From an optimization exercise on the open Yosys and OpenROAD flow, aimed at small area, a short achievable clock period and few clock cycles; shortcuts taken in it are not production practice. Only simulation tests tie the RTL to the original design; equivalence was not proved. Some runs may be left out. An edit can pass the tests and still lose a function that they never use. Power and IR drop assume default switching activity.

Run 1, cell classes on the final placement:
Scale: 1 px per um.
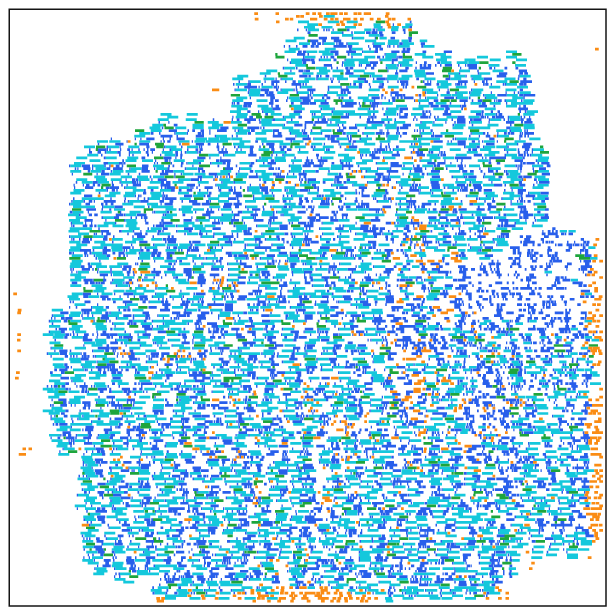
Run 1, top view of the die:
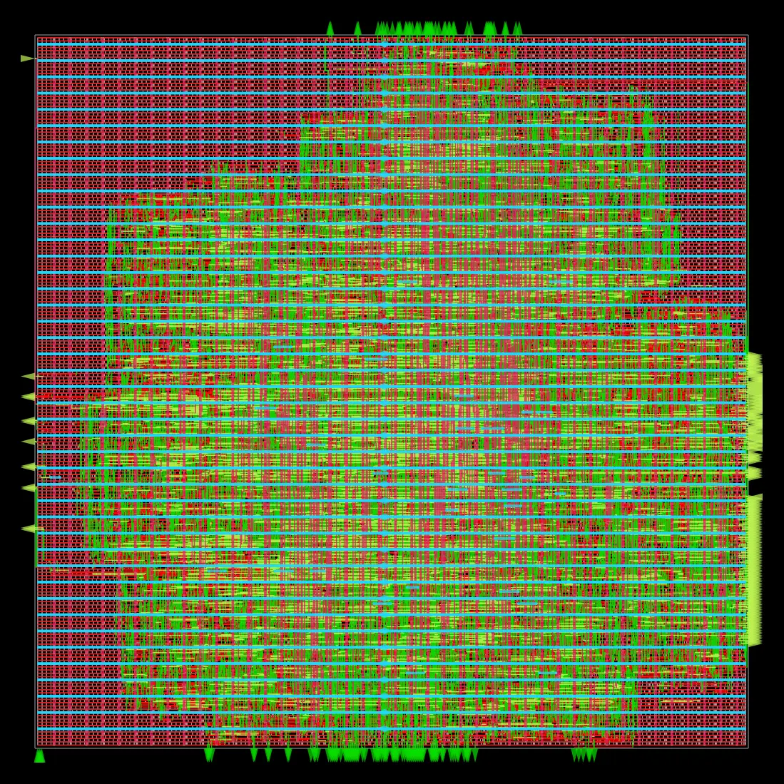
Run 1, cell area per tile:
Scale: 0.5 px per um. 30 x 30 tiles, from white (low) to dark blue (high), 0 to 100% covered.
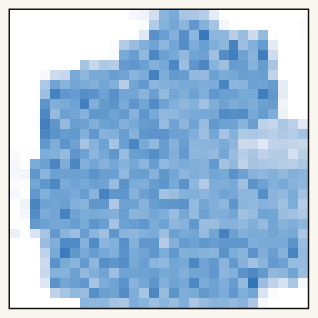
$ cat design.v
`timescale 1ns / 1ps
module reg_param #(parameter SIZE = 4) (
    input wire clk,
    input wire en,
    input wire rst,
    input wire [SIZE-1:0] din,
    output reg [SIZE-1:0] dout
);
always @(posedge clk) begin
    if (rst)
        dout <= 'b0;
    else if (en)
        dout <= din;
end
endmodule
`timescale 1ns / 1ps
module Decoder(
    input  [16-1:0] Instr_in,
    output [6-1:0] Rm, Rn,
    output [3:0] op,
    output jump_flag,
    output [12-1:0] imm
    );
    localparam [3:0] op_jmp  = 4'b0010; 
    localparam [3:0] op_jne  = 4'b0011; 
    localparam [3:0] op_je   = 4'b0100;    
    assign op = Instr_in[15:12];
    assign Rn = Instr_in[11:06];
    assign Rm = Instr_in[05:00];
    assign imm = Instr_in[11:0];
    assign jump_flag = (op==op_jmp||op==op_je||op==op_jne) ? 1'b1 : 1'b0;
endmodule
`timescale 1ns / 1ps
module Fetch_unit(
    input wire clk, en, rst,
    input wire [16-1:0] PC_in, inst_in,
    input wire [12-1:0] imm_in,
    input wire jump_flag, ctrl_jump, ctrl_ap_start,
    output wire [16-1:0] inst_out, PC_out,
    output wire PC_en
    );
    reg [1:0] stall_cs, stall_ns;
    always @(*) begin
        case (stall_cs)
            2'b00: stall_ns = (jump_flag) ? 2'b01 : 2'b00;
            2'b01: stall_ns = 2'b10;  
            2'b10: stall_ns = 2'b00;  
            default: stall_ns = 2'b00;
        endcase
    end
    always @(posedge clk)
        if (rst)
            stall_cs <= 2'b00;
        else if (en)
            stall_cs <= stall_ns;
    wire ctrl_nop;
    assign ctrl_nop = (!ctrl_ap_start || (|stall_ns) || (|stall_cs));
    assign inst_out = (ctrl_nop) ? 16'b1111_110000_110000 : inst_in;
    assign PC_out = (rst) ? 31 : ((|stall_ns) ? PC_in : ((ctrl_jump) ? {{4{1'b0}}, imm_in} : ((|stall_cs) ? PC_in : PC_in + 1)));
    assign PC_en = (ctrl_ap_start) ? 1'b1 : 1'b0;
endmodule
`timescale 1ns / 1ps
module Register_file(RS1, RS2, disp_RS, WS, WD, WE, RD1, RD2, disp_RD, PC_IN, PC_EN, PC_OUT, RF_OUT, clk, en, rst);
    parameter REGSIZE = 7;  
    input [6-1:0] RS1, RS2, WS, disp_RS;
    input [16-1:0] WD, PC_IN;
    input WE, PC_EN;
    output reg [16-1:0] RD1, RD2, PC_OUT, disp_RD;
    output wire [16*6-1:0] RF_OUT;
    input clk, en, rst;
    reg [16-1:0] reg_file [REGSIZE-1:0];    
    integer i;                                   
    assign RF_OUT = {reg_file[5],reg_file[4],reg_file[3],reg_file[2],reg_file[1],reg_file[0]};
    always @(*)
        begin
            RD1 = (RS1 == WS && WE) ? WD : ((RS1 < REGSIZE) ? reg_file[RS1] : 'b0);  
        end
    always @(*)
        begin
            RD2 = (RS2 == WS && WE) ? WD : ((RS2 < REGSIZE) ? reg_file[RS2] : 'b0);  
        end
    always @(*)
        begin
            PC_OUT = reg_file[6];
        end
    always @(*)
        begin
            disp_RD = (disp_RS < REGSIZE) ? reg_file[disp_RS] : 'b0;
        end
    always @(posedge clk)
    begin
        if (rst) begin
            for (i=0; i<REGSIZE-1; i=i+1) 
                reg_file[i] <= 'b0;  
            reg_file[6] <= 31;
        end
        else if (en)
        begin
            if (WE && WS < 6)
                reg_file[WS] <= WD;  
            if (PC_EN)
                reg_file[6] <= PC_IN;
        end
    end
endmodule
`timescale 1ns / 1ps
module ALU(
    input wire clk, en,
    input wire [3:0] op,
    input wire [16-1:0] din0,  
    input wire [16-1:0] din1,  
    input wire [6-1:0] Rm_in,  
    input wire [16-1:0] mem_in,  
    input wire [12-1:0] imm_in,  
    input wire rst,
    output wire [16-1:0] dout,
    output wire jump, halt
    );
    reg cmp_flag, jump_t, halt_t;
    reg [16-1:0] dout_t;
    localparam [3:0] op_add  = 4'b0101; 
    localparam [3:0] op_sub  = 4'b0110; 
    localparam [3:0] op_inc  = 4'b0001; 
    localparam [3:0] op_xor  = 4'b0111; 
    localparam [3:0] op_cmp  = 4'b1000; 
    localparam [3:0] op_mov0 = 4'b1001;  
    localparam [3:0] op_mov1 = 4'b1010;  
    localparam [3:0] op_mov2 = 4'b1011;  
    localparam [3:0] op_mov3 = 4'b1100;  
    localparam [3:0] op_mov4 = 4'b1101;  
    localparam [3:0] op_sadd = 4'b1110; 
    localparam [3:0] op_jmp  = 4'b0010; 
    localparam [3:0] op_jne  = 4'b0011; 
    localparam [3:0] op_je   = 4'b0100;    
    localparam [3:0] op_nop  = 4'b1111; 
    localparam [3:0] op_halt = 4'b0000; 
    always @(*) begin
        case (op)
            op_add : dout_t = din0+din1;                             
            op_sub : dout_t = din0-din1;                             
            op_inc : dout_t = din0+16'b1;                            
            op_xor : dout_t = din0^din1;                             
            op_cmp : dout_t = 0;                                     
            op_mov0: dout_t = {{(16-6){1'b0}},Rm_in};      
            op_mov1: dout_t = din1;                                  
            op_mov2: dout_t = din1;                                  
            op_mov3: dout_t = mem_in;                                
            op_mov4: dout_t = mem_in;                                
            op_sadd: dout_t = ((|din0[15:6]==0)?{{10{din0[5]}},din0[5:0]}:din0) + ((|din1[15:6]==0)?{{10{din1[5]}},din1[5:0]}:din1);                             
            op_jmp : dout_t = {{(16-12){1'b0}},imm_in};     
            op_jne : dout_t = {{(16-12){1'b0}},imm_in};     
            op_je  : dout_t = {{(16-12){1'b0}},imm_in};     
            op_nop : dout_t = 0;                                     
            op_halt: dout_t = 0;                                     
            default: dout_t = 0;                                     
        endcase
        halt_t = (op == op_halt) ? 1'b1 : 1'b0;
        case (op)
            op_jmp: jump_t = 1'b1;                  
            op_jne: jump_t = !cmp_flag;             
            op_je : jump_t = cmp_flag;              
            default: jump_t = 1'b0;                 
        endcase
    end
    always @(posedge clk) begin
        if (rst)
            cmp_flag <= 1'b0;
        else if (en && op == op_cmp)
            cmp_flag <= (din0 == din1);
    end
    assign dout = dout_t;
    assign jump = jump_t;
    assign halt = halt_t;
endmodule
`timescale 1ns / 1ps
module memory(
    input clk,
    input en,
	input wen,
	input rst,
	input load_Mem,
    input [16-1:0] din,
    input [12-1:0] raddr_i,  
    input [12-1:0] raddr_d,  
    input [12-1:0] waddr,
    output [16-1:0] iout,
    output [16-1:0] dout,
    output [16*12-1:0] MEM_OUT
    );
    reg [16-1:0] mem [0:127];  
    integer i;
    always @(posedge clk) begin
        if (rst) begin
            for (i = 0; i < 128; i=i+1) begin
                mem[i] <= 0;
            end
        end 
        else if (load_Mem) begin
            mem[7'h1E] <= 16'h1E;  
            mem[7'h1F] <= 16'h1F;  
            mem[7'h20] <= 16'h20;  
            mem[7'h22] <= 16'h22;  
            mem[7'h24] <= 16'h24;  
            mem[7'h26] <= 16'h26;  
        end else if (wen && en) begin
            mem[waddr[6:0]] <= din;
        end
    end    
    assign iout = mem[raddr_i[6:0]];
    assign dout = (raddr_d[6:0] == waddr[6:0] && wen) ? din : mem[raddr_d[6:0]];
    assign MEM_OUT = {mem[7'h29],mem[7'h28],mem[7'h27],mem[7'h26],mem[7'h25],mem[7'h24],mem[7'h23],mem[7'h22],mem[7'h21],mem[7'h20],mem[7'h1F],mem[7'h1E]};
endmodule
`timescale 1ns / 1ps
module datapath (
    input wire clk,
    input wire rst,
    input wire load_Mem,
    input wire [16-1:0] user_inst_write,
    input wire [12-1:0] user_inst_addr,
    input wire user_inst_wen,
    input wire ap_start, resume,
    output wire [16*6-1:0] rf_out,
    output wire [16*12-1:0] mem_out,
    output wire ap_start_debug,
    output wire halt
);
    localparam op_add  = 4'b0101; 
    localparam op_sub  = 4'b0110; 
    localparam op_inc  = 4'b0001; 
    localparam op_xor  = 4'b0111; 
    localparam op_cmp  = 4'b1000; 
    localparam op_mov0 = 4'b1001;  
    localparam op_mov1 = 4'b1010;  
    localparam op_mov2 = 4'b1011;  
    localparam op_mov3 = 4'b1100;  
    localparam op_mov4 = 4'b1101;  
    localparam op_sadd = 4'b1110; 
    localparam op_jmp  = 4'b0010; 
    localparam op_jne  = 4'b0011; 
    localparam op_je   = 4'b0100;    
    localparam op_nop  = 4'b1111; 
    localparam op_halt = 4'b0000; 
    reg ap_start_cs, ap_start_ns;
    always @(*) begin
        case (ap_start_cs)
            1'b0: ap_start_ns = (ap_start) ? 1'b1 : 1'b0;
            1'b1: ap_start_ns = (rst) ? 1'b0 : 1'b1;
        endcase
    end
    always @(posedge clk)
        ap_start_cs <= (rst) ? 1'b0 : ap_start_ns;
    assign ap_start_debug = ap_start_cs;
    wire clk_local, halt_flag;
    reg clk_sel;
    assign clk_local = clk;
    reg [1:0] halt_cs, halt_ns;
    always @(*) begin
        case(halt_cs)
            2'b00 : begin  
                halt_ns = (halt_flag && ap_start_cs) ? 2'b01 : 2'b00;
                clk_sel = 1;  
            end
            2'b01 : begin  
                halt_ns = (resume) ? 2'b10 : halt_cs;
                clk_sel = 0;  
            end
            2'b10 : begin  
                clk_sel = 1;
                halt_ns = (halt_flag && ap_start_cs) ? 2'b01 : 2'b00;  
            end
            default : begin  
                clk_sel = 1;
                halt_ns = 0;
            end
        endcase
    end
    always @(posedge clk)
        halt_cs <= (rst) ? 2'b00 : halt_ns;
    assign halt = (halt_cs == 2'b01);
    wire [16-1:0] INST_next, INST_curr, INST_read;
    wire [16-1:0] PC_next, PC_curr;
    wire PC_en;
    wire [6-1:0]  RN_ID, RM_ID;
    wire [6-1:0]  RN_EX, RM_EX;
    wire [6-1:0]  RN_WB, RM_WB;
    wire [3:0] OP_ID;
    wire [3:0] OP_EX;
    wire [3:0] OP_WB;
    wire [16-1:0] RF_D1_ID, RF_D2_ID, MEM_D_ID;
    wire [16-1:0] RF_D1_EX, RF_D2_EX, MEM_D_EX;
    wire [16-1:0] RF_D1_WB;  
    wire [12-1:0] imm_ID, imm_EX;
    wire [16-1:0] RES_EX, RES_WB;
    wire JUMP_EX, JUMP_WB, jump_flag;
    Fetch_unit fetch_0(
        .clk(clk_local),
        .en(clk_sel),
        .rst(rst),
        .PC_in(PC_curr),
        .inst_in(INST_read),
        .imm_in(RES_WB[12-1:0]),
        .jump_flag(jump_flag),  
        .ctrl_jump(JUMP_WB),
        .ctrl_ap_start(ap_start_cs),
        .inst_out(INST_next),
        .PC_out(PC_next),
        .PC_en(PC_en)
    );
    reg_param  #(.SIZE(16)) reg0 (
        .clk(clk_local),
        .en(clk_sel),
        .rst(rst),
        .din(INST_next),
        .dout(INST_curr)
    );
    Decoder decoder_0(
        .Instr_in(INST_curr),
        .Rm(RM_ID),
        .Rn(RN_ID),
        .op(OP_ID),
        .imm(imm_ID),
        .jump_flag(jump_flag)
    );
    wire RF_WE;
    assign RF_WE = (OP_WB != op_cmp) && (OP_WB != op_mov2) && (OP_WB != op_mov4) && (OP_WB != op_jmp) && (OP_WB != op_je) && (OP_WB != op_jne) && (OP_WB != op_nop) && (OP_WB != op_halt);
    Register_file rf_0(
        .clk(clk_local),
        .en(clk_sel),
        .rst(rst),
        .RS1(RN_ID),
        .RS2((OP_ID == op_mov0 || OP_ID == op_nop) ? 6'b0 : RM_ID),  
        .disp_RS(6'b0),  
        .WS(RN_WB),
        .WD(RES_WB),
        .WE(RF_WE),
        .PC_IN(PC_next),
        .PC_EN(PC_en),
        .RD1(RF_D1_ID),
        .RD2(RF_D2_ID),  
        .disp_RD(),
        .RF_OUT(rf_out),
        .PC_OUT(PC_curr)
    );
    wire MEM_WE;
    assign MEM_WE = (OP_WB == op_mov2) || (OP_WB == op_mov4);
    memory mem_0(
        .clk(clk_local),
        .en(clk_sel),
        .rst(rst),
        .load_Mem(load_Mem),
        .raddr_i(PC_curr[12-1:0]),
        .raddr_d(RF_D2_ID[12-1:0]),
        .waddr((ap_start_cs == 1'b0) ? user_inst_addr : RF_D1_WB[12-1:0]),
        .din((ap_start_cs == 1'b0) ? user_inst_write : RES_WB),
        .wen((ap_start_cs == 1'b0) ? user_inst_wen : MEM_WE),
        .iout(INST_read),
        .dout(MEM_D_ID),
        .MEM_OUT(mem_out)
    );
    reg_param #(.SIZE(2*6+4+3*16+12)) reg1 (
        .clk(clk_local),
        .en(clk_sel),
        .rst(rst),
        .din({RN_ID, RM_ID, OP_ID, RF_D1_ID, RF_D2_ID, MEM_D_ID, imm_ID}),
        .dout({RN_EX, RM_EX, OP_EX, RF_D1_EX, RF_D2_EX, MEM_D_EX, imm_EX})
    );
    ALU alu_0(
        .clk(clk_local),
        .en(clk_sel),
        .rst(rst),
        .op(OP_EX),
        .din0((RN_EX==RN_WB && RF_WE) ? RES_WB : RF_D1_EX),  
        .din1((RM_EX==RN_WB && RF_WE) ? RES_WB : RF_D2_EX),  
        .Rm_in(RM_EX),
        .mem_in((RF_D2_EX == RF_D1_WB && MEM_WE) ? RES_WB : MEM_D_EX),  
        .imm_in(imm_EX),
        .dout(RES_EX),
        .jump(JUMP_EX),
        .halt(halt_flag)
    );
    reg_param #(.SIZE(2*6+4+2*16+1)) reg2 (
        .clk(clk_local),
        .en(clk_sel),
        .rst(rst),
        .din({RN_EX, RM_EX, OP_EX, RF_D1_EX, RES_EX, JUMP_EX}),
        .dout({RN_WB, RM_WB, OP_WB, RF_D1_WB, RES_WB, JUMP_WB})
    );
endmodule
$ cat run.sh
#!/bin/bash
# synth_recipe.tcl (not shown) runs the flow's synth.tcl, then flattens the netlist and writes it again
# the make line also repeats each setting of config.mk as NAME=value (left out here)
make -C /OpenROAD-flow-scripts/flow DESIGN_CONFIG=/design/flow/config.mk WORK_HOME=/design/flow/orfs CLKGATE_MAP_FILE= SYNTH_SCRIPT=/design/flow/synth_recipe.tcl finish
$ cat config.mk
export PLATFORM = sky130hd
export DESIGN_NAME = datapath
export DESIGN_NICKNAME = datapath
export VERILOG_FILES = /design/flow/design.v
export SDC_FILE = /design/flow/constraint.sdc
export NUM_CORES = 4
export LEC_CHECK = 0
export CAP_MARGIN = 20
export CORE_MARGIN = 2
export CORE_UTILIZATION = 35
export PLACE_DENSITY = 0.5
export SLEW_MARGIN = 20
$ cat constraint.sdc
create_clock -name core_clock -period 8.0 [get_ports {clk}]
set_input_delay 1.6000 -clock core_clock [delete_from_list [all_inputs] [get_ports {clk}]]
set_output_delay 1.6000 -clock core_clock [all_outputs]
set_load 0.01 [all_outputs]
==> reports/metrics.yaml, run 1 <==
hold_depth: 2
report.final.slew_viol_count: 0
relSlewSlack: 0.147
grt_pass1_vias: 92000
dp.cells: 15100
seq_area_mm2: 0.0675
finClkSkew_ns: 0.0566
total_leakage_power_nw: 46.2
synth_ff_type: "edfxtp_1"
p_sw_mw: 11.9
finalWirelength_um: 565000
place_area_mm2: 0.131
clk_latency_ns: 0.93
r2r_cells: 14
synth-edff-count: 2128
dieHeight_um: 595
p_comb_frac: 0.252
fin_crit_sh: 0.866
via_per_inst: 6.27
overflow: 0
synthXorXnorAreaFrac: 0.00672
drt-pass1-iter-count: 6
fin_ws_ns: 1.08
clk_pin_slew_worst_paths_ns: 0.06
async_reset_ff_frac: 0
numCtsBuffers: 277
worstReg2RegEnd: "reg1.dout[23]"
cp.depth: 14
total_power_mw: 35.3
final_cell_mix: "nor2_1, edfxtp_1, nand2_1"
tns_ns: 0
run_status: "no timing/DRC/antenna violations"
p_seq_frac: 0.399
cp.required_ns: 8.73
p_clk_frac: 0.348
synth_warnings: 8
port_buffers: 318
synth-seq-cells: 2308
nFillCells: 33100
min_path_type: "reg2reg"
flow.area_growth_from_synthesis_pct: 14.5
power_density_mw_per_mm2: 252
synth_simple_gate_area_frac: 0.153
antenna_found_initial: 62
synthCells: 10700
finalNonFillerCells: 15600
cp_max_fo: 62
critPathCapture: "reg1.dout[23]"
ant_nets: 0
cts.path.max_buffers: 4
cp-end-kind: "register"
whs_endpoint: "reg2.dout[25]"
gp_congestion: 0.959
synth_top_area_cell: "edfxtp_1"
multi_input_area_mm2: 0.0509
hold_viol: 0
die_x_um: 595
layout_commonest_cell: "nor2_1"
cpLargestDelayFamily: "simple AND/OR/NAND/NOR gates"
grt_usage: 0.310
wire_per_inst_um: 36.3
numClockSinks: 2308
critical_path_buf_inv_count: 3
rsz0062_at_grt: "false"
ctsResizeCount: 0
netlist-cell-type-count: 89
dr_total_vias: 97600
cts-htree-levels: 5
syn_avg_cell_area_um2: 11.4
startpoint: "reg0.dout[13]"
ir_drop_uv: 161
layout.nets: 10800
rrSetupSlack_ns: 1.08
timing.rr.start: "reg0.dout[13]"
synth_top_family_by_area: "multiplexers"
drv_cap: 0
internal_power_mw: 23.4
period_needed_ns: 6.92
ys_top_cells_by_area: "edfxtp_1, mux4_2, nor2_1"
slowest_stage: "mux2_8"
path_class: "reg2reg"
path_cells: "xnor2_1 -> a21oi_1 -> o32ai_2 -> nand4_1 -> mux2_8 -> buf_12 -> buf_4 -> mux2i_1 -> o221ai_1 -> a21oi_1 -> nor4b_1 -> buf_4 -> nor4_1 -> a221oi_1"
post-cts-setup-buffer-count: 0
final-setup-viol-count: 0
switching_share: 0.337
worst_hold_startpoint: "reg2.dout[25]"
synth_area_mm2: 0.122
whs_ns: 0.469
holdBufCountCts: 0
worstPathArrival_ns: 7.66
root_buffer: "clkbuf_16"
synth_mux_area_frac: 0.179
synth_seq_area_share: 0.552
cts_tree: "yes"
Testbench counts for the RTL of run 1, summed over its fixed seeds: cycles 44,125.
-- 'cell classes on the final placement' (at the start) --
other buffers and delay cells -> orange  # cells 747, share of their area 5.3%
flops -> cyan  # cells 2,308, share of their area 50%
clock drivers and dummy loads -> green  # cells 484, share of their area 6.3%
combinational and other logic -> blue  # cells 7,400, share of their area 38%
post-route cell area: 0.140 mm^2
core area: 0.349 mm^2
Site Rows: 217

-- 'top view of the die' (at the start) --
full die area: 0.354 mm^2
I/O pin cnt: 324

-- 'cell area per tile' (at the start) --
fullest tile = 73%
mean over tiles = 38%
emptiest ninth of the die = north-west
nearly empty tiles = 19%
Util after Layout: 0.402
Initial Util: 0.351

## run 1: power by group through the flow
stage                     Sequential [mW]  Clock, mW  Combinational (mW)
after floorplan                      14.1          0                4.74
after global placement               14.3          0                8.54
after detailed placement             14.3          0                8.56
after CTS                            14.1       12.4                8.59
after global routing                 14.1       12.8                9.04
final                                14.1       12.3                8.92
## run 1: sequential cells by signal, summed over array words and instances, names as in the netlist, named ones only
register	count
mem_0.mem	2048
reg1.dout	64
ap_start_cs	1
reg0.dout	16
halt_cs	2
rf_0.reg_file	128
alu_0.cmp_flag	1
fetch_0.stall_cs	2
reg2.dout	43
## run 1: final cells by class
class,instances,share of cell area
clock buffer,367,0.0541
tap,4599,0.0411
clock inverter,117,0.00629
timing repair buffer,747,0.0510
sequential,2308,0.482
multi-input combinational,7344,0.363
antenna,23,0.000411
inverter,56,0.00161
## run 1: layer usage
layer	vias up	wire length, um	global-route usage
met1	49900	211000	0.405
met2	6855	246000	0.466
li1	39500	-	-
met5	-	389	0
met3	1294	67500	0.0796
met4	60	39700	0.181
==> run 2: a larger rewrite; changed files in full <==
==> design.v <==
`timescale 1ns / 1ps
module datapath (
    input wire clk,
    input wire rst,
    input wire load_Mem,
    input wire [16-1:0] user_inst_write,
    input wire [12-1:0] user_inst_addr,
    input wire user_inst_wen,
    input wire ap_start, resume,
    output wire [16*6-1:0] rf_out,
    output wire [16*12-1:0] mem_out,
    output wire ap_start_debug,
    output wire halt
);
    localparam [3:0] OP_HALT = 4'h0, OP_INC = 4'h1, OP_JMP = 4'h2, OP_JNE = 4'h3,
                     OP_JE = 4'h4, OP_ADD = 4'h5, OP_SUB = 4'h6, OP_XOR = 4'h7,
                     OP_CMP = 4'h8, OP_MOV0 = 4'h9, OP_MOV1 = 4'hA, OP_MOV2 = 4'hB,
                     OP_MOV3 = 4'hC, OP_MOV4 = 4'hD, OP_SADD = 4'hE, OP_NOP = 4'hF;
    localparam [15:0] BUBBLE = 16'hF000;
    reg started, halted, flag;
    reg [6:0] pc;           
    reg [5:0] ea;           
    reg [15:0] ir;          
    reg pend;               
    reg [6:0] alt_pc;       
    reg [5:0] alt_ea;
    reg [15:0] r0, r1, r2, r3, r4, r5;
    assign ap_start_debug = started;
    assign halt = halted;
    assign rf_out = {r5, r4, r3, r2, r1, r0};
    wire [3:0] xop = ir[15:12];
    wire [5:0] xn = ir[11:6];
    wire [5:0] xm = ir[5:0];
    reg [15:0] a, b;
    always @(*) begin
        case (xn[2:0])
            3'd0: a = r0;
            3'd1: a = r1;
            3'd2: a = r2;
            3'd3: a = r3;
            3'd4: a = r4;
            3'd5: a = r5;
            default: a = 16'h0;
        endcase
        case (xm[2:0])
            3'd0: b = r0;
            3'd1: b = r1;
            3'd2: b = r2;
            3'd3: b = r3;
            3'd4: b = r4;
            3'd5: b = r5;
            default: b = 16'h0;
        endcase
    end
    wire [15:0] mrd;    
    wire [15:0] sa = (a[15:6] == 10'b0) ? {{10{a[5]}}, a[5:0]} : a;
    wire [15:0] sb = (b[15:6] == 10'b0) ? {{10{b[5]}}, b[5:0]} : b;
    wire x_eq = (a == b);
    reg [15:0] res;
    always @(*) begin
        case (xop)
            OP_INC:  res = a + 16'd1;
            OP_ADD:  res = a + b;
            OP_SUB:  res = a - b;
            OP_XOR:  res = a ^ b;
            OP_MOV0: res = {10'b0, xm};
            OP_MOV1: res = b;
            OP_MOV3: res = mrd;
            OP_SADD: res = sa + sb;
            default: res = 16'h0;
        endcase
    end
    wire x_rwe = (xop == OP_INC) || (xop == OP_ADD) || (xop == OP_SUB) || (xop == OP_XOR) ||
                 (xop == OP_MOV0) || (xop == OP_MOV1) || (xop == OP_MOV3) || (xop == OP_SADD);
    wire x_mwe = (xop == OP_MOV2) || (xop == OP_MOV4);
    wire [15:0] x_wdata = (xop == OP_MOV2) ? b : mrd;
    wire x_halt = (xop == OP_HALT);
    wire x_cmp = (xop == OP_CMP);
    wire [6:0] ua = user_inst_addr[6:0];
    wire can_start = ap_start && !load_Mem && !(user_inst_wen && (ua == 7'd31 || ua == 7'd32));
    wire hold_halt = halted && resume && x_halt;
    wire run = !rst && (started ? ((!halted || resume) && !hold_halt) : can_start);
    always @(posedge clk) begin
        if (rst) begin
            started <= 1'b0;
            halted <= 1'b0;
            flag <= 1'b0;
        end else begin
            if (ap_start) started <= 1'b1;
            if (run) halted <= x_halt;
            else if (halted && resume) halted <= 1'b0;
            if (run && x_cmp) flag <= x_eq;
        end
    end
    wire [15:0] rbus = rst ? 16'h0 : res;
    wire rw = run && x_rwe;
    always @(posedge clk) begin
        if (rst || (rw && xn == 6'd0)) r0 <= rbus;
        if (rst || (rw && xn == 6'd1)) r1 <= rbus;
        if (rst || (rw && xn == 6'd2)) r2 <= rbus;
        if (rst || (rw && xn == 6'd3)) r3 <= rbus;
        if (rst || (rw && xn == 6'd4)) r4 <= rbus;
        if (rst || (rw && xn == 6'd5)) r5 <= rbus;
    end
    wire cpu_we = started && run && x_mwe;
    wire [6:0] waddr = started ? a[6:0] : ua;
    wire wen = !load_Mem && (started ? cpu_we : user_inst_wen);
    wire [15:0] wbus = rst ? 16'h0 : (started ? x_wdata : user_inst_write);
    wire [15:0] mem [0:127];
    genvar gi;
    generate
        for (gi = 0; gi < 128; gi = gi + 1) begin : g_mem
            localparam PRESET = (gi == 30) || (gi == 31) || (gi == 32) || (gi == 34) || (gi == 36) || (gi == 38);
            reg [15:0] w;
            wire we = rst || (wen && waddr == gi) || (PRESET && load_Mem);
            wire [15:0] d;
            if (PRESET) begin : g_p
                assign d = (load_Mem && !rst) ? gi : wbus;
            end else begin : g_n
                assign d = wbus;
            end
            always @(posedge clk)
                if (we) w <= d;
            assign mem[gi] = w;
        end
    endgenerate
    assign mem_out = {mem[41], mem[40], mem[39], mem[38], mem[37], mem[36],
                      mem[35], mem[34], mem[33], mem[32], mem[31], mem[30]};
    assign mrd = mem[b[6:0]];
    wire [15:0] ev = mem[{ea, 1'b0}];
    wire [15:0] od = mem[{pc[6:1], 1'b1}];
    wire [15:0] w0 = pc[0] ? od : ev;
    wire [15:0] w1 = pc[0] ? ev : od;
    wire [3:0] op0 = w0[15:12];
    wire [3:0] op1 = w1[15:12];
    wire [6:0] imm0 = w0[6:0];
    wire [6:0] imm1 = w1[6:0];
    wire flag_cur = x_cmp ? x_eq : flag;
    wire mispred = pend && x_eq;
    wire isj0 = (op0 == OP_JMP) || (op0 == OP_JNE) || (op0 == OP_JE);
    wire isj1 = (op1 == OP_JMP) || (op1 == OP_JNE) || (op1 == OP_JE);
    wire isn0 = (op0 == OP_NOP);
    wire isn1 = (op1 == OP_NOP);
    wire norm1 = !isj1 && !isn1;
    wire tk0 = (op0 == OP_JMP) || (op0 == OP_JNE && !flag_cur) || (op0 == OP_JE && flag_cur);
    wire tk1 = (op1 == OP_JMP) || (op1 == OP_JNE && !flag_cur) || (op1 == OP_JE && flag_cur);
    wire skip0 = isn0 || (isj0 && !tk0);
    wire [6:0] pc1 = pc + 7'd1;
    wire [6:0] pc2 = pc + 7'd2;
    wire [6:0] pc3 = pc + 7'd3;
    wire [6:0] imm0p = imm0 + 7'd1;
    wire [6:0] imm1p = imm1 + 7'd1;
    always @(posedge clk) begin
        if (rst) begin
            pc <= 7'd31;
            ea <= 6'd16;
            ir <= BUBBLE;
            pend <= 1'b0;
            alt_pc <= 7'd0;
            alt_ea <= 6'd0;
        end else if (run) begin
            pend <= 1'b0;
            if (mispred) begin
                ir <= BUBBLE;
                pc <= alt_pc;
                ea <= alt_ea;
            end else if (isj0 && tk0) begin
                ir <= BUBBLE;
                pc <= imm0;
                ea <= imm0p[6:1];
            end else if (skip0) begin
                ir <= norm1 ? w1 : BUBBLE;
                if (isj1 && tk1) begin
                    pc <= imm1;
                    ea <= imm1p[6:1];
                end else begin
                    pc <= pc2;
                    ea <= pc3[6:1];
                end
            end else begin
                ir <= w0;
                if (norm1) begin
                    pc <= pc1;
                    ea <= pc2[6:1];
                end else if (isn1 || op0 != OP_CMP || op1 == OP_JMP) begin
                    if (isj1 && tk1) begin
                        pc <= imm1;
                        ea <= imm1p[6:1];
                    end else begin
                        pc <= pc2;
                        ea <= pc3[6:1];
                    end
                end else begin
                    pend <= 1'b1;
                    if (op1 == OP_JNE) begin
                        pc <= imm1;
                        ea <= imm1p[6:1];
                        alt_pc <= pc2;
                        alt_ea <= pc3[6:1];
                    end else begin
                        pc <= pc2;
                        ea <= pc3[6:1];
                        alt_pc <= imm1;
                        alt_ea <= imm1p[6:1];
                    end
                end
            end
        end
    end
endmodule
==> reports/metrics.yaml, run 2 <==
synth_simple_gate_area_frac: 0.123  # was 0.153
run_status: "aborted with a tool error"  # was no timing/DRC/antenna violations
synth_top_family_by_area: "compound AO/OA/AOI/OAI gates"  # was multiplexers
post-synth-top-area-fraction: 0.630  # was 0.522
grt_pass1_vias: 122000
synth_ff_type: "edfxtp_1"  # unchanged
hpwl_um: 723000  # was 380,000 um
port_buffers: 318  # unchanged
ctsResizeCount: 0  # unchanged
synth_common_cells: "edfxtp_1, a22oi_1, clkbuf_1"  # was nor2_1, edfxtp_1, nand2_1
rows: 198  # was 217
synth-seq-cells: 2190  # was 2,308
die_x_um: 545  # was 595 um
async_reset_ff_frac: 0  # unchanged
numCtsBuffers: 263  # was 277
cts.path.max_buffers: 4  # unchanged
error: "[ERROR GRT-0116] Global routing finished with congestion. Check the congestion regions in the DRC Viewer."
ys_top_cells_by_area: "edfxtp_1, a22oi_1, and3_1"  # was edfxtp_1, mux4_2, nor2_1
synth_area_mm2: 0.102  # was 0.122 mm^2
synth-edff-count: 2144  # was 2,128
initial_core_util: 0.352  # was 0.351
synth_warnings: 1  # was 8
synth_seq_area_share: 0.639  # was 0.552
synth_fa_ha_area_frac: 0.00707  # was 0.00528
numClockSinks: 2190  # was 2,308
syn_avg_cell_area_um2: 12.9  # was 11.4 um^2
cts-htree-levels: 5  # unchanged
io_pins: 324  # unchanged
synthCells: 7903  # was 10,700
grt_pass1_wl_um: 1490000
pre_cts_slack_ns: 0.689  # was 1.38 ns
gp_congestion: 1.60  # was 0.959
synth.most_common_cell: "edfxtp_1"  # was nor2_1
root_buffer: "clkbuf_16"  # unchanged
holdBufCountCts: 0  # unchanged
dieHeight_um: 545  # was 595 um
haltStage: "5_1_grt"
grt_usage: 0.769
overflow: 1288
netlist-cell-type-count: 98  # was 89
synth_mux_area_frac: 0.0138  # was 0.179
post-cts-setup-buffer-count: 0  # unchanged
grt_max_degree: 90
synth_top_area_cell: "edfxtp_1"  # unchanged
synthXorXnorAreaFrac: 0.00565  # was 0.00672
synth_compound_area_frac: 0.185  # was 0.0669
Testbench counts for the RTL of run 2, summed over its fixed seeds: cycles 28,513.
-- run 2: through the flow --
stage / hold slack [ns] / cells / cell area [um^2] / total power, mW
2_1_floorplan: 0.436 / 7903 / 102000 / 22.6
3_3_place_gp: 0.455 / 12600 / 119000 / 33.8
3_5_place_dp: 0.459 / 12600 / 119000 / 34.0
4_1_cts: 0.469 / 13000 / 128000 / 46.3
-- run 2: how the worst max path moves through the flow --
stage          start              to  slack, ns  cells after the start
4_1_cts        ir[1]  g_mem[62].w[6]       0.63                     20
3_5_place_dp   pc[1]           ea[0]       0.69                     15
3_3_place_gp   ir[1]  g_mem[95].w[9]       0.42                     20
2_1_floorplan  ir[2]   g_mem[0].w[2]       0.61                     17
-- run 2: power by group through the flow --
| stage | Sequential, mW | Combinational (mW) | Clock [mW] |
|---|---|---|---|
| 2_1_floorplan | 16.4 | 6.22 | 0 |
| 3_3_place_gp | 18.6 | 15.1 | 0 |
| 3_5_place_dp | 18.6 | 15.3 | 0 |
| 4_1_cts | 18.4 | 15.4 | 12.5 |
-- run 2: per-layer routing --
metal / overflow / track usage
met2: 665 / 0.851
met3: 93 / 0.706
met4: 436 / 0.707
met1: 84 / 0.789
met5: 10 / 0.464
--- run 3 (changed files replaced; the others as in run 2) ---
==> design.v <==
`timescale 1ns / 1ps
module datapath (
    input wire clk,
    input wire rst,
    input wire load_Mem,
    input wire [16-1:0] user_inst_write,
    input wire [12-1:0] user_inst_addr,
    input wire user_inst_wen,
    input wire ap_start, resume,
    output wire [16*6-1:0] rf_out,
    output wire [16*12-1:0] mem_out,
    output wire ap_start_debug,
    output wire halt
);
    localparam [3:0] OP_HALT = 4'h0, OP_INC = 4'h1, OP_JMP = 4'h2, OP_JNE = 4'h3,
                     OP_JE = 4'h4, OP_ADD = 4'h5, OP_SUB = 4'h6, OP_XOR = 4'h7,
                     OP_CMP = 4'h8, OP_MOV0 = 4'h9, OP_MOV1 = 4'hA, OP_MOV2 = 4'hB,
                     OP_MOV3 = 4'hC, OP_MOV4 = 4'hD, OP_SADD = 4'hE, OP_NOP = 4'hF;
    localparam [15:0] BUBBLE = 16'hF000;
    reg started, halted, flag;
    reg [6:0] pc;           
    reg [15:0] id;
    reg id_pend;            
    reg [6:0] id_alt_pc;    
    reg [15:0] ir;
    reg ir_pend;
    reg [6:0] ir_alt_pc;
    reg [5:0] sel_n, sel_m;    
    reg [15:0] ld_lo;          
    reg [7:0] ld_hi;           
    reg [6:0] ld_a;            
    reg [15:0] r0, r1, r2, r3, r4, r5;
    assign ap_start_debug = started;
    assign halt = halted;
    assign rf_out = {r5, r4, r3, r2, r1, r0};
    wire [3:0] xop = ir[15:12];
    wire [5:0] xm = ir[5:0];
    wire [15:0] a = ({16{sel_n[0]}} & r0) | ({16{sel_n[1]}} & r1) | ({16{sel_n[2]}} & r2) |
                    ({16{sel_n[3]}} & r3) | ({16{sel_n[4]}} & r4) | ({16{sel_n[5]}} & r5);
    wire [15:0] b = ({16{sel_m[0]}} & r0) | ({16{sel_m[1]}} & r1) | ({16{sel_m[2]}} & r2) |
                    ({16{sel_m[3]}} & r3) | ({16{sel_m[4]}} & r4) | ({16{sel_m[5]}} & r5);
    function [15:0] pfx_add(input [15:0] x, input [15:0] y, input ci);
        reg [4:0] s0, s1;
        reg c;
        integer k;
        begin
            c = ci;
            for (k = 0; k < 4; k = k + 1) begin
                s0 = {1'b0, x[k*4 +: 4]} + {1'b0, y[k*4 +: 4]};
                s1 = {1'b0, x[k*4 +: 4]} + {1'b0, y[k*4 +: 4]} + 5'd1;
                pfx_add[k*4 +: 4] = c ? s1[3:0] : s0[3:0];
                c = c ? s1[4] : s0[4];
            end
        end
    endfunction
    wire [15:0] mrd;    
    wire sb_fwd;
    wire [5:0] r_small = {r5[15:6] == 10'b0, r4[15:6] == 10'b0, r3[15:6] == 10'b0,
                        r2[15:6] == 10'b0, r1[15:6] == 10'b0, r0[15:6] == 10'b0};
    wire ext_a = |(sel_n & r_small) && a[5];
    wire ext_b = |(sel_m & r_small) && b[5];
    wire [15:0] sa = {a[15:6] | {10{ext_a}}, a[5:0]};
    wire [15:0] sb = {b[15:6] | {10{ext_b}}, b[5:0]};
    wire x_eq = (a == b);
    function [7:0] opdec(input [3:0] op);
        opdec = {op == OP_MOV3 || op == OP_MOV4, op == OP_SADD, op == OP_MOV1, op == OP_MOV0,
                 op == OP_XOR, op == OP_SUB, op == OP_ADD, op == OP_INC};
    endfunction
    reg [7:0] xs;
    wire s_inc = xs[0];
    wire s_add = xs[1];
    wire s_sub = xs[2];
    wire s_xor = xs[3];
    wire s_mv0 = xs[4];
    wire s_mv1 = xs[5];
    wire s_sad = xs[6];
    wire s_mem = xs[7];
    wire [15:0] add_a = s_sad ? sa : a;
    wire [15:0] add_b = ({16{s_add}} & b) | ({16{s_sub}} & ~b) | ({16{s_sad}} & sb);
    wire add_c = s_inc || s_sub;
    wire [15:0] sum = pfx_add(add_a, add_b, add_c);
    wire [15:0] res = ({16{s_inc || s_add || s_sub || s_sad}} & sum) | ({16{s_xor}} & (a ^ b)) |
                      ({16{s_mv0}} & {10'b0, xm}) | ({16{s_mv1}} & b) | mrd;
    wire x_rwe = (xop == OP_INC) || (xop == OP_ADD) || (xop == OP_SUB) || (xop == OP_XOR) ||
                 (xop == OP_MOV0) || (xop == OP_MOV1) || (xop == OP_MOV3) || (xop == OP_SADD);
    wire x_mwe = (xop == OP_MOV2) || (xop == OP_MOV4);
    wire [15:0] x_wdata = (xop == OP_MOV2) ? b : mrd;
    wire x_halt = (xop == OP_HALT);
    wire x_cmp = (xop == OP_CMP);
    wire x_sure = (ir[11:6] == ir[5:0]);    
    wire d_halt_now;
    wire mispred;
    wire [6:0] ua = user_inst_addr[6:0];
    wire [6:0] pc1;
    wire can_start = ap_start && !load_Mem && !user_inst_wen;
    wire [15:0] m31;
    wire w31_now = load_Mem || (user_inst_wen && ua == 7'd31);
    wire [6:0] idle_pc = (!w31_now && m31[15:12] == OP_JMP) ? m31[6:0] : 7'd31;
    wire hold_halt = halted && resume && x_halt;
    wire run = !rst && (started ? ((!halted || resume) && !hold_halt) : can_start);
    always @(posedge clk) begin
        if (rst) begin
            started <= 1'b0;
            halted <= 1'b0;
            flag <= 1'b0;
        end else begin
            if (ap_start) started <= 1'b1;
            if (run) halted <= x_halt || d_halt_now;
            else if (halted && resume) halted <= 1'b0;
            if (run && x_cmp) flag <= x_eq;
        end
    end
    wire [15:0] rbus = rst ? 16'h0 : res;
    wire rw = run && x_rwe;
    always @(posedge clk) begin
        if (rst || (rw && sel_n[0])) r0 <= rbus;
        if (rst || (rw && sel_n[1])) r1 <= rbus;
        if (rst || (rw && sel_n[2])) r2 <= rbus;
        if (rst || (rw && sel_n[3])) r3 <= rbus;
        if (rst || (rw && sel_n[4])) r4 <= rbus;
        if (rst || (rw && sel_n[5])) r5 <= rbus;
    end
    reg sb_v;
    reg [6:0] sb_a;
    reg [15:0] sb_d;
    always @(posedge clk) begin
        if (rst)
            sb_v <= 1'b0;
        else
            sb_v <= run && x_mwe;
        sb_a <= a[6:0];
        sb_d <= x_wdata;
    end
    assign sb_fwd = sb_v && (sb_a == ld_a);
    wire [6:0] waddr = started ? sb_a : ua;
    wire wen = !load_Mem && (started ? sb_v : user_inst_wen);
    wire [15:0] wbus = rst ? 16'h0 : (started ? sb_d : user_inst_write);
    wire [15:0] mem [0:127];
    genvar gi;
    generate
        for (gi = 0; gi < 128; gi = gi + 1) begin : g_mem
            localparam PRESET = (gi == 30) || (gi == 31) || (gi == 32) || (gi == 34) || (gi == 36) || (gi == 38);
            reg [15:0] w;
            wire we = rst || (wen && waddr == gi) || (PRESET && load_Mem);
            wire [15:0] d;
            if (PRESET) begin : g_p
                assign d = (load_Mem && !rst) ? gi : wbus;
            end else begin : g_n
                assign d = wbus;
            end
            always @(posedge clk)
                if (we) w <= d;
            assign mem[gi] = w;
        end
    endgenerate
    assign m31 = mem[31];
    assign mem_out = {mem[41], mem[40], mem[39], mem[38], mem[37], mem[36],
                      mem[35], mem[34], mem[33], mem[32], mem[31], mem[30]};
    wire [15:0] grp [0:7];
    genvar gg;
    generate
        for (gg = 0; gg < 8; gg = gg + 1) begin : g_rd
            reg [15:0] acc;
            integer k;
            always @(*) begin
                acc = 16'h0;
                for (k = 0; k < 16; k = k + 1)
                    acc = acc | ({16{ld_lo[k]}} & mem[gg * 16 + k]);
            end
            assign grp[gg] = {16{ld_hi[gg] && s_mem && !sb_fwd}} & acc;
        end
    endgenerate
    assign mrd = grp[0] | grp[1] | grp[2] | grp[3] | grp[4] | grp[5] | grp[6] | grp[7] |
                 ({16{s_mem && sb_fwd}} & sb_d);
    wire [3:0] dop = id[15:12];
    wire [5:0] dn = id[11:6];
    wire [5:0] dm = id[5:0];
    wire d_cmp = (dop == OP_CMP);
    wire d_ld = (dop == OP_MOV3) || (dop == OP_MOV4);
    wire d_sure = (dn == dm);
    assign d_halt_now = started && (dop == OP_HALT) && !halted && !x_halt && !x_mwe && !mispred;
    wire x_wr_dm = x_rwe && (dm < 6'd6) && sel_n[dm[2:0]];
    wire [6:0] fa = a[6:0];
    wire [6:0] fsa = sa[6:0];
    wire [6:0] fsb = sb[6:0];
    wire [6:0] x_lo7 = ({7{s_inc}} & (fa + 7'd1)) | ({7{s_add}} & (fa + b[6:0])) |
                       ({7{s_sub}} & (fa - b[6:0])) | ({7{s_xor}} & (fa ^ b[6:0])) |
                       ({7{s_mv0}} & {1'b0, xm}) | ({7{s_mv1}} & b[6:0]) |
                       ({7{s_sad}} & (fsa + fsb));
    reg [15:0] dv;    
    always @(*) begin
        if (x_wr_dm) dv = {9'b0, x_lo7};
        else case (dm)
            6'd0: dv = r0;
            6'd1: dv = r1;
            6'd2: dv = r2;
            6'd3: dv = r3;
            6'd4: dv = r4;
            6'd5: dv = r5;
            default: dv = 16'h0;
        endcase
    end
    wire stall_ld = d_ld && x_wr_dm && s_mem;
    function [31:0] ohx(input [6:0] x);
        reg [7:0] ol, oh, el, eh;
        begin
            ol = 8'b1 << x[3:1];
            oh = 8'b1 << x[6:4];
            el = x[0] ? {ol[6:0], ol[7]} : ol;
            eh = (x[0] && x[3:1] == 3'd7) ? {oh[6:0], oh[7]} : oh;
            ohx = {eh, el, oh, ol};
        end
    endfunction
    reg [31:0] oh;
    wire [7:0] o_lo = oh[7:0];
    wire [7:0] o_hi = oh[15:8];
    wire [7:0] e_lo = oh[23:16];
    wire [7:0] e_hi = oh[31:24];
    wire [15:0] egrp [0:7];
    wire [15:0] ogrp [0:7];
    generate
        for (gg = 0; gg < 8; gg = gg + 1) begin : g_fr
            reg [15:0] eacc, oacc;
            integer k;
            always @(*) begin
                eacc = 16'h0;
                oacc = 16'h0;
                for (k = 0; k < 8; k = k + 1) begin
                    eacc = eacc | ({16{e_lo[k]}} & mem[(gg * 8 + k) * 2]);
                    oacc = oacc | ({16{o_lo[k]}} & mem[(gg * 8 + k) * 2 + 1]);
                end
            end
            assign egrp[gg] = {16{e_hi[gg]}} & eacc;
            assign ogrp[gg] = {16{o_hi[gg]}} & oacc;
        end
    endgenerate
    wire [15:0] ev = egrp[0] | egrp[1] | egrp[2] | egrp[3] | egrp[4] | egrp[5] | egrp[6] | egrp[7];
    wire [15:0] od = ogrp[0] | ogrp[1] | ogrp[2] | ogrp[3] | ogrp[4] | ogrp[5] | ogrp[6] | ogrp[7];
    wire [15:0] w0 = pc[0] ? od : ev;
    wire [15:0] w1 = pc[0] ? ev : od;
    wire [3:0] op0 = w0[15:12];
    wire [3:0] op1 = w1[15:12];
    wire [6:0] imm0 = w0[6:0];
    wire [6:0] imm1 = w1[6:0];
    assign mispred = ir_pend && x_eq;
    wire isj0 = (op0 == OP_JMP) || (op0 == OP_JNE) || (op0 == OP_JE);
    wire isj1 = (op1 == OP_JMP) || (op1 == OP_JNE) || (op1 == OP_JE);
    wire isc0 = (op0 == OP_JNE) || (op0 == OP_JE);
    wire isc1 = (op1 == OP_JNE) || (op1 == OP_JE);
    wire isn0 = (op0 == OP_NOP);
    wire isn1 = (op1 == OP_NOP);
    wire norm0 = !isj0 && !isn0;
    wire norm1 = !isj1 && !isn1;
    wire cmp0 = (op0 == OP_CMP);
    wire y_cmp = d_cmp || x_cmp;                  
    wire y_sure = d_cmp ? d_sure : x_sure;        
    wire known = !y_cmp || y_sure;
    wire fl = y_cmp ? y_sure : flag;
    wire tk0 = (op0 == OP_JMP) || (op0 == OP_JNE && !fl) || (op0 == OP_JE && fl);
    wire tk1 = (op1 == OP_JMP) || (op1 == OP_JNE && !fl) || (op1 == OP_JE && fl);
    wire sure0 = 1'b0;    
    wire tk1c = (op1 == OP_JMP) || (op1 == OP_JNE && !sure0) || (op1 == OP_JE && sure0);
    wire skip0 = isn0 || (isj0 && !tk0);
    wire wait0 = isc0 && x_cmp && !d_cmp && !x_sure;
    wire wait1 = skip0 && isc1 && x_cmp && !d_cmp && !x_sure;
    wire f_wait = wait0 || wait1;
    wire only0 = norm0 && !cmp0 && isc1 && x_cmp && !d_cmp && !x_sure;
    assign pc1 = pc + 7'd1;
    wire [6:0] pc2 = pc + 7'd2;
    wire c_t0 = isj0 && tk0;
    wire c_s1 = !c_t0 && !skip0 && (norm1 || only0);
    wire c_t1 = !c_t0 && (skip0 ? (isj1 && tk1) : (!norm1 && !only0 && !isn1 && (cmp0 ? tk1c : tk1)));
    wire [15:0] f_ins = c_t0 ? BUBBLE : (skip0 ? (norm1 ? w1 : BUBBLE) : w0);
    wire [6:0] f_pc = c_t0 ? imm0 : (c_t1 ? imm1 : (c_s1 ? pc1 : pc2));
    wire [31:0] f_oh = c_t0 ? ohx(imm0) : (c_t1 ? ohx(imm1) : (c_s1 ? ohx(pc1) : ohx(pc2)));
    reg f_pred;
    reg [6:0] f_alt_pc;
    always @(*) begin
        f_pred = 1'b0;
        f_alt_pc = pc2;
        if (c_t0) begin
            f_pred = isc0 && !known;
            f_alt_pc = pc1;
        end else if (skip0) begin
            f_pred = isc0 && !known;
            f_alt_pc = imm0;
            if (!(isc0 && !known) && isc1 && !known) begin
                f_pred = 1'b1;
                f_alt_pc = tk1 ? pc2 : imm1;
            end
        end else if (!norm1 && !only0 && !isn1) begin
            f_pred = isc1 && (cmp0 ? !sure0 : !known);
            f_alt_pc = c_t1 ? pc2 : imm1;
        end
    end
    wire f_own = norm0 && cmp0;     
    always @(posedge clk) begin
        if (rst) begin
            pc <= 7'd31;
            oh <= ohx(7'd31);
            id <= BUBBLE;
            id_pend <= 1'b0;
            ir <= BUBBLE;
            xs <= 8'b0;
            ir_pend <= 1'b0;
            sel_n <= 6'b0;
            sel_m <= 6'b0;
        end else if (!started && !run) begin
            pc <= idle_pc;
            oh <= ohx(idle_pc);
        end else if (run) begin
            if (mispred) begin
                pc <= ir_alt_pc;
                oh <= ohx(ir_alt_pc);
                id <= BUBBLE;
                id_pend <= 1'b0;
                ir <= BUBBLE;
                xs <= 8'b0;
            xs <= 8'b0;
                ir_pend <= 1'b0;
                sel_n <= 6'b0;
            end else if (stall_ld) begin
                ir <= BUBBLE;
                xs <= 8'b0;
            xs <= 8'b0;
                ir_pend <= 1'b0;
                sel_n <= 6'b0;
            end else begin
                ir <= d_halt_now ? BUBBLE : id;
                xs <= d_halt_now ? 8'b0 : opdec(dop);
                sel_n <= (dn < 6'd6 && !d_halt_now) ? (6'b1 << dn) : 6'b0;
                sel_m <= (dm < 6'd6) ? (6'b1 << dm) : 6'b0;
                ld_a <= dv[6:0];
                ld_lo <= 16'b1 << dv[3:0];
                ld_hi <= 8'b1 << dv[6:4];
                if (!f_wait && f_pred && !f_own && !id_pend) begin
                    ir_pend <= 1'b1;
                    ir_alt_pc <= f_alt_pc;
                end else begin
                    ir_pend <= id_pend;
                    ir_alt_pc <= id_alt_pc;
                end
                if (f_wait) begin
                    id <= BUBBLE;
                    id_pend <= 1'b0;
                end else begin
                    id <= f_ins;
                    id_pend <= f_pred && f_own;
                    id_alt_pc <= f_alt_pc;
                    pc <= f_pc;
                    oh <= f_oh;
                end
            end
        end
    end
endmodule
==> config.mk <==
export PLATFORM = sky130hd
export DESIGN_NAME = datapath
export DESIGN_NICKNAME = datapath
export VERILOG_FILES = /design/flow/design.v
export SDC_FILE = /design/flow/constraint.sdc
export NUM_CORES = 4
export LEC_CHECK = 0
export CAP_MARGIN = 20
export CORE_MARGIN = 2
export CORE_UTILIZATION = 28
export CTS_BUF_LIST = sky130_fd_sc_hd__clkbuf_4 sky130_fd_sc_hd__clkbuf_8
export PLACE_DENSITY = 0.45
export SETUP_SLACK_MARGIN = 4.0
export SLEW_MARGIN = 20
export TNS_END_PERCENT = 5
Run 3, cell classes on the final placement:
Scale: 1 px per um.
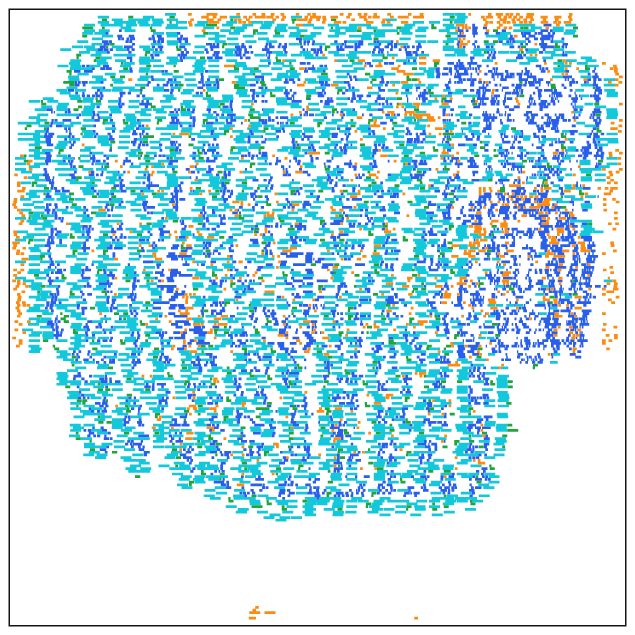
clock drivers and dummy loads -> green  # cells 695, share of their area 6.1%
flops -> cyan  # cells 2,309, share of their area 55%
combinational and other logic -> blue  # cells 4,731, share of their area 30%
other buffers and delay cells -> orange  # cells 1,022, share of their area 8.4%
Util after Layout: 0.348
core area: 0.372 mm^2

Run 3, cell area per tile:
Scale: 0.5 px per um. 31 x 31 tiles, from white (low) to dark blue (high), 0 to 100% covered.
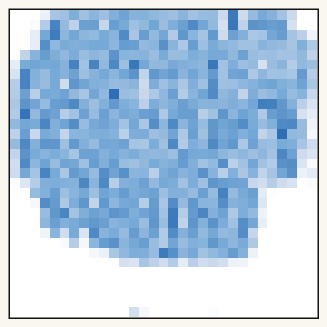
mean over tiles = 33%
nearly empty tiles = 26%
fullest tile = 75%
Initial Util: 0.281

==> reports/metrics.yaml, run 3 <==
synthCells: 7707  # was 7,903
rsz0062_at_grt: "true"
ant_nets: 0
clk_latency_ns: 1.10
worstPathArrival_ns: 5.94
dp.cells: 12700  # was 12,600
largest_class: "flip-flops and latches"
synth_seq_area_share: 0.652  # was 0.639
slowest_stage: "nand4_1"
gp_congestion: 1.00  # was 1.60
root_buffer: "clkbuf_8"  # was clkbuf_16
hpwl_um: 401000  # was 723,000 um
clock_area_frac: 0.0579
whs_ns: 0.485
via_per_inst: 6.71
synth.most_common_cell: "edfxtp_1"  # unchanged
p_sw_mw: 17.4
pre_cts_slack_ns: 1.50  # was 0.689 ns
seq_area_mm2: 0.0682
run_status: "no timing/DRC/antenna violations"  # was aborted with a tool error
clk_pin_slew_worst_paths_ns: 0.08
fin_crit_sh: 0.651
synth_simple_gate_area_frac: 0.0638  # was 0.123
hold_viol: 0
wire_per_inst_um: 45.5
ys_top_cells_by_area: "edfxtp_1, a22oi_1, a221oi_1"  # was edfxtp_1, a22oi_1, and3_1
rrSetupSlack_ns: 2.79
layout_commonest_cell: "edfxtp_1"
antenna_found_initial: 66
synth-edff-count: 2189  # was 2,144
multi_input_gates: 4668
power_clock_mw: 10.8
finClkSkew_ns: 0.128
synth_ff_type: "edfxtp_1"  # unchanged
async_reset_ff_frac: 0  # unchanged
synth-seq-cells: 2309  # was 2,190
total_leakage_power_nw: 43.5
synth_common_cells: "edfxtp_1, a22oi_1, clkbuf_1"  # unchanged
io_pins: 324  # unchanged
relSlewSlack: 0.0302
drv_cap: 0
cp-end-kind: "register"
cp.required_ns: 8.73
path_cells: "buf_12 -> a22oi_2 -> nand4_1 -> a2111oi_4 -> buf_4 -> nand4_1 -> and2_4 -> or4_4 -> o211a_4 -> a221oi_4 -> o21ai_4 -> mux2_4 -> a221o_1 -> mux2_4"
cts_tree: "yes"
power_density_mw_per_mm2: 335
numClockSinks: 2309  # was 2,190
antenna_cells: 35
nFillCells: 36100
seq_cells: 2309
Testbench counts for the RTL of run 3, summed over its fixed seeds: cycles 28,887.
Run 3, top view of the die:
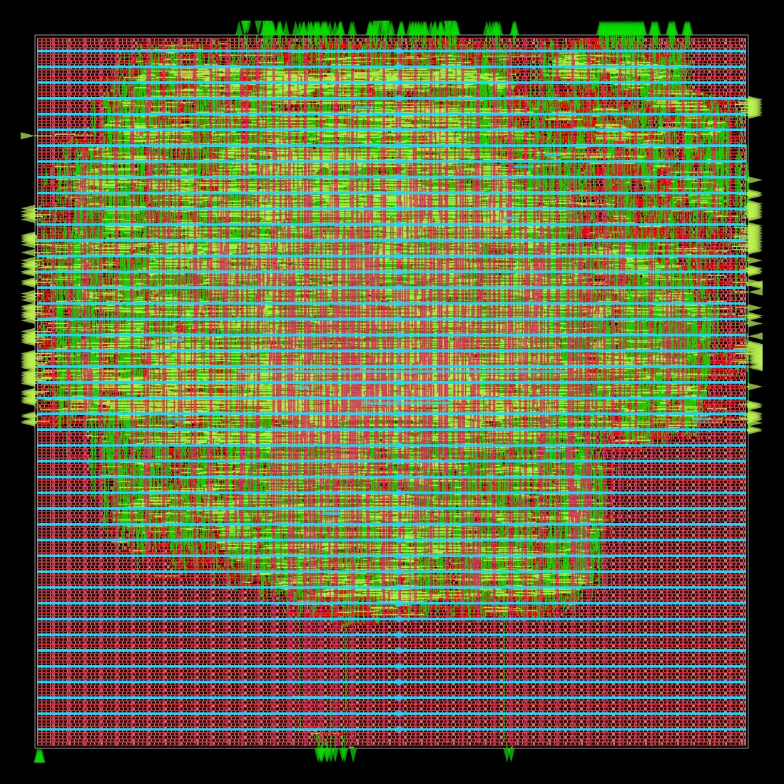
Detailed Route WL: 626,000 um
Site Rows: 224
die width: 615 um
Chip Height: 615 um
fin cells: 13,800

## run 3: worst max-delay path: cells and delay by family, from the launching register on
| family | cells | cell delay [ns] |
|---|---|---|
| AND/OR/NAND/NOR | 4 | 1.73 |
| multiplexers | 2 | 0.58 |
| buffers and inverters | 2 | 0.41 |
| AO/OA/AOI/OAI | 6 | 1.69 |
| flip-flops | 1 | 0.47 |
## run 3: cells by family after synthesis
family,count (synthesis)
mux,126
xor+xnor,92
buf+inv,736
compound gates,3136
flops,2309
fa+ha+maj,44
simple gates,1264
## run 3: what timing repair did
action                                   CTS  global route
hold buffers                               0             0
resized for setup                        378           134
endpoints found under the setup margin  1541          1779
gates cloned                              12             1
setup buffers                            217            49
pin swaps                                157            84
## run 3: final timing paths
check	from	to	cells after the start
worst max register to register	oh[1]	ir_alt_pc[3]	14
worst min-delay path	flag	flag	2
worst max-delay path	oh[1]	ir_alt_pc[3]	14
worst min register to register	flag	flag	2
## run 3: layer usage
metal  part of all wire  GRT usage  vias up
li1                   -          -    34200
met1               0.37      0.401    47200
met2               0.40      0.433     8945
met3               0.16      0.142     1893
met4              0.076      0.198       24
met5            0.00076          0        -
--- run 4 (diff from run 3) ---
--- a/design.v
+++ b/design.v
@@ -30,8 +30,9 @@
     reg [7:0] ld_hi;           
     reg [6:0] ld_a;            
     reg [15:0] r0, r1, r2, r3, r4, r5;
-    assign ap_start_debug = started;
-    assign halt = halted;
+    reg started_o, halted_o;
+    assign ap_start_debug = started_o;
+    assign halt = halted_o;
     assign rf_out = {r5, r4, r3, r2, r1, r0};
     wire [3:0] xop = ir[15:12];
     wire [5:0] xm = ir[5:0];
@@ -102,11 +103,16 @@
         if (rst) begin
             started <= 1'b0;
             halted <= 1'b0;
+            started_o <= 1'b0;
+            halted_o <= 1'b0;
             flag <= 1'b0;
         end else begin
             if (ap_start) started <= 1'b1;
             if (run) halted <= x_halt || d_halt_now;
             else if (halted && resume) halted <= 1'b0;
+            if (run) halted_o <= x_halt || d_halt_now;
+            else if (halted_o && resume) halted_o <= 1'b0;
+            started_o <= started || ap_start;
             if (run && x_cmp) flag <= x_eq;
         end
     end
--- a/config.mk
+++ b/config.mk
@@ -7,7 +7,7 @@
 export LEC_CHECK = 0
 export CAP_MARGIN = 20
 export CORE_MARGIN = 2
-export CORE_UTILIZATION = 28
+export CORE_UTILIZATION = 26
 export CTS_BUF_LIST = sky130_fd_sc_hd__clkbuf_4 sky130_fd_sc_hd__clkbuf_8
 export PLACE_DENSITY = 0.45
 export SETUP_SLACK_MARGIN = 4.0
Run 4, cell area per tile:
Scale: 0.5 px per um. 32 x 32 tiles, from white (low) to dark blue (high), 0 to 100% covered.
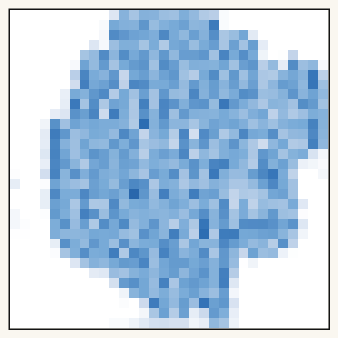
nearly empty tiles = 31%
emptiest ninth of the die = south-west
mean over tiles = 31%
tiles over 75% full = 0.30%
fullest tile = 78%
Initial Util: 0.261
Util after Layout: 0.334
core area: 0.399 mm^2

Run 4, top view of the die:
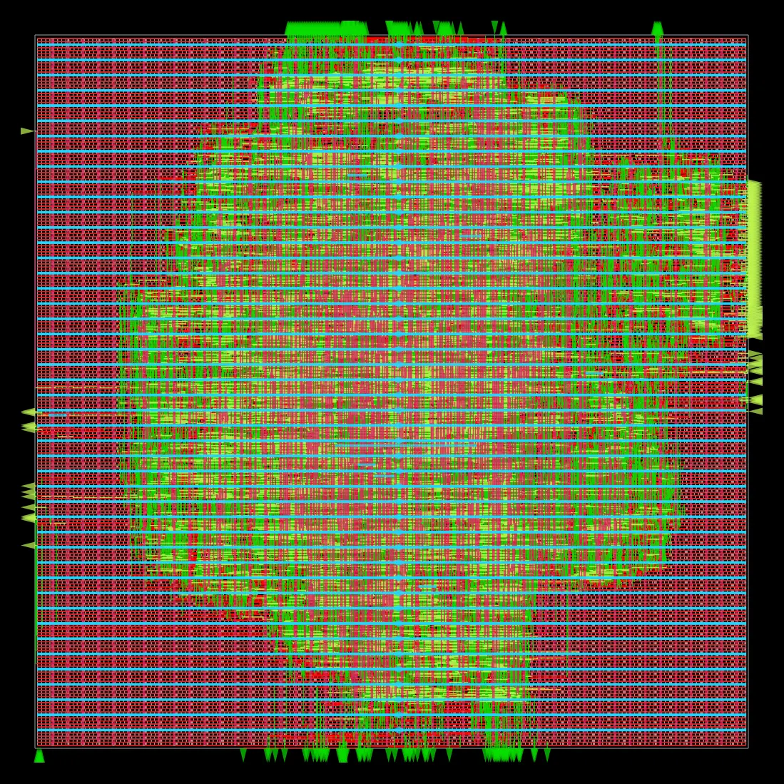
Site Rows: 232
Chip Height: 637 um
die width: 637 um
post-route cell area: 0.133 mm^2

==> reports/metrics.yaml, run 4 <==
run_status: "no timing/DRC/antenna violations"  # unchanged
wirelength_met1_um: 225000  # was 230,000 um
timing.rr.start: "ld_lo[1]"  # was oh[1]
seq_cells: 2311  # was 2,309
port_buffers: 318  # unchanged
ant_nets: 0  # unchanged
finalWirelength_um: 632000  # was 626,000 um
reg_top3: "g_mem.w x2048, oh x32"  # unchanged
synthCells: 7676  # was 7,707
root_buffer: "clkbuf_8"  # unchanged
synth-seq-cells: 2311  # was 2,309
p_clk_frac: 0.294  # was 0.248
n_all_buffers: 1143  # was 1,022
clock_buffers: 516  # was 523
met2RoutedLength_um: 259000  # was 249,000 um
largest_reg_flops: 2048  # unchanged
power_density_mw_per_mm2: 288  # was 335 mW/mm^2
synth_top_family_by_area: "compound AO/OA/AOI/OAI gates"  # unchanged
layout_commonest_cell: "edfxtp_1"  # unchanged
p_sw_mw: 14.0  # was 17.4 mW
synth_ff_type: "edfxtp_1"  # unchanged
use_met2: 0.422  # was 0.433
hold_depth: 1  # was 2
netlist-cell-type-count: 95  # was 102
relSlewSlack: 0.124  # was 0.0302
nWellTaps: 5265  # was 4,972
hpwl_um: 393000  # was 401,000 um
wire_per_inst_um: 44.6  # was 45.5 um
multi_input_area_share: 0.285  # about the same
async_reset_ff_frac: 0  # unchanged
synth_common_cells: "edfxtp_1, a22oi_1, clkbuf_1"  # unchanged
busiest_layer: "met2"  # unchanged
signal_buffer_area_fraction: 0.0905  # was 0.0798
nNonClkInverters: 62  # was 63
synth_mux_area_frac: 0.0121  # was 0.0127
synth-edff-count: 2189  # unchanged
internal_power_mw: 24.3  # was 26.0 mW
synth_seq_area_share: 0.654  # was 0.652
top_layer: "met5"  # unchanged
worstPathArrival_ns: 5.39  # was 5.94 ns
total_leakage_power_nw: 44.5  # was 43.5 nW
rsz0062_at_grt: "true"  # unchanged
flow.area_growth_from_synthesis_pct: 27.9  # was 23.9%
synth_warnings: 1  # unchanged
ir_drop_uv: 160  # was 220 uV
hold_viol: 0  # unchanged
met3_wirelength_um: 89000  # was 98,900 um
synth_simple_gate_area_frac: 0.0571  # was 0.0638
top_register: "g_mem.w"  # unchanged
grt_max_degree: 95  # was 101
min_path_type: "reg2reg"  # unchanged
cts.path.max_buffers: 4  # unchanged
antenna_cells: 26  # was 35
ctsResizeCount: 667  # was 378
antenna_found_initial: 46  # was 66
post-cts-setup-buffer-count: 267  # was 217
clk_latency_ns: 1.18  # was 1.10 ns
numCtsBuffers: 397  # was 391
cp.required_ns: 8.68  # was 8.73 ns
synthXorXnorAreaFrac: 0.00807  # was 0.00771
multi_input_area_mm2: 0.0380  # was 0.0369 mm^2
drt-pass1-iter-count: 7  # was 10
syn_avg_cell_area_um2: 13.6  # about the same
overflow: 0  # unchanged
numClockSinks: 2311  # was 2,309
p_comb_frac: 0.298  # was 0.371
post-synth-top-area-fraction: 0.631  # was 0.629
total_power_mw: 38.3  # was 43.4 mW
multi_input_gates: 4647  # was 4,668
cts-htree-levels: 5  # unchanged
io_pins: 324  # unchanged
grt_usage: 0.295  # was 0.316
holdBufCountCts: 0  # unchanged
whs_endpoint: "halted_o"  # was flag
final_cell_mix: "edfxtp_1, a22oi_1, buf_4"  # unchanged
via_per_inst: 6.53  # was 6.71
drv_cap: 0  # unchanged
seq_area_mm2: 0.0683  # was 0.0682 mm^2
clock_area_frac: 0.0598  # was 0.0579
path_class: "in2reg"  # was reg2reg
clk_pin_slew_worst_paths_ns: 0.06  # was 0.08 ns
Testbench counts for the RTL of run 4, summed over its fixed seeds: cycles 28,887.
Run 4, cell classes on the final placement:
Scale: 1 px per um.
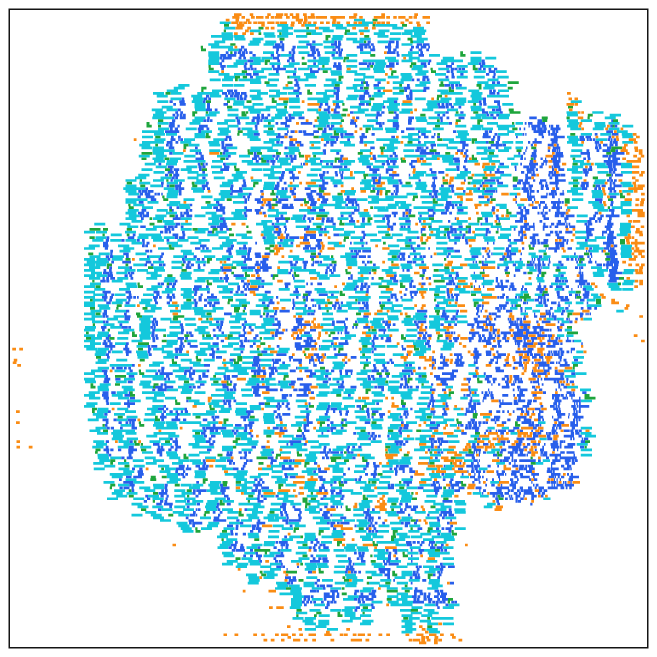
flops -> cyan  # cells 2,311, share of their area 54%
other buffers and delay cells -> orange  # cells 1,143, share of their area 9.5%
clock drivers and dummy loads -> green  # cells 725, share of their area 6.3%
combinational and other logic -> blue  # cells 4,709, share of their area 30%
Seq/total area: 0.513

-- run 4: critical path: stages --
cell and delay, ns:
clkdlybuf4s50_1 0.62, nand2b_1 0.34, o22ai_1 0.85, nand2_2 0.77, o21ai_4 1.15
-- run 4: power groups by stage --
stage | Clock [mW] | Combinational (mW) | Sequential (mW)
detailed placement | 0 | 8.62 | 15.9
floorplan | 0 | 4.35 | 15.4
global placement | 0 | 8.61 | 15.9
CTS | 11.3 | 10.4 | 15.6
finish | 11.3 | 11.4 | 15.6
global route | 11.8 | 11.5 | 15.7
-- run 4: per-stage QoR --
stage | hold WS (ns) | std cells | setup WS, ns | area, um^2 | util
3_5_place_dp | 0.469 | 13000 | 1.90 | 117000 | 0.292
3_3_place_gp | 0.458 | 13000 | 1.85 | 117000 | 0.292
2_1_floorplan | 0.446 | 7676 | 3.36 | 104000 | -
4_1_cts | 0.482 | 14100 | 3.48 | 131000 | 0.328
5_1_grt | 0.510 | 14200 | 3.47 | 133000 | 0.334
6_report | 0.468 | 14200 | 3.29 | 133000 | 0.334
--- run 5 (diff from run 4) ---
--- a/design.v
+++ b/design.v
@@ -137,9 +137,15 @@
         sb_a <= a[6:0];
         sb_d <= x_wdata;
     end
-    assign sb_fwd = sb_v && (sb_a == ld_a);
-    wire [6:0] waddr = started ? sb_a : ua;
-    wire wen = !load_Mem && (started ? sb_v : user_inst_wen);
+    reg fwd_q;
+    wire d_to_x = run && !mispred && !stall_ld;
+    wire [6:0] ld_a_next = d_to_x ? dv[6:0] : ld_a;
+    always @(posedge clk) fwd_q <= !rst && run && x_mwe && (a[6:0] == ld_a_next);
+    assign sb_fwd = fwd_q;
+    wire [7:0] h_lo = (8'b1 << ua[2:0]) & {8{!started && user_inst_wen && !load_Mem}};
+    wire [15:0] h_hi = 16'b1 << ua[6:3];
+    wire [7:0] c_lo = (8'b1 << sb_a[2:0]) & {8{started && sb_v && !load_Mem}};
+    wire [15:0] c_hi = 16'b1 << sb_a[6:3];
     wire [15:0] wbus = rst ? 16'h0 : (started ? sb_d : user_inst_write);
     wire [15:0] mem [0:127];
     genvar gi;
@@ -147,7 +153,8 @@
         for (gi = 0; gi < 128; gi = gi + 1) begin : g_mem
             localparam PRESET = (gi == 30) || (gi == 31) || (gi == 32) || (gi == 34) || (gi == 36) || (gi == 38);
             reg [15:0] w;
-            wire we = rst || (wen && waddr == gi) || (PRESET && load_Mem);
+            wire we = rst || (h_hi[gi / 8] && h_lo[gi % 8]) || (c_hi[gi / 8] && c_lo[gi % 8]) ||
+                      (PRESET && load_Mem);
             wire [15:0] d;
             if (PRESET) begin : g_p
                 assign d = (load_Mem && !rst) ? gi : wbus;
@@ -267,68 +274,65 @@
     wire sure0 = 1'b0;    
     wire tk1c = (op1 == OP_JMP) || (op1 == OP_JNE && !sure0) || (op1 == OP_JE && sure0);
     wire skip0 = isn0 || (isj0 && !tk0);
-    wire wait0 = isc0 && x_cmp && !d_cmp && !x_sure;
-    wire wait1 = skip0 && isc1 && x_cmp && !d_cmp && !x_sure;
+    wire wait0 = isc0 && !known;
+    wire wait1 = skip0 && isc1 && !known;
     wire f_wait = wait0 || wait1;
-    wire only0 = norm0 && !cmp0 && isc1 && x_cmp && !d_cmp && !x_sure;
+    wire only0 = norm0 && !cmp0 && isc1 && !known;
     assign pc1 = pc + 7'd1;
     wire [6:0] pc2 = pc + 7'd2;
     wire c_t0 = isj0 && tk0;
     wire c_s1 = !c_t0 && !skip0 && (norm1 || only0);
     wire c_t1 = !c_t0 && (skip0 ? (isj1 && tk1) : (!norm1 && !only0 && !isn1 && (cmp0 ? tk1c : tk1)));
-    wire [15:0] f_ins = c_t0 ? BUBBLE : (skip0 ? (norm1 ? w1 : BUBBLE) : w0);
-    wire [6:0] f_pc = c_t0 ? imm0 : (c_t1 ? imm1 : (c_s1 ? pc1 : pc2));
-    wire [31:0] f_oh = c_t0 ? ohx(imm0) : (c_t1 ? ohx(imm1) : (c_s1 ? ohx(pc1) : ohx(pc2)));
-    reg f_pred;
-    reg [6:0] f_alt_pc;
-    always @(*) begin
-        f_pred = 1'b0;
-        f_alt_pc = pc2;
-        if (c_t0) begin
-            f_pred = isc0 && !known;
-            f_alt_pc = pc1;
-        end else if (skip0) begin
-            f_pred = isc0 && !known;
-            f_alt_pc = imm0;
-            if (!(isc0 && !known) && isc1 && !known) begin
-                f_pred = 1'b1;
-                f_alt_pc = tk1 ? pc2 : imm1;
-            end
-        end else if (!norm1 && !only0 && !isn1) begin
-            f_pred = isc1 && (cmp0 ? !sure0 : !known);
-            f_alt_pc = c_t1 ? pc2 : imm1;
-        end
+    wire c_s2 = !c_t0 && !c_t1 && !c_s1;
+    wire i_w0 = !c_t0 && !skip0;                
+    wire i_w1 = !c_t0 && skip0 && norm1;        
+    wire f_own = norm0 && cmp0 && isc1;
+    wire [6:0] f_alt_pc = (op1 == OP_JNE) ? pc2 : imm1;
+    wire idle = !started && !run;
+    wire f_redir = rst || idle || (run && mispred);            
+    wire [6:0] redir_pc = rst ? 7'd31 : (idle ? idle_pc : ir_alt_pc);
+    wire f_adv = run && !mispred && !stall_ld;                 
+    wire f_go = f_adv && !f_wait;                              
+    wire f_keep = !f_redir && !f_go;
+    wire g_t0 = f_go && c_t0;
+    wire g_t1 = f_go && c_t1;
+    wire g_s1 = f_go && c_s1;
+    wire g_s2 = f_go && c_s2;
+    wire [6:0] pc_next = ({7{g_t0}} & imm0) | ({7{g_t1}} & imm1) | ({7{g_s1}} & pc1) |
+                         ({7{g_s2}} & pc2) | ({7{f_redir}} & redir_pc) | ({7{f_keep}} & pc);
+    wire [31:0] oh_next = ({32{g_t0}} & ohx(imm0)) | ({32{g_t1}} & ohx(imm1)) |
+                          ({32{g_s1}} & ohx(pc1)) | ({32{g_s2}} & ohx(pc2)) |
+                          ({32{f_redir}} & ohx(redir_pc)) | ({32{f_keep}} & oh);
+    wire d_w0 = f_go && i_w0;
+    wire d_w1 = f_go && i_w1;
+    wire d_keep = !rst && !(run && mispred) && !f_adv;
+    wire d_bub = !d_w0 && !d_w1 && !d_keep;
+    wire [15:0] id_next = ({16{d_w0}} & w0) | ({16{d_w1}} & w1) | ({16{d_bub}} & BUBBLE) |
+                          ({16{d_keep}} & id);
+    wire id_pend_next = (f_go && f_own) || (d_keep && id_pend);
+    always @(posedge clk) begin
+        pc <= pc_next;
+        oh <= oh_next;
+        id <= id_next;
+        id_pend <= id_pend_next;
+        if (f_go) id_alt_pc <= f_alt_pc;
     end
-    wire f_own = norm0 && cmp0;     
     always @(posedge clk) begin
         if (rst) begin
-            pc <= 7'd31;
-            oh <= ohx(7'd31);
-            id <= BUBBLE;
-            id_pend <= 1'b0;
             ir <= BUBBLE;
             xs <= 8'b0;
             ir_pend <= 1'b0;
             sel_n <= 6'b0;
             sel_m <= 6'b0;
-        end else if (!started && !run) begin
-            pc <= idle_pc;
-            oh <= ohx(idle_pc);
         end else if (run) begin
             if (mispred) begin
-                pc <= ir_alt_pc;
-                oh <= ohx(ir_alt_pc);
-                id <= BUBBLE;
-                id_pend <= 1'b0;
                 ir <= BUBBLE;
                 xs <= 8'b0;
-            xs <= 8'b0;
                 ir_pend <= 1'b0;
                 sel_n <= 6'b0;
             end else if (stall_ld) begin
                 ir <= BUBBLE;
                 xs <= 8'b0;
-            xs <= 8'b0;
                 ir_pend <= 1'b0;
                 sel_n <= 6'b0;
             end else begin
@@ -339,23 +343,8 @@
                 ld_a <= dv[6:0];
                 ld_lo <= 16'b1 << dv[3:0];
                 ld_hi <= 8'b1 << dv[6:4];
-                if (!f_wait && f_pred && !f_own && !id_pend) begin
-                    ir_pend <= 1'b1;
-                    ir_alt_pc <= f_alt_pc;
-                end else begin
-                    ir_pend <= id_pend;
-                    ir_alt_pc <= id_alt_pc;
-                end
-                if (f_wait) begin
-                    id <= BUBBLE;
-                    id_pend <= 1'b0;
-                end else begin
-                    id <= f_ins;
-                    id_pend <= f_pred && f_own;
-                    id_alt_pc <= f_alt_pc;
-                    pc <= f_pc;
-                    oh <= f_oh;
-                end
+                ir_pend <= id_pend;
+                ir_alt_pc <= id_alt_pc;
             end
         end
     end
Run 5, cell area per tile:
Scale: 0.5 px per um. 32 x 32 tiles, from white (low) to dark blue (high), 0 to 100% covered.
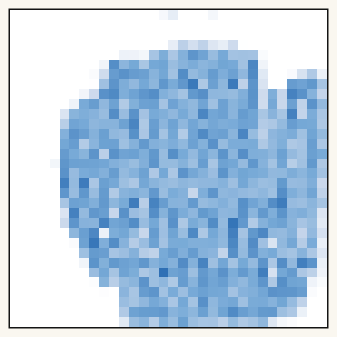
nearly empty tiles = 33%
emptiest ninth of the die = north-west
fullest tile = 74%
mean over tiles = 30%
Initial Util: 0.261
core area: 0.396 mm^2

Run 5, cell classes on the final placement:
Scale: 1 px per um.
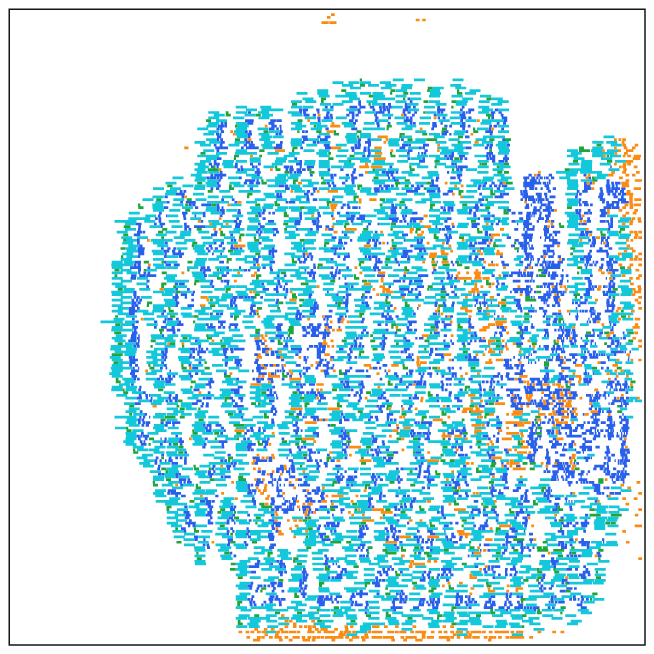
combinational and other logic -> blue  # cells 4,466, share of their area 28%
flops -> cyan  # cells 2,312, share of their area 57%
clock drivers and dummy loads -> green  # cells 721, share of their area 6.6%
other buffers and delay cells -> orange  # cells 989, share of their area 8.5%
Seq/total area: 0.536
Site Rows: 231
post-route cell area: 0.127 mm^2

==> reports/metrics.yaml, run 5 <==
seq_cells: 2312  # was 2,311
layout_commonest_cell: "edfxtp_1"  # unchanged
period_needed_ns: 4.81  # was 4.71 ns
numCtsBuffers: 402  # was 397
run_status: "no timing/DRC/antenna violations"  # unchanged
netlist-cell-type-count: 103  # was 95
nWellTaps: 5242  # was 5,265
syn_avg_cell_area_um2: 13.9  # was 13.6 um^2
grt_max_degree: 97  # was 95
synth_warnings: 1  # unchanged
relSlewSlack: 0.112  # was 0.124
synth_common_cells: "edfxtp_1, a22oi_1, clkbuf_1"  # unchanged
seq_area_mm2: 0.0683  # about the same
cts_tree: "yes"  # unchanged
met3_wirelength_um: 93400  # was 89,000 um
total_leakage_power_nw: 42.8  # was 44.5 nW
io_pins: 324  # unchanged
finClkSkew_ns: 0.110  # was 0.112 ns
holdBufCountCts: 0  # unchanged
post-cts-setup-buffer-count: 224  # was 267
met2RoutedLength_um: 251000  # was 259,000 um
hpwl_um: 379000  # was 393,000 um
report.final.slew_viol_count: 0  # unchanged
dr_total_vias: 90500  # was 92,600
async_reset_ff_frac: 0  # unchanged
grt_pass1_wl_um: 798000  # was 818,000 um
tns_ns: 0  # unchanged
min_path_type: "reg2reg"  # unchanged
dieArea_mm2: 0.402  # was 0.406 mm^2
slowest_stage: "edfxtp_1"  # was o21ai_4
worst_hold_startpoint: "id_alt_pc[0]"  # was halted_o
rrSetupSlack_ns: 3.19  # was 3.31 ns
nFillCells: 38700  # was 38,800
synthXorXnorAreaFrac: 0.00777  # was 0.00807
clk_pin_slew_worst_paths_ns: 0.07  # was 0.06 ns
timing.rr.start: "ld_lo[9]"  # was ld_lo[1]
ctsResizeCount: 342  # was 667
largest_reg_flops: 2048  # unchanged
wirelength_met1_um: 218000  # was 225,000 um
path_cells: "buf_12 -> a22o_1 -> a221oi_1 -> nand3_1 -> nor2_1 -> o22ai_1 -> nor3_1 -> nand3_1 -> a221oi_1 -> a21oi_4"  # was clkdlybuf4s50_1 -> nand2b_1 -> o22ai_1 -> nand2_2 -> o21ai_4
cp_max_fo: 53  # was 16
synth_ff_type: "edfxtp_1"  # unchanged
met1_usage: 0.362  # was 0.365
overflow: 0  # unchanged
synth_seq_area_share: 0.660  # was 0.654
busiest_layer: "met2"  # unchanged
slowest_delay_ns: 0.76  # was 1.15 ns
synth_compound_area_frac: 0.227  # was 0.233
root_buffer: "clkbuf_8"  # unchanged
whs_endpoint: "ir_alt_pc[0]"  # was halted_o
Testbench counts for the RTL of run 5, summed over its fixed seeds: cycles 28,899.
Run 5, top view of the die:
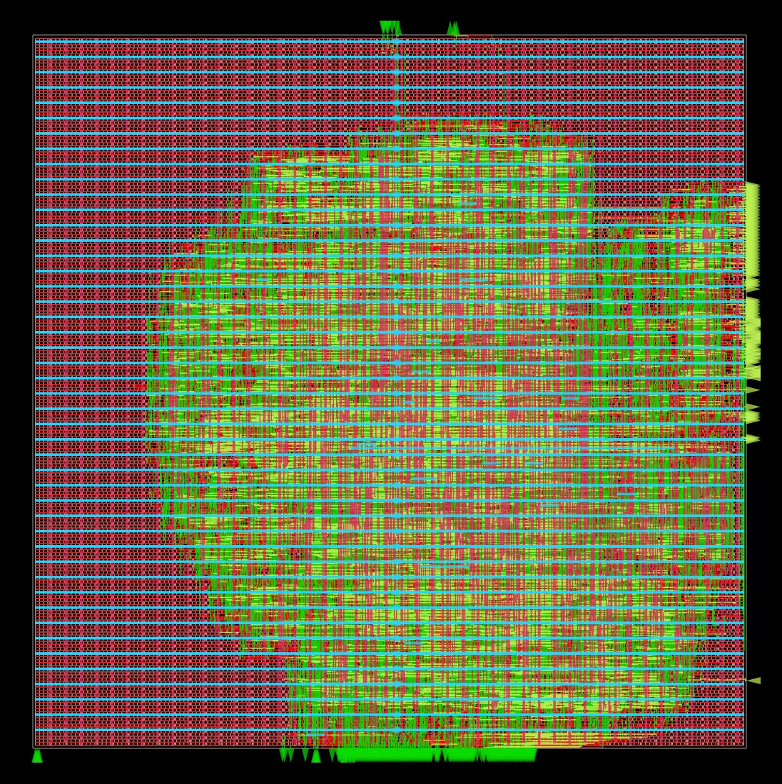
fin cells: 13,800
Util after Layout: 0.322
die width: 634 um
Detailed Route WL: 615,000 um
Chip Height: 634 um

==> run 5: changes by cell type after synthesis, sizes merged, moves of 79 or more <==
cell	before	now
a221o	3	136
a22oi	1545	1625
a41oi	186	96
clkbuf	415	336
nand2	243	161
nand4	158	260
o21ai	221	47
==> run 5: worst reg2reg max path, delay by kind of cell, from the launching register on <==
kind,cells,cell delay [ns]
and+or+nand+nor,4,1.53
buffers and inverters,1,0.40
AOI/OAI and AO/OA,5,1.83
DFF,1,0.76
==> run 5: logic make-up after synthesis <==
logic type	count (synthesis)
AO/OA/AOI/OAI	2995
flip-flops	2312
AND/OR/NAND/NOR	1198
buffers and inverters	701
XOR/XNOR	90
multiplexers	73
adder cells (fa/ha/maj)	44
==> run 5: worst max path at each step <==
stage | from | endpoint | slack, ns
final | ld_lo[9] | r4[12] | 3.19
after CTS | r2[10] | r0[15] | 3.42
after detailed placement | user_inst_wen | oh[27] | 1.57
after global placement | user_inst_wen | oh[27] | 1.49
after global routing | r2[11] | r0[13] | 3.26
after floorplan | r2[9] | r0[15] | 3.76
==> run 5: power breakdown <==
group          internal (mW)  switching [mW]
logic                   4.80            11.9
registers               14.7            1.21
clock network           5.80            5.38
--- run 6 (diff from run 5) ---
--- a/design.v
+++ b/design.v
@@ -138,9 +138,14 @@
         sb_d <= x_wdata;
     end
     reg fwd_q;
-    wire d_to_x = run && !mispred && !stall_ld;
-    wire [6:0] ld_a_next = d_to_x ? dv[6:0] : ld_a;
+    wire ld_take = run && !stall_ld;
+    wire [6:0] ld_a_next = ld_take ? dv[6:0] : ld_a;
     always @(posedge clk) fwd_q <= !rst && run && x_mwe && (a[6:0] == ld_a_next);
+    always @(posedge clk) begin
+        ld_a <= ld_a_next;
+        ld_lo <= 16'b1 << ld_a_next[3:0];
+        ld_hi <= 8'b1 << ld_a_next[6:4];
+    end
     assign sb_fwd = fwd_q;
     wire [7:0] h_lo = (8'b1 << ua[2:0]) & {8{!started && user_inst_wen && !load_Mem}};
     wire [15:0] h_hi = 16'b1 << ua[6:3];
@@ -340,9 +345,6 @@
                 xs <= d_halt_now ? 8'b0 : opdec(dop);
                 sel_n <= (dn < 6'd6 && !d_halt_now) ? (6'b1 << dn) : 6'b0;
                 sel_m <= (dm < 6'd6) ? (6'b1 << dm) : 6'b0;
-                ld_a <= dv[6:0];
-                ld_lo <= 16'b1 << dv[3:0];
-                ld_hi <= 8'b1 << dv[6:4];
                 ir_pend <= id_pend;
                 ir_alt_pc <= id_alt_pc;
             end
Run 6, top view of the die:
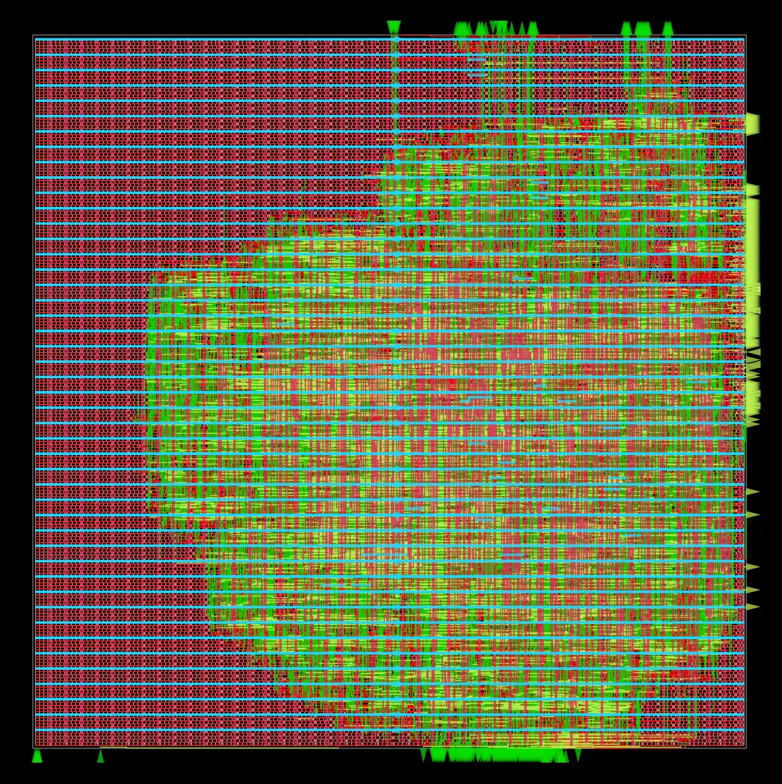
fin cells: 13,600
die width: 632 um
full die area: 0.400 mm^2

Run 6, cell area per tile:
Scale: 0.5 px per um. 32 x 32 tiles, from white (low) to dark blue (high), 0 to 100% covered.
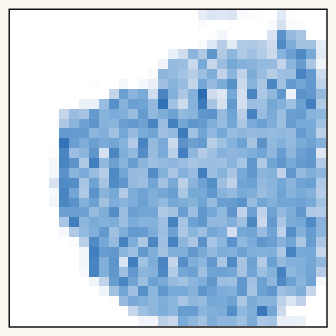
tiles over 75% full = 0.10%
emptiest ninth of the die = north-west
nearly empty tiles = 31%
mean over tiles = 30%
fullest tile = 76%
Util after Layout: 0.322
core area: 0.393 mm^2
Initial Util: 0.261

Run 6, cell classes on the final placement:
Scale: 1 px per um.
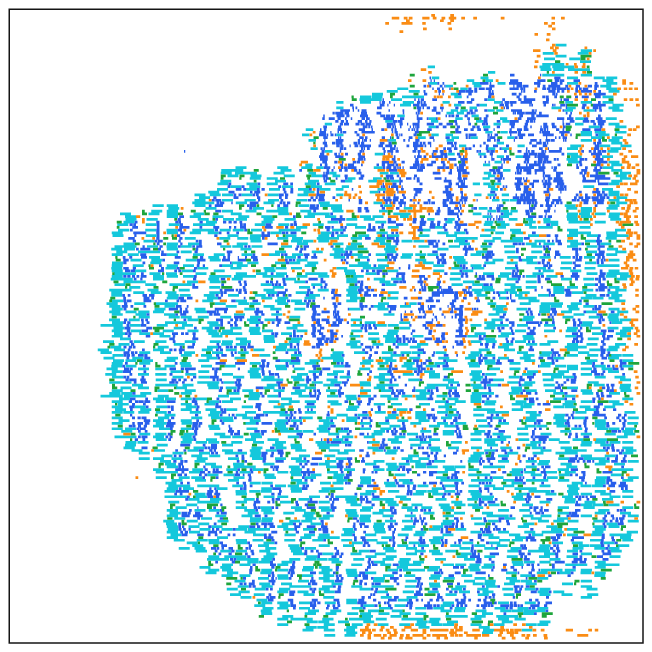
other buffers and delay cells -> orange  # cells 917, share of their area 7.6%
combinational and other logic -> blue  # cells 4,403, share of their area 29%
flops -> cyan  # cells 2,312, share of their area 57%
clock drivers and dummy loads -> green  # cells 727, share of their area 6.9%
Site Rows: 230
post-route cell area: 0.126 mm^2
Seq/total area: 0.538

==> reports/metrics.yaml, run 6 <==
startpoint: "ld_lo[7]"  # was ld_lo[9]
synth.most_common_cell: "edfxtp_1"  # unchanged
tns_ns: 0  # unchanged
multi_input_gates: 4347  # was 4,401
antenna_found_initial: 59  # was 63
hold_depth: 0  # unchanged
synth_area_mm2: 0.103  # about the same
cts_tree: "yes"  # unchanged
seq_area_mm2: 0.0680  # was 0.0683 mm^2
numClockSinks: 2312  # unchanged
io_pins: 324  # unchanged
dr_total_vias: 88500  # was 90,500
via_per_inst: 6.50  # was 6.57
critical_path_buf_inv_count: 2  # was 1
synth-seq-cells: 2312  # unchanged
slowest_delay_ns: 0.87  # was 0.76 ns
report.final.slew_viol_count: 0  # unchanged
synthCells: 7333  # was 7,413
ant_nets: 0  # unchanged
path_cells: "buf_4 -> a221oi_1 -> and3_1 -> a31oi_1 -> a311o_1 -> a2111oi_2 -> buf_4 -> a31oi_1"  # was buf_12 -> a22o_1 -> a221oi_1 -> nand3_1 -> nor2_1 -> o22ai_1 -> nor3_1 -> nand3_1 -> a221oi_1 -> a21oi_4
port_buffers: 318  # unchanged
root_buffer: "clkbuf_8"  # unchanged
total_power_mw: 43.1  # was 43.8 mW
async_reset_ff_frac: 0  # unchanged
top_register: "g_mem.w"  # unchanged
clock_area_frac: 0.0655  # was 0.0622
busiest_layer: "met2"  # unchanged
place_area_mm2: 0.114  # was 0.115 mm^2
critPathCapture: "r3[6]"  # was r4[12]
hpwl_um: 376000  # was 379,000 um
largest_class: "flip-flops and latches"  # unchanged
slowest_stage: "dfxtp_4"  # was edfxtp_1
min_path_type: "reg2reg"  # unchanged
nFillCells: 38600  # was 38,700
ys_top_cells_by_area: "edfxtp_1, a22oi_1, dfxtp_1"  # was edfxtp_1, a22oi_1, a221oi_1
synth_warnings: 1  # unchanged
whs_ns: 0.391  # was 0.419 ns
largest_reg_flops: 2048  # unchanged
run_status: "no timing/DRC/antenna violations"  # unchanged
whs_endpoint: "ir_alt_pc[4]"  # was ir_alt_pc[0]
numCtsBuffers: 396  # was 402
cp.required_ns: 8.74  # was 8.86 ns
synth_common_cells: "edfxtp_1, a22oi_1, a221oi_1"  # was edfxtp_1, a22oi_1, clkbuf_1
flow.area_growth_from_synthesis_pct: 23.2  # was 23.4%
met3_usage: 0.106  # was 0.118
drt-pass1-iter-count: 8  # was 9
cp_max_fo: 28  # was 53
layout_commonest_cell: "edfxtp_1"  # unchanged
dp.cells: 12600  # was 12,700
grt_pass1_vias: 82500  # was 83,700
synth_top_area_cell: "edfxtp_1"  # unchanged
synth-edff-count: 2158  # was 2,189
timing.rr.start: "ld_lo[7]"  # was ld_lo[9]
nWellTaps: 5220  # was 5,242
grt_usage: 0.287  # was 0.293
power_density_mw_per_mm2: 341  # was 344 mW/mm^2
drv_cap: 0  # unchanged
syn_avg_cell_area_um2: 14.0  # was 13.9 um^2
clk_latency_ns: 1.21  # was 1.17 ns
rsz0062_at_grt: "true"  # unchanged
cts.path.max_buffers: 4  # unchanged
seq_cells: 2312  # unchanged
gp_congestion: 0.982  # was 0.974
worstReg2RegEnd: "r3[6]"  # was r4[12]
rrSetupSlack_ns: 3.18  # was 3.19 ns
multi_input_area_share: 0.270  # was 0.267
hold_viol: 0  # unchanged
ir_drop_uv: 248  # was 262 uV
post-synth-top-area-fraction: 0.631  # was 0.636
cpLargestDelayFamily: "compound AO/OA/AOI/OAI gates"  # unchanged
signal_buffer_area_fraction: 0.0720  # was 0.0810
grt_pass1_wl_um: 782000  # was 798,000 um
synth_ff_type: "edfxtp_1"  # unchanged
cts-htree-levels: 5  # unchanged
overflow: 0  # unchanged
final_cell_mix: "edfxtp_1, a22oi_1, buf_4"  # unchanged
clock_buffers: 524  # was 522
worst_hold_startpoint: "id_alt_pc[4]"  # was id_alt_pc[0]
finClkSkew_ns: 0.154  # was 0.110 ns
total_leakage_power_nw: 41.3  # was 42.8 nW
synth_seq_area_share: 0.661  # was 0.660
layout.nets: 8108  # was 8,249
use_met2: 0.420  # was 0.415
reg_top3: "g_mem.w x2048, oh x32"  # unchanged
clk_pin_slew_worst_paths_ns: 0.05  # was 0.07 ns
met1_usage: 0.352  # was 0.362
netlist-cell-type-count: 100  # was 103
fin_ws_ns: 3.18  # was 3.19 ns
cp-end-kind: "register"  # unchanged
r2r_cells: 8  # was 10
multi_input_area_mm2: 0.0342  # was 0.0340 mm^2
relSlewSlack: 0.0790  # was 0.112
fin_crit_sh: 0.603  # was 0.601
finalWirelength_um: 600000  # was 615,000 um
period_needed_ns: 4.82  # was 4.81 ns
grt_max_degree: 97  # unchanged
cp.depth: 8  # was 10
final-setup-viol-count: 0  # unchanged
wire_per_inst_um: 44.1  # was 44.6 um
n_all_buffers: 917  # was 989
worstPathArrival_ns: 5.56  # was 5.67 ns
nNonClkInverters: 56  # was 65
path_class: "reg2reg"  # unchanged
antenna_cells: 28  # was 37
pre_cts_slack_ns: 1.72  # was 1.57 ns
Testbench counts for the RTL of run 6, summed over its fixed seeds: cycles 28,899.
==> run 6: where the power goes <==
part           leakage [nW]  total (mW)  switching, mW  internal, mW
clock                  4.36        11.6           5.40          6.24
combinational          13.5        15.7           11.3          4.42
sequential             23.5        15.8           1.37          14.5
total                  41.3        43.1           18.0          25.1
==> run 6: cells by family after synthesis <==
logic type,synth area share
AO/OA/AOI/OAI,0.234
multiplexers,0.00880
buffers and inverters,0.0269
XOR/XNOR,0.00756
AND/OR/NAND/NOR,0.0556
adder cells (fa/ha/maj),0.00580
flip-flops,0.661
==> run 6: what timing repair did <==
| item | CTS | global route |
|---|---|---|
| hold buffers | 0 | 0 |
| setup buffers | 181 | 44 |
| pin swaps | 59 | 40 |
| endpoints found under the setup margin | 284 | 264 |
| gates cloned | 6 | 1 |
| gates resized for setup | 280 | 56 |
==> run 6: metal layers <==
layer  up-vias  part of all wire
met5         -           0.00063
met4        48             0.084
met3      1954              0.14
met2      8280              0.42
met1     45200              0.36
li1      33000                 -
--- run 7 (diff from run 6) ---
--- a/config.mk
+++ b/config.mk
@@ -10,6 +10,6 @@
 export CORE_UTILIZATION = 26
 export CTS_BUF_LIST = sky130_fd_sc_hd__clkbuf_4 sky130_fd_sc_hd__clkbuf_8
 export PLACE_DENSITY = 0.45
-export SETUP_SLACK_MARGIN = 4.0
+export SETUP_SLACK_MARGIN = 4.5
 export SLEW_MARGIN = 20
 export TNS_END_PERCENT = 5
Run 7, cell classes on the final placement:
Scale: 1 px per um.
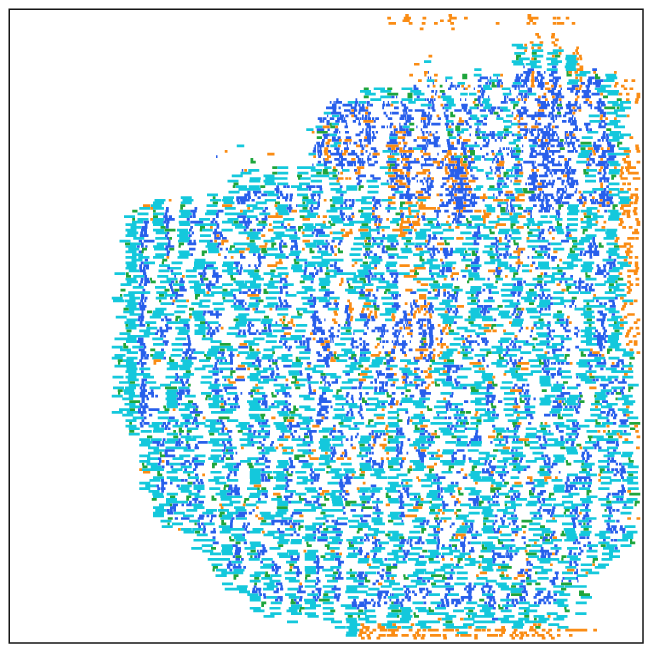
combinational and other logic -> blue  # cells 4,400, share of their area 29%
clock drivers and dummy loads -> green  # cells 728, share of their area 6.6%
flops -> cyan  # cells 2,312, share of their area 55%
other buffers and delay cells -> orange  # cells 1,095, share of their area 9.1%
post-route cell area: 0.130 mm^2
Util after Layout: 0.330

Run 7, top view of the die:
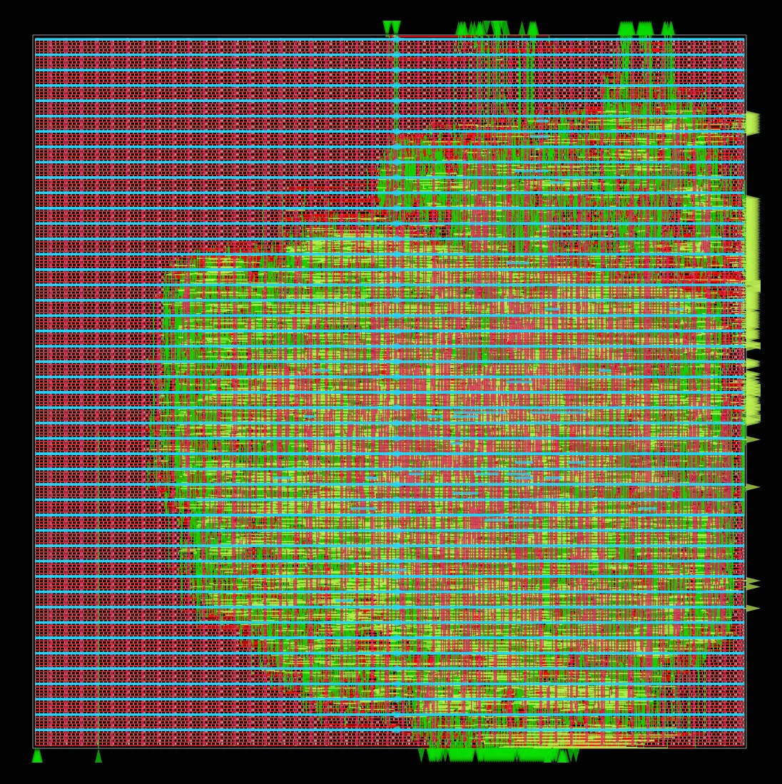
Chip Height: 632 um
Detailed Route WL: 621,000 um

==> reports/metrics.yaml, run 7 <==
die_x_um: 632  # unchanged
tns_ns: 0  # unchanged
gp_congestion: 0.998  # was 0.982
drv_cap: 0  # unchanged
ir_drop_uv: 227  # was 248 uV
hold_depth: 0  # unchanged
path_cells: "buf_12 -> a22oi_2 -> nand4_1 -> a2111oi_4 -> buf_12 -> nand4_1 -> buf_4 -> nand2_4 -> buf_12 -> buf_4 -> a311o_1 -> o2111ai_1 -> or3_4 -> buf_6 -> buf_6 -> buf_6 -> o31ai_1"  # was buf_4 -> a221oi_1 -> and3_1 -> a31oi_1 -> a311o_1 -> a2111oi_2 -> buf_4 -> a31oi_1
root_buffer: "clkbuf_8"  # unchanged
place_area_mm2: 0.114  # about the same
layout_commonest_cell: "edfxtp_1"  # unchanged
whs_endpoint: "ir_alt_pc[4]"  # unchanged
pre_cts_slack_ns: 1.74  # was 1.72 ns
cpLargestDelayFamily: "simple AND/OR/NAND/NOR gates"  # was compound AO/OA/AOI/OAI gates
final_cell_mix: "edfxtp_1, a22oi_1, buf_4"  # unchanged
async_reset_ff_frac: 0  # unchanged
largest_reg_flops: 2048  # unchanged
wire_per_inst_um: 45.0  # was 44.1 um
final-setup-viol-count: 0  # unchanged
slowest_delay_ns: 0.68  # was 0.87 ns
ys_top_cells_by_area: "edfxtp_1, a22oi_1, dfxtp_1"  # unchanged
synth_warnings: 1  # unchanged
rrSetupSlack_ns: 3.35  # was 3.18 ns
synth_area_mm2: 0.103  # unchanged
netlist-cell-type-count: 100  # unchanged
slowest_stage: "nand4_1"  # was dfxtp_4
holdBufCountCts: 0  # unchanged
worstReg2RegEnd: "oh[15]"  # was r3[6]
ant_nets: 0  # unchanged
synth_fa_ha_area_frac: 0.00580  # unchanged
cts-htree-levels: 5  # unchanged
drt-pass1-iter-count: 9  # was 8
synth_top_family_by_area: "compound AO/OA/AOI/OAI gates"  # unchanged
multi_input_area_mm2: 0.0353  # was 0.0342 mm^2
clk_latency_ns: 1.21  # about the same
synth_seq_area_share: 0.661  # unchanged
syn_avg_cell_area_um2: 14.0  # unchanged
port_buffers: 318  # unchanged
finalNonFillerCells: 13800  # was 13,600
via_per_inst: 6.58  # was 6.50
r2r_cells: 17  # was 8
antenna_found_initial: 81  # was 59
seq_area_mm2: 0.0680  # about the same
cp.depth: 17  # was 8
startpoint: "oh[18]"  # was ld_lo[7]
io_pins: 324  # unchanged
dr_total_vias: 90700  # was 88,500
synth-seq-cells: 2312  # unchanged
run_status: "no timing/DRC/antenna violations"  # unchanged
reg_top3: "g_mem.w x2048, oh x32"  # unchanged
fin_crit_sh: 0.581  # was 0.603
synth-edff-count: 2158  # unchanged
ctsResizeCount: 428  # was 280
total_power_mw: 44.4  # was 43.1 mW
nFillCells: 38300  # was 38,600
overflow: 0  # unchanged
post-cts-setup-buffer-count: 233  # was 181
rows: 230  # unchanged
total_leakage_power_nw: 42.6  # was 41.3 nW
synthCells: 7333  # unchanged
rsz0062_at_grt: "true"  # unchanged
top_register: "g_mem.w"  # unchanged
cp.required_ns: 9.03  # was 8.74 ns
dp.cells: 12600  # about the same
grt_max_degree: 97  # unchanged
fin_ws_ns: 3.35  # was 3.18 ns
period_needed_ns: 4.65  # was 4.82 ns
whs_ns: 0.407  # was 0.391 ns
path_class: "reg2reg"  # unchanged
synth_compound_area_frac: 0.234  # unchanged
critical_path_buf_inv_count: 8  # was 2
finClkSkew_ns: 0.106  # was 0.154 ns
coreArea_mm2: 0.393  # unchanged
post-synth-top-area-fraction: 0.631  # unchanged
synth_common_cells: "edfxtp_1, a22oi_1, a221oi_1"  # unchanged
hpwl_um: 383000  # was 376,000 um
cp_max_fo: 7  # was 28
dieArea_mm2: 0.400  # unchanged
Run 7, cell area per tile:
Scale: 0.5 px per um. 32 x 32 tiles, from white (low) to dark blue (high), 0 to 100% covered.
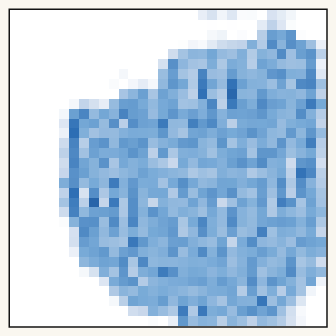
emptiest ninth of the die = north-west
nearly empty tiles = 32%
fullest tile = 79%
mean over tiles = 31%
tiles over 75% full = 0.30%

run 7: cell types whose count changed in the layout (fill, tap and decap cells not counted), moves of 17 or more:
| cell | change |
|---|---|
| clkbuf_4 | -20 |
| nor2_1 | -18 |
| buf_12 | +17 |
| buf_4 | +92 |
| a22oi_2 | +25 |
| buf_6 | +50 |
| a22oi_1 | -25 |
run 7: logic make-up (layout without fill, tap and decap cells):
group | Yosys count | in the layout
compound gates | 3053 | 3053
xor+xnor | 87 | 87
fa+ha+maj | 44 | 44
buf+inv | 677 | 1879
flops | 2312 | 2312
mux | 78 | 78
other cells | 0 | 39
simple gates | 1082 | 1082
run 7: area by class of cell:
class	instances	share of cell area
tap	5220	0.0504
timing repair buffer	1095	0.0865
clock inverter	220	0.0138
antenna	39	0.000753
multi-input combinational	4344	0.272
inverter	56	0.00183
sequential	2312	0.525
clock buffer	508	0.0492
run 7: routing by layer:
layer | track usage | routed length [um]
met5 | 0.000725 | 516
met4 | 0.211 | 57500
met3 | 0.109 | 90700
met2 | 0.424 | 256000
met1 | 0.354 | 216000
run 7: power breakdown:
group	internal [mW]	switching, mW
clock	6.08	5.34
combinational	5.03	12.3
sequential	14.5	1.21
total	25.6	18.8
--- run 8 (diff from run 7) ---
--- a/config.mk
+++ b/config.mk
@@ -10,6 +10,6 @@
 export CORE_UTILIZATION = 26
 export CTS_BUF_LIST = sky130_fd_sc_hd__clkbuf_4 sky130_fd_sc_hd__clkbuf_8
 export PLACE_DENSITY = 0.45
-export SETUP_SLACK_MARGIN = 4.5
+export SETUP_SLACK_MARGIN = 5.0
 export SLEW_MARGIN = 20
 export TNS_END_PERCENT = 5
Run 8, cell area per tile:
Scale: 0.5 px per um. 32 x 32 tiles, from white (low) to dark blue (high), 0 to 100% covered.
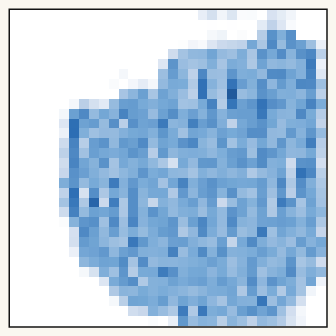
mean over tiles = 31%
tiles over 75% full = 0.30%
nearly empty tiles = 32%
emptiest ninth of the die = north-west
fullest tile = 84%
Util after Layout: 0.335

Run 8, cell classes on the final placement:
Scale: 1 px per um.
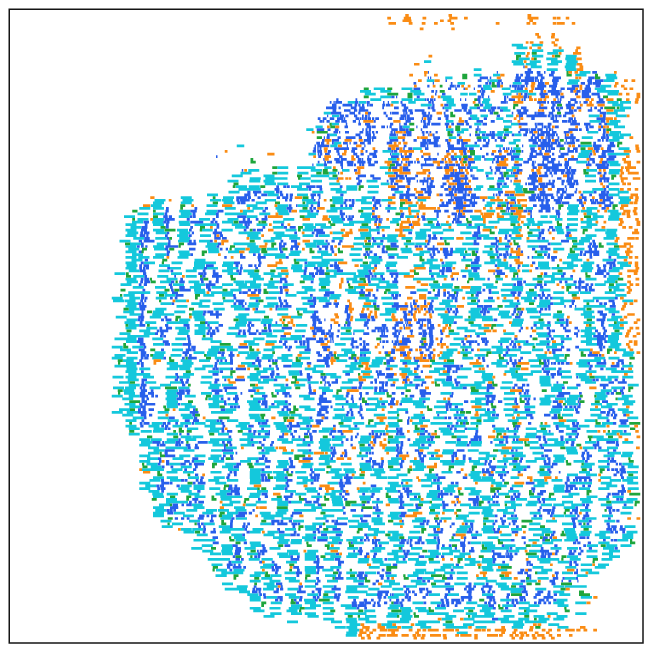
flops -> cyan  # cells 2,312, share of their area 54%
clock drivers and dummy loads -> green  # cells 728, share of their area 6.5%
combinational and other logic -> blue  # cells 4,402, share of their area 29%
other buffers and delay cells -> orange  # cells 1,201, share of their area 10%
Seq/total area: 0.517
post-route cell area: 0.132 mm^2

Run 8, top view of the die:
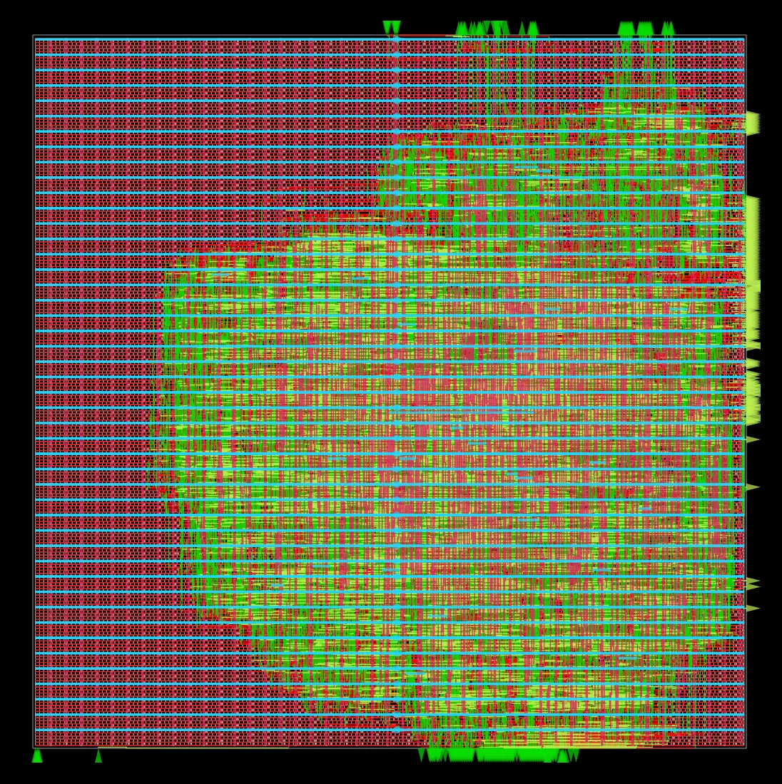
Detailed Route WL: 630,000 um
fin cells: 13,900

==> reports/metrics.yaml, run 8 <==
whs_ns: 0.412  # was 0.407 ns
grt_usage: 0.298  # was 0.292
switching_share: 0.425  # was 0.424
p_comb_frac: 0.401  # was 0.390
met3_wirelength_um: 92700  # was 90,700 um
pg_comb_mw: 18.0  # was 17.3 mW
largest_reg_flops: 2048  # unchanged
grt_pass1_wl_um: 807000  # was 793,000 um
timing.rr.start: "oh[2]"  # was oh[18]
syn_avg_cell_area_um2: 14.0  # unchanged
flow.area_growth_from_synthesis_pct: 28.3  # was 26.2%
cts.path.max_buffers: 4  # unchanged
hold_viol: 0  # unchanged
numCtsBuffers: 394  # unchanged
dieHeight_um: 632  # unchanged
wire_per_inst_um: 45.3  # was 45.0 um
fin_crit_sh: 0.574  # was 0.581
final_cell_mix: "edfxtp_1, a22oi_1, buf_4"  # unchanged
rrSetupSlack_ns: 3.41  # was 3.35 ns
ys_top_cells_by_area: "edfxtp_1, a22oi_1, dfxtp_1"  # unchanged
clk_latency_ns: 1.16  # was 1.21 ns
p_sw_mw: 19.1  # was 18.8 mW
holdBufCountCts: 0  # unchanged
async_reset_ff_frac: 0  # unchanged
internal_power_mw: 25.9  # was 25.6 mW
synth_warnings: 1  # unchanged
worstPathArrival_ns: 5.57  # was 5.68 ns
dieArea_mm2: 0.400  # unchanged
ant_nets: 0  # unchanged
grt_max_degree: 97  # unchanged
r2r_cells: 13  # was 17
synth_top_area_cell: "edfxtp_1"  # unchanged
grt_pass1_vias: 84700  # was 83,800
p_clk_frac: 0.254  # was 0.257
die_x_um: 632  # unchanged
p_seq_mw: 15.5  # was 15.7 mW
critPathMostFrequentCell: "buf_4"
cts-htree-levels: 5  # unchanged
hpwl_um: 383000  # unchanged
layout.nets: 8389  # was 8,281
netlist-cell-type-count: 100  # unchanged
rsz0062_at_grt: "true"  # unchanged
report.final.slew_viol_count: 0  # unchanged
post-synth-top-area-fraction: 0.631  # unchanged
cp.required_ns: 8.97  # was 9.03 ns
cp-end-kind: "register"  # unchanged
clk_pin_slew_worst_paths_ns: 0.07  # about the same
power_clock_mw: 11.4  # about the same
gp_congestion: 0.998  # unchanged
reg_top3: "g_mem.w x2048, oh x32"  # unchanged
pre_cts_slack_ns: 1.74  # unchanged
cpLargestDelayFamily: "compound AO/OA/AOI/OAI gates"  # was simple AND/OR/NAND/NOR gates
slowest_stage: "a2111oi_4"  # was nand4_1
synth_common_cells: "edfxtp_1, a22oi_1, a221oi_1"  # unchanged
worstReg2RegEnd: "oh[28]"  # was oh[15]
root_buffer: "clkbuf_8"  # unchanged
run_status: "no timing/DRC/antenna violations"  # unchanged
layout_commonest_cell: "edfxtp_1"  # unchanged
numClockSinks: 2312  # unchanged
synth_ff_type: "edfxtp_1"  # unchanged
place_area_mm2: 0.114  # unchanged
top_register: "g_mem.w"  # unchanged
synth_seq_area_share: 0.661  # unchanged
synthCells: 7333  # unchanged
wirelength_met1_um: 219000  # was 216,000 um
slowest_delay_ns: 0.63  # was 0.68 ns
period_needed_ns: 4.59  # was 4.65 ns
coreArea_mm2: 0.393  # unchanged
synth.most_common_cell: "edfxtp_1"  # unchanged
cp.depth: 13  # was 17
nFillCells: 38200  # was 38,300
drv_cap: 0  # unchanged
path_class: "reg2reg"  # unchanged
cts_tree: "yes"  # unchanged
total_power_mw: 45.0  # was 44.4 mW
tns_ns: 0  # unchanged
dr_total_vias: 91400  # was 90,700
rows: 230  # unchanged
port_buffers: 318  # unchanged
top_power_group: "combinational cells"  # unchanged
finClkSkew_ns: 0.0917  # was 0.106 ns
synth-seq-cells: 2312  # unchanged
synth_area_mm2: 0.103  # unchanged
final-setup-viol-count: 0  # unchanged
cp_max_fo: 18  # was 7
total_leakage_power_nw: 43.6  # was 42.6 nW
via_per_inst: 6.57  # was 6.58
power_density_mw_per_mm2: 342  # was 343 mW/mm^2
critical_path_buf_inv_count: 3  # was 8
startpoint: "oh[2]"  # was oh[18]
==> run 8: final cells by class <==
class | instances | area [um^2] | area share
clock inverter | 220 | 1780 | 0.0135
sequential | 2312 | 68000 | 0.517
tap | 5220 | 6530 | 0.0496
multi-input combinational | 4346 | 35800 | 0.272
inverter | 56 | 233 | 0.00177
timing repair buffer | 1201 | 12800 | 0.0971
clock buffer | 508 | 6370 | 0.0484
antenna | 47 | 118 | 0.000893
==> run 8: cells by family after synthesis <==
| kind of cell | synth area share |
|---|---|
| AOI/OAI and AO/OA | 0.234 |
| xor gates and xnor gates | 0.00756 |
| adders and majority gates | 0.00580 |
| buffers and inverters | 0.0269 |
| DFF | 0.661 |
| muxes | 0.00880 |
| and+or+nand+nor | 0.0556 |
==> run 8: repair_timing <==
| item | CTS | global route |
|---|---|---|
| pin swaps | 157 | 116 |
| cloned | 19 | 11 |
| endpoints found under the setup margin | 3434 | 3666 |
| setup buffers | 334 | 127 |
| resized for setup | 586 | 271 |
==> run 8: routing by layer <==
metal / up-vias / GRT usage
li1: 33600 / -
met1: 46500 / 0.361
met2: 8990 / 0.435
met3: 2289 / 0.110
met4: 50 / 0.216
met5: - / 0.00242
--- run 9 (diff from run 8) ---
==> flow/run.sh (new file) <==
#!/bin/bash
# The standard layout (standard.sh), with one change: the buffers that
# buffer_ports puts on every input and output port are buf_4 cells instead of
# the default choice (a slow delay buffer). Each tool's output goes to its own log.
set -euo pipefail
bash standard.sh synth > synth.log 2>&1
bash standard.sh "BUFFER_PORTS_ARGS=-buffer_cell sky130_fd_sc_hd__buf_4" finish > layout.log 2>&1
==> standard.sh (new file) <==
#!/bin/bash
# synth_recipe.tcl (not shown) runs the flow's synth.tcl, then flattens the netlist and writes it again
# the make line also repeats each setting of config.mk as NAME=value (left out here)
make -C /OpenROAD-flow-scripts/flow DESIGN_CONFIG=/design/flow/config.mk WORK_HOME=/design/flow/orfs CLKGATE_MAP_FILE= SYNTH_SCRIPT=/design/flow/synth_recipe.tcl "${@:-finish}"
--- a/config.mk
+++ b/config.mk
@@ -10,6 +10,6 @@
 export CORE_UTILIZATION = 26
 export CTS_BUF_LIST = sky130_fd_sc_hd__clkbuf_4 sky130_fd_sc_hd__clkbuf_8
 export PLACE_DENSITY = 0.45
-export SETUP_SLACK_MARGIN = 5.0
+export SETUP_SLACK_MARGIN = 4.0
 export SLEW_MARGIN = 20
 export TNS_END_PERCENT = 5
removed: run.sh
Run 9, cell classes on the final placement:
Scale: 1 px per um.
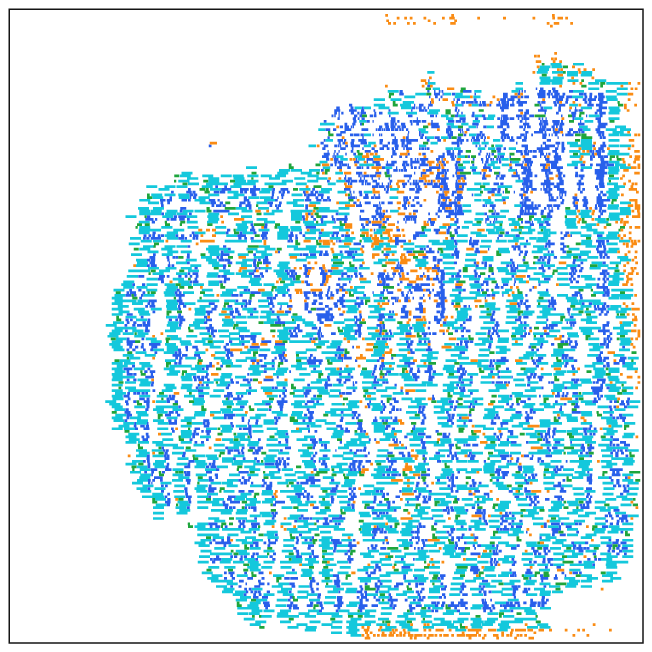
other buffers and delay cells -> orange  # cells 914, share of their area 7.3%
flops -> cyan  # cells 2,312, share of their area 57%
clock drivers and dummy loads -> green  # cells 715, share of their area 6.7%
combinational and other logic -> blue  # cells 4,400, share of their area 29%
Util after Layout: 0.320
Seq/total area: 0.541
post-route cell area: 0.126 mm^2

Run 9, cell area per tile:
Scale: 0.5 px per um. 32 x 32 tiles, from white (low) to dark blue (high), 0 to 100% covered.
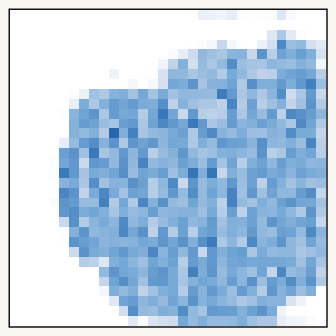
nearly empty tiles = 33%
tiles over 75% full = 0.10%
mean over tiles = 30%
fullest tile = 78%
emptiest ninth of the die = north-west

==> reports/metrics.yaml, run 9 <==
rsz0062_at_grt: "true"  # unchanged
multi_input_area_share: 0.272  # about the same
ant_nets: 1  # was 0
p_seq_mw: 15.8  # was 15.5 mW
p_clk_frac: 0.263  # was 0.254
clk_latency_ns: 1.15  # was 1.16 ns
root_buffer: "clkbuf_8"  # unchanged
met1_usage: 0.359  # was 0.361
layout_commonest_cell: "edfxtp_1"  # unchanged
ir_drop_uv: 206  # was 214 uV
r2r_cells: 9  # was 13
multi_input_area_mm2: 0.0343  # was 0.0358 mm^2
synth.most_common_cell: "edfxtp_1"  # unchanged
grt_max_degree: 179  # was 97
power_clock_mw: 11.3  # was 11.4 mW
path_cells: "buf_4 -> a221oi_1 -> nand3_1 -> nor2_1 -> o22ai_1 -> nor3_1 -> nand4_1 -> nor2_1 -> nor2_1"  # was buf_4 -> buf_4 -> a22oi_1 -> nand4_1 -> a2111oi_4 -> and3_4 -> mux2i_4 -> inv_1 -> nor3_1 -> a31o_2 -> a221oi_1 -> o21ai_0 -> a211o_1
p_seq_frac: 0.369  # was 0.345
met3_wirelength_um: 84900  # was 92,700 um
via_per_inst: 6.56  # was 6.57
cp.depth: 9  # was 13
p_comb_frac: 0.369  # was 0.401
antenna_cells: 25  # was 47
dieArea_mm2: 0.400  # unchanged
place_area_mm2: 0.113  # was 0.114 mm^2
synth-seq-cells: 2312  # unchanged
busiest_layer: "met2"  # unchanged
slowest_stage: "nor3_1"  # was a2111oi_4
cp_max_fo: 28  # was 18
final-setup-viol-count: 0  # unchanged
clk_pin_slew_worst_paths_ns: 0.06  # was 0.07 ns
timing.rr.start: "ld_lo[14]"  # was oh[2]
layout.nets: 8108  # was 8,389
min_path_type: "reg2reg"  # unchanged
cts_tree: "yes"  # unchanged
failed_checks: "antenna rules"
signal_buffer_area_fraction: 0.0688  # was 0.0971
hold_depth: 0  # unchanged
n_all_buffers: 914  # was 1,201
nWellTaps: 5220  # unchanged
die_x_um: 632  # unchanged
coreArea_mm2: 0.393  # unchanged
ys_top_cells_by_area: "edfxtp_1, a22oi_1, dfxtp_1"  # unchanged
period_needed_ns: 4.73  # was 4.59 ns
dr_total_vias: 89100  # was 91,400
synth_ff_type: "edfxtp_1"  # unchanged
worstReg2RegEnd: "r0[1]"  # was oh[28]
clock_buffers: 528  # was 508
tns_ns: 0  # unchanged
worst_hold_startpoint: "id_alt_pc[1]"  # was id_alt_pc[3]
drv_cap: 0  # unchanged
grt_usage: 0.290  # was 0.298
cp-end-kind: "register"  # unchanged
grt_pass1_vias: 83000  # was 84,700
hpwl_um: 376000  # was 383,000 um
pg_comb_mw: 15.8  # was 18.0 mW
holdBufCountCts: 0  # unchanged
use_met2: 0.416  # was 0.435
antenna_found_initial: 65  # was 66
largest_class: "flip-flops and latches"  # unchanged
critical_path_buf_inv_count: 1  # was 3
path_class: "reg2reg"  # unchanged
worstPathArrival_ns: 5.52  # was 5.57 ns
finClkSkew_ns: 0.136  # was 0.0917 ns
numClockSinks: 2312  # unchanged
report.final.slew_viol_count: 0  # unchanged
port_buffers: 318  # unchanged
numCtsBuffers: 402  # was 394
netlist-cell-type-count: 100  # unchanged
final_cell_mix: "edfxtp_1, a22oi_1, buf_4"  # unchanged
overflow: 0  # unchanged
critPathCapture: "r0[1]"  # was oh[28]
synth-edff-count: 2158  # unchanged
synth_area_mm2: 0.103  # unchanged
synth_common_cells: "edfxtp_1, a22oi_1, a221oi_1"  # unchanged
seq_cells: 2312  # unchanged
wirelength_met1_um: 217000  # was 219,000 um
switching_share: 0.419  # was 0.425
run_status: "failed layout checks"  # was no timing/DRC/antenna violations
cpLargestDelayFamily: "simple AND/OR/NAND/NOR gates"  # was compound AO/OA/AOI/OAI gates
multi_input_gates: 4344  # was 4,346
seq_area_mm2: 0.0680  # about the same
rows: 230  # unchanged
drt-pass1-iter-count: 10  # was 12
synth_warnings: 1  # unchanged
top_power_group: "registers"  # was combinational cells
relSlewSlack: 0.0859  # was 0.103
critPathMostFrequentCell: "nor2_1"  # was buf_4
cts.path.max_buffers: 4  # unchanged
Run 9, top view of the die:
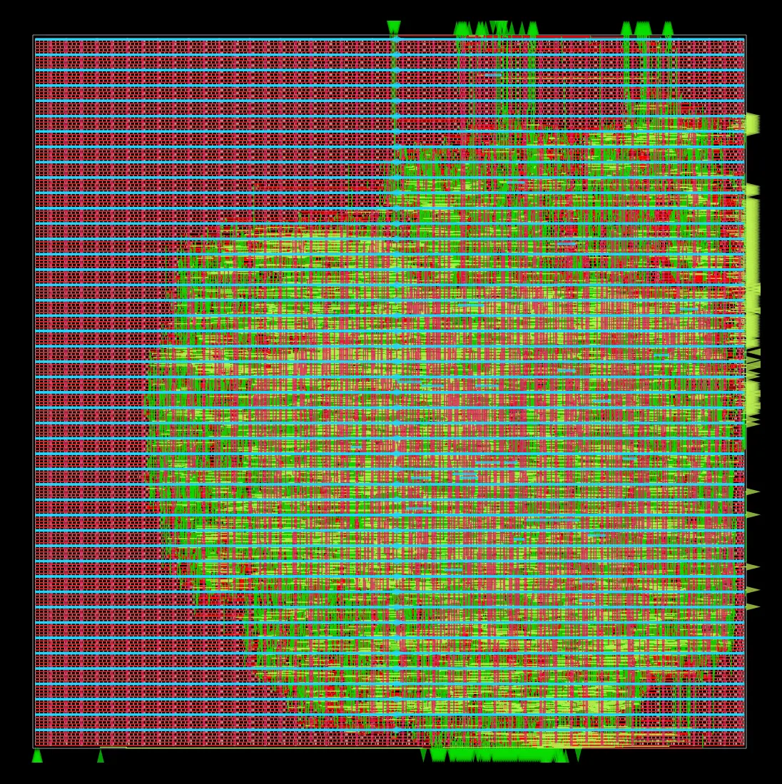
fin cells: 13,600
Detailed Route WL: 605,000 um

run 9: kinds of logic (layout without fill, tap and decap cells):
logic type | after synthesis | in the layout | share of synthesized area
AOI/OAI and AO/OA | 3053 | 3053 | 0.234
buffers and inverters | 677 | 1685 | 0.0269
other | 0 | 25 | 0
adders and majority gates | 44 | 44 | 0.00580
xor gates and xnor gates | 87 | 87 | 0.00756
DFF | 2312 | 2312 | 0.661
muxes | 78 | 78 | 0.00880
and+or+nand+nor | 1082 | 1082 | 0.0556
run 9: what timing repair did:
item,in CTS,in global routing
resized for setup,345,30
endpoints found under the setup margin,272,203
setup buffers,222,12
pin swaps,82,22
gates cloned,10,0
run 9: through the flow:
stage               power, mW  cells  hold slack [ns]   util  setup WS, ns
floorplan                21.4   7333            0.400      -          3.78
global placement         29.0  12600            0.408  0.287          2.16
detailed placement       29.0  12600            0.406  0.287          2.12
global route             43.3  13600            0.437  0.320          3.36
CTS                      41.9  13500            0.433  0.319          3.48
finish                   42.9  13600            0.433  0.320          3.27

## separate check: timing with driven ports
No port has a modelled driver above. Below, the same layouts with a new extraction and two added sets of constraints. Step 1 assumes that a clkbuf_16 drives the clock port and a buf_2 every other input. Step 2, shift: input delay + t, output delay - t, t = (earliest + latest rising clock arrival at the registers) / 2. This alone moves slack from input paths to output paths. a / b / c = ideal / step 1 / step 2; a / b = the first two.
run	t (ns)	setup WS [ns]	latest minus earliest clock arrival (ns)	worst register clock-pin slew, ns	worst data-port slew with drivers (ns)
run 1	1.019	1.075 / 1.075 / 1.075	0.078 / 0.078	0.07 / 0.07	0.17
run 3	1.139	2.792 / 2.792 / 1.779	0.139 / 0.139	0.08 / 0.08	0.05
run 4	1.231	3.293 / 3.309 / 2.136	0.118 / 0.118	0.08 / 0.08	0.20
run 5	1.229	3.192 / 3.192 / 2.079	0.116 / 0.116	0.08 / 0.08	0.15
run 6	1.240	3.179 / 3.179 / 2.256	0.154 / 0.154	0.07 / 0.07	0.25
run 7	1.248	3.350 / 3.350 / 2.298	0.108 / 0.108	0.07 / 0.07	0.27
run 8	1.233	3.406 / 3.406 / 2.189	0.092 / 0.092	0.07 / 0.07	0.34
run 9	1.200	3.265 / 3.265 / 2.569	0.165 / 0.165	0.08 / 0.08	0.21
For run 8, which loses most, drivers alone change the setup slack by 0.000 ns; drivers and shift together by -1.217 ns.
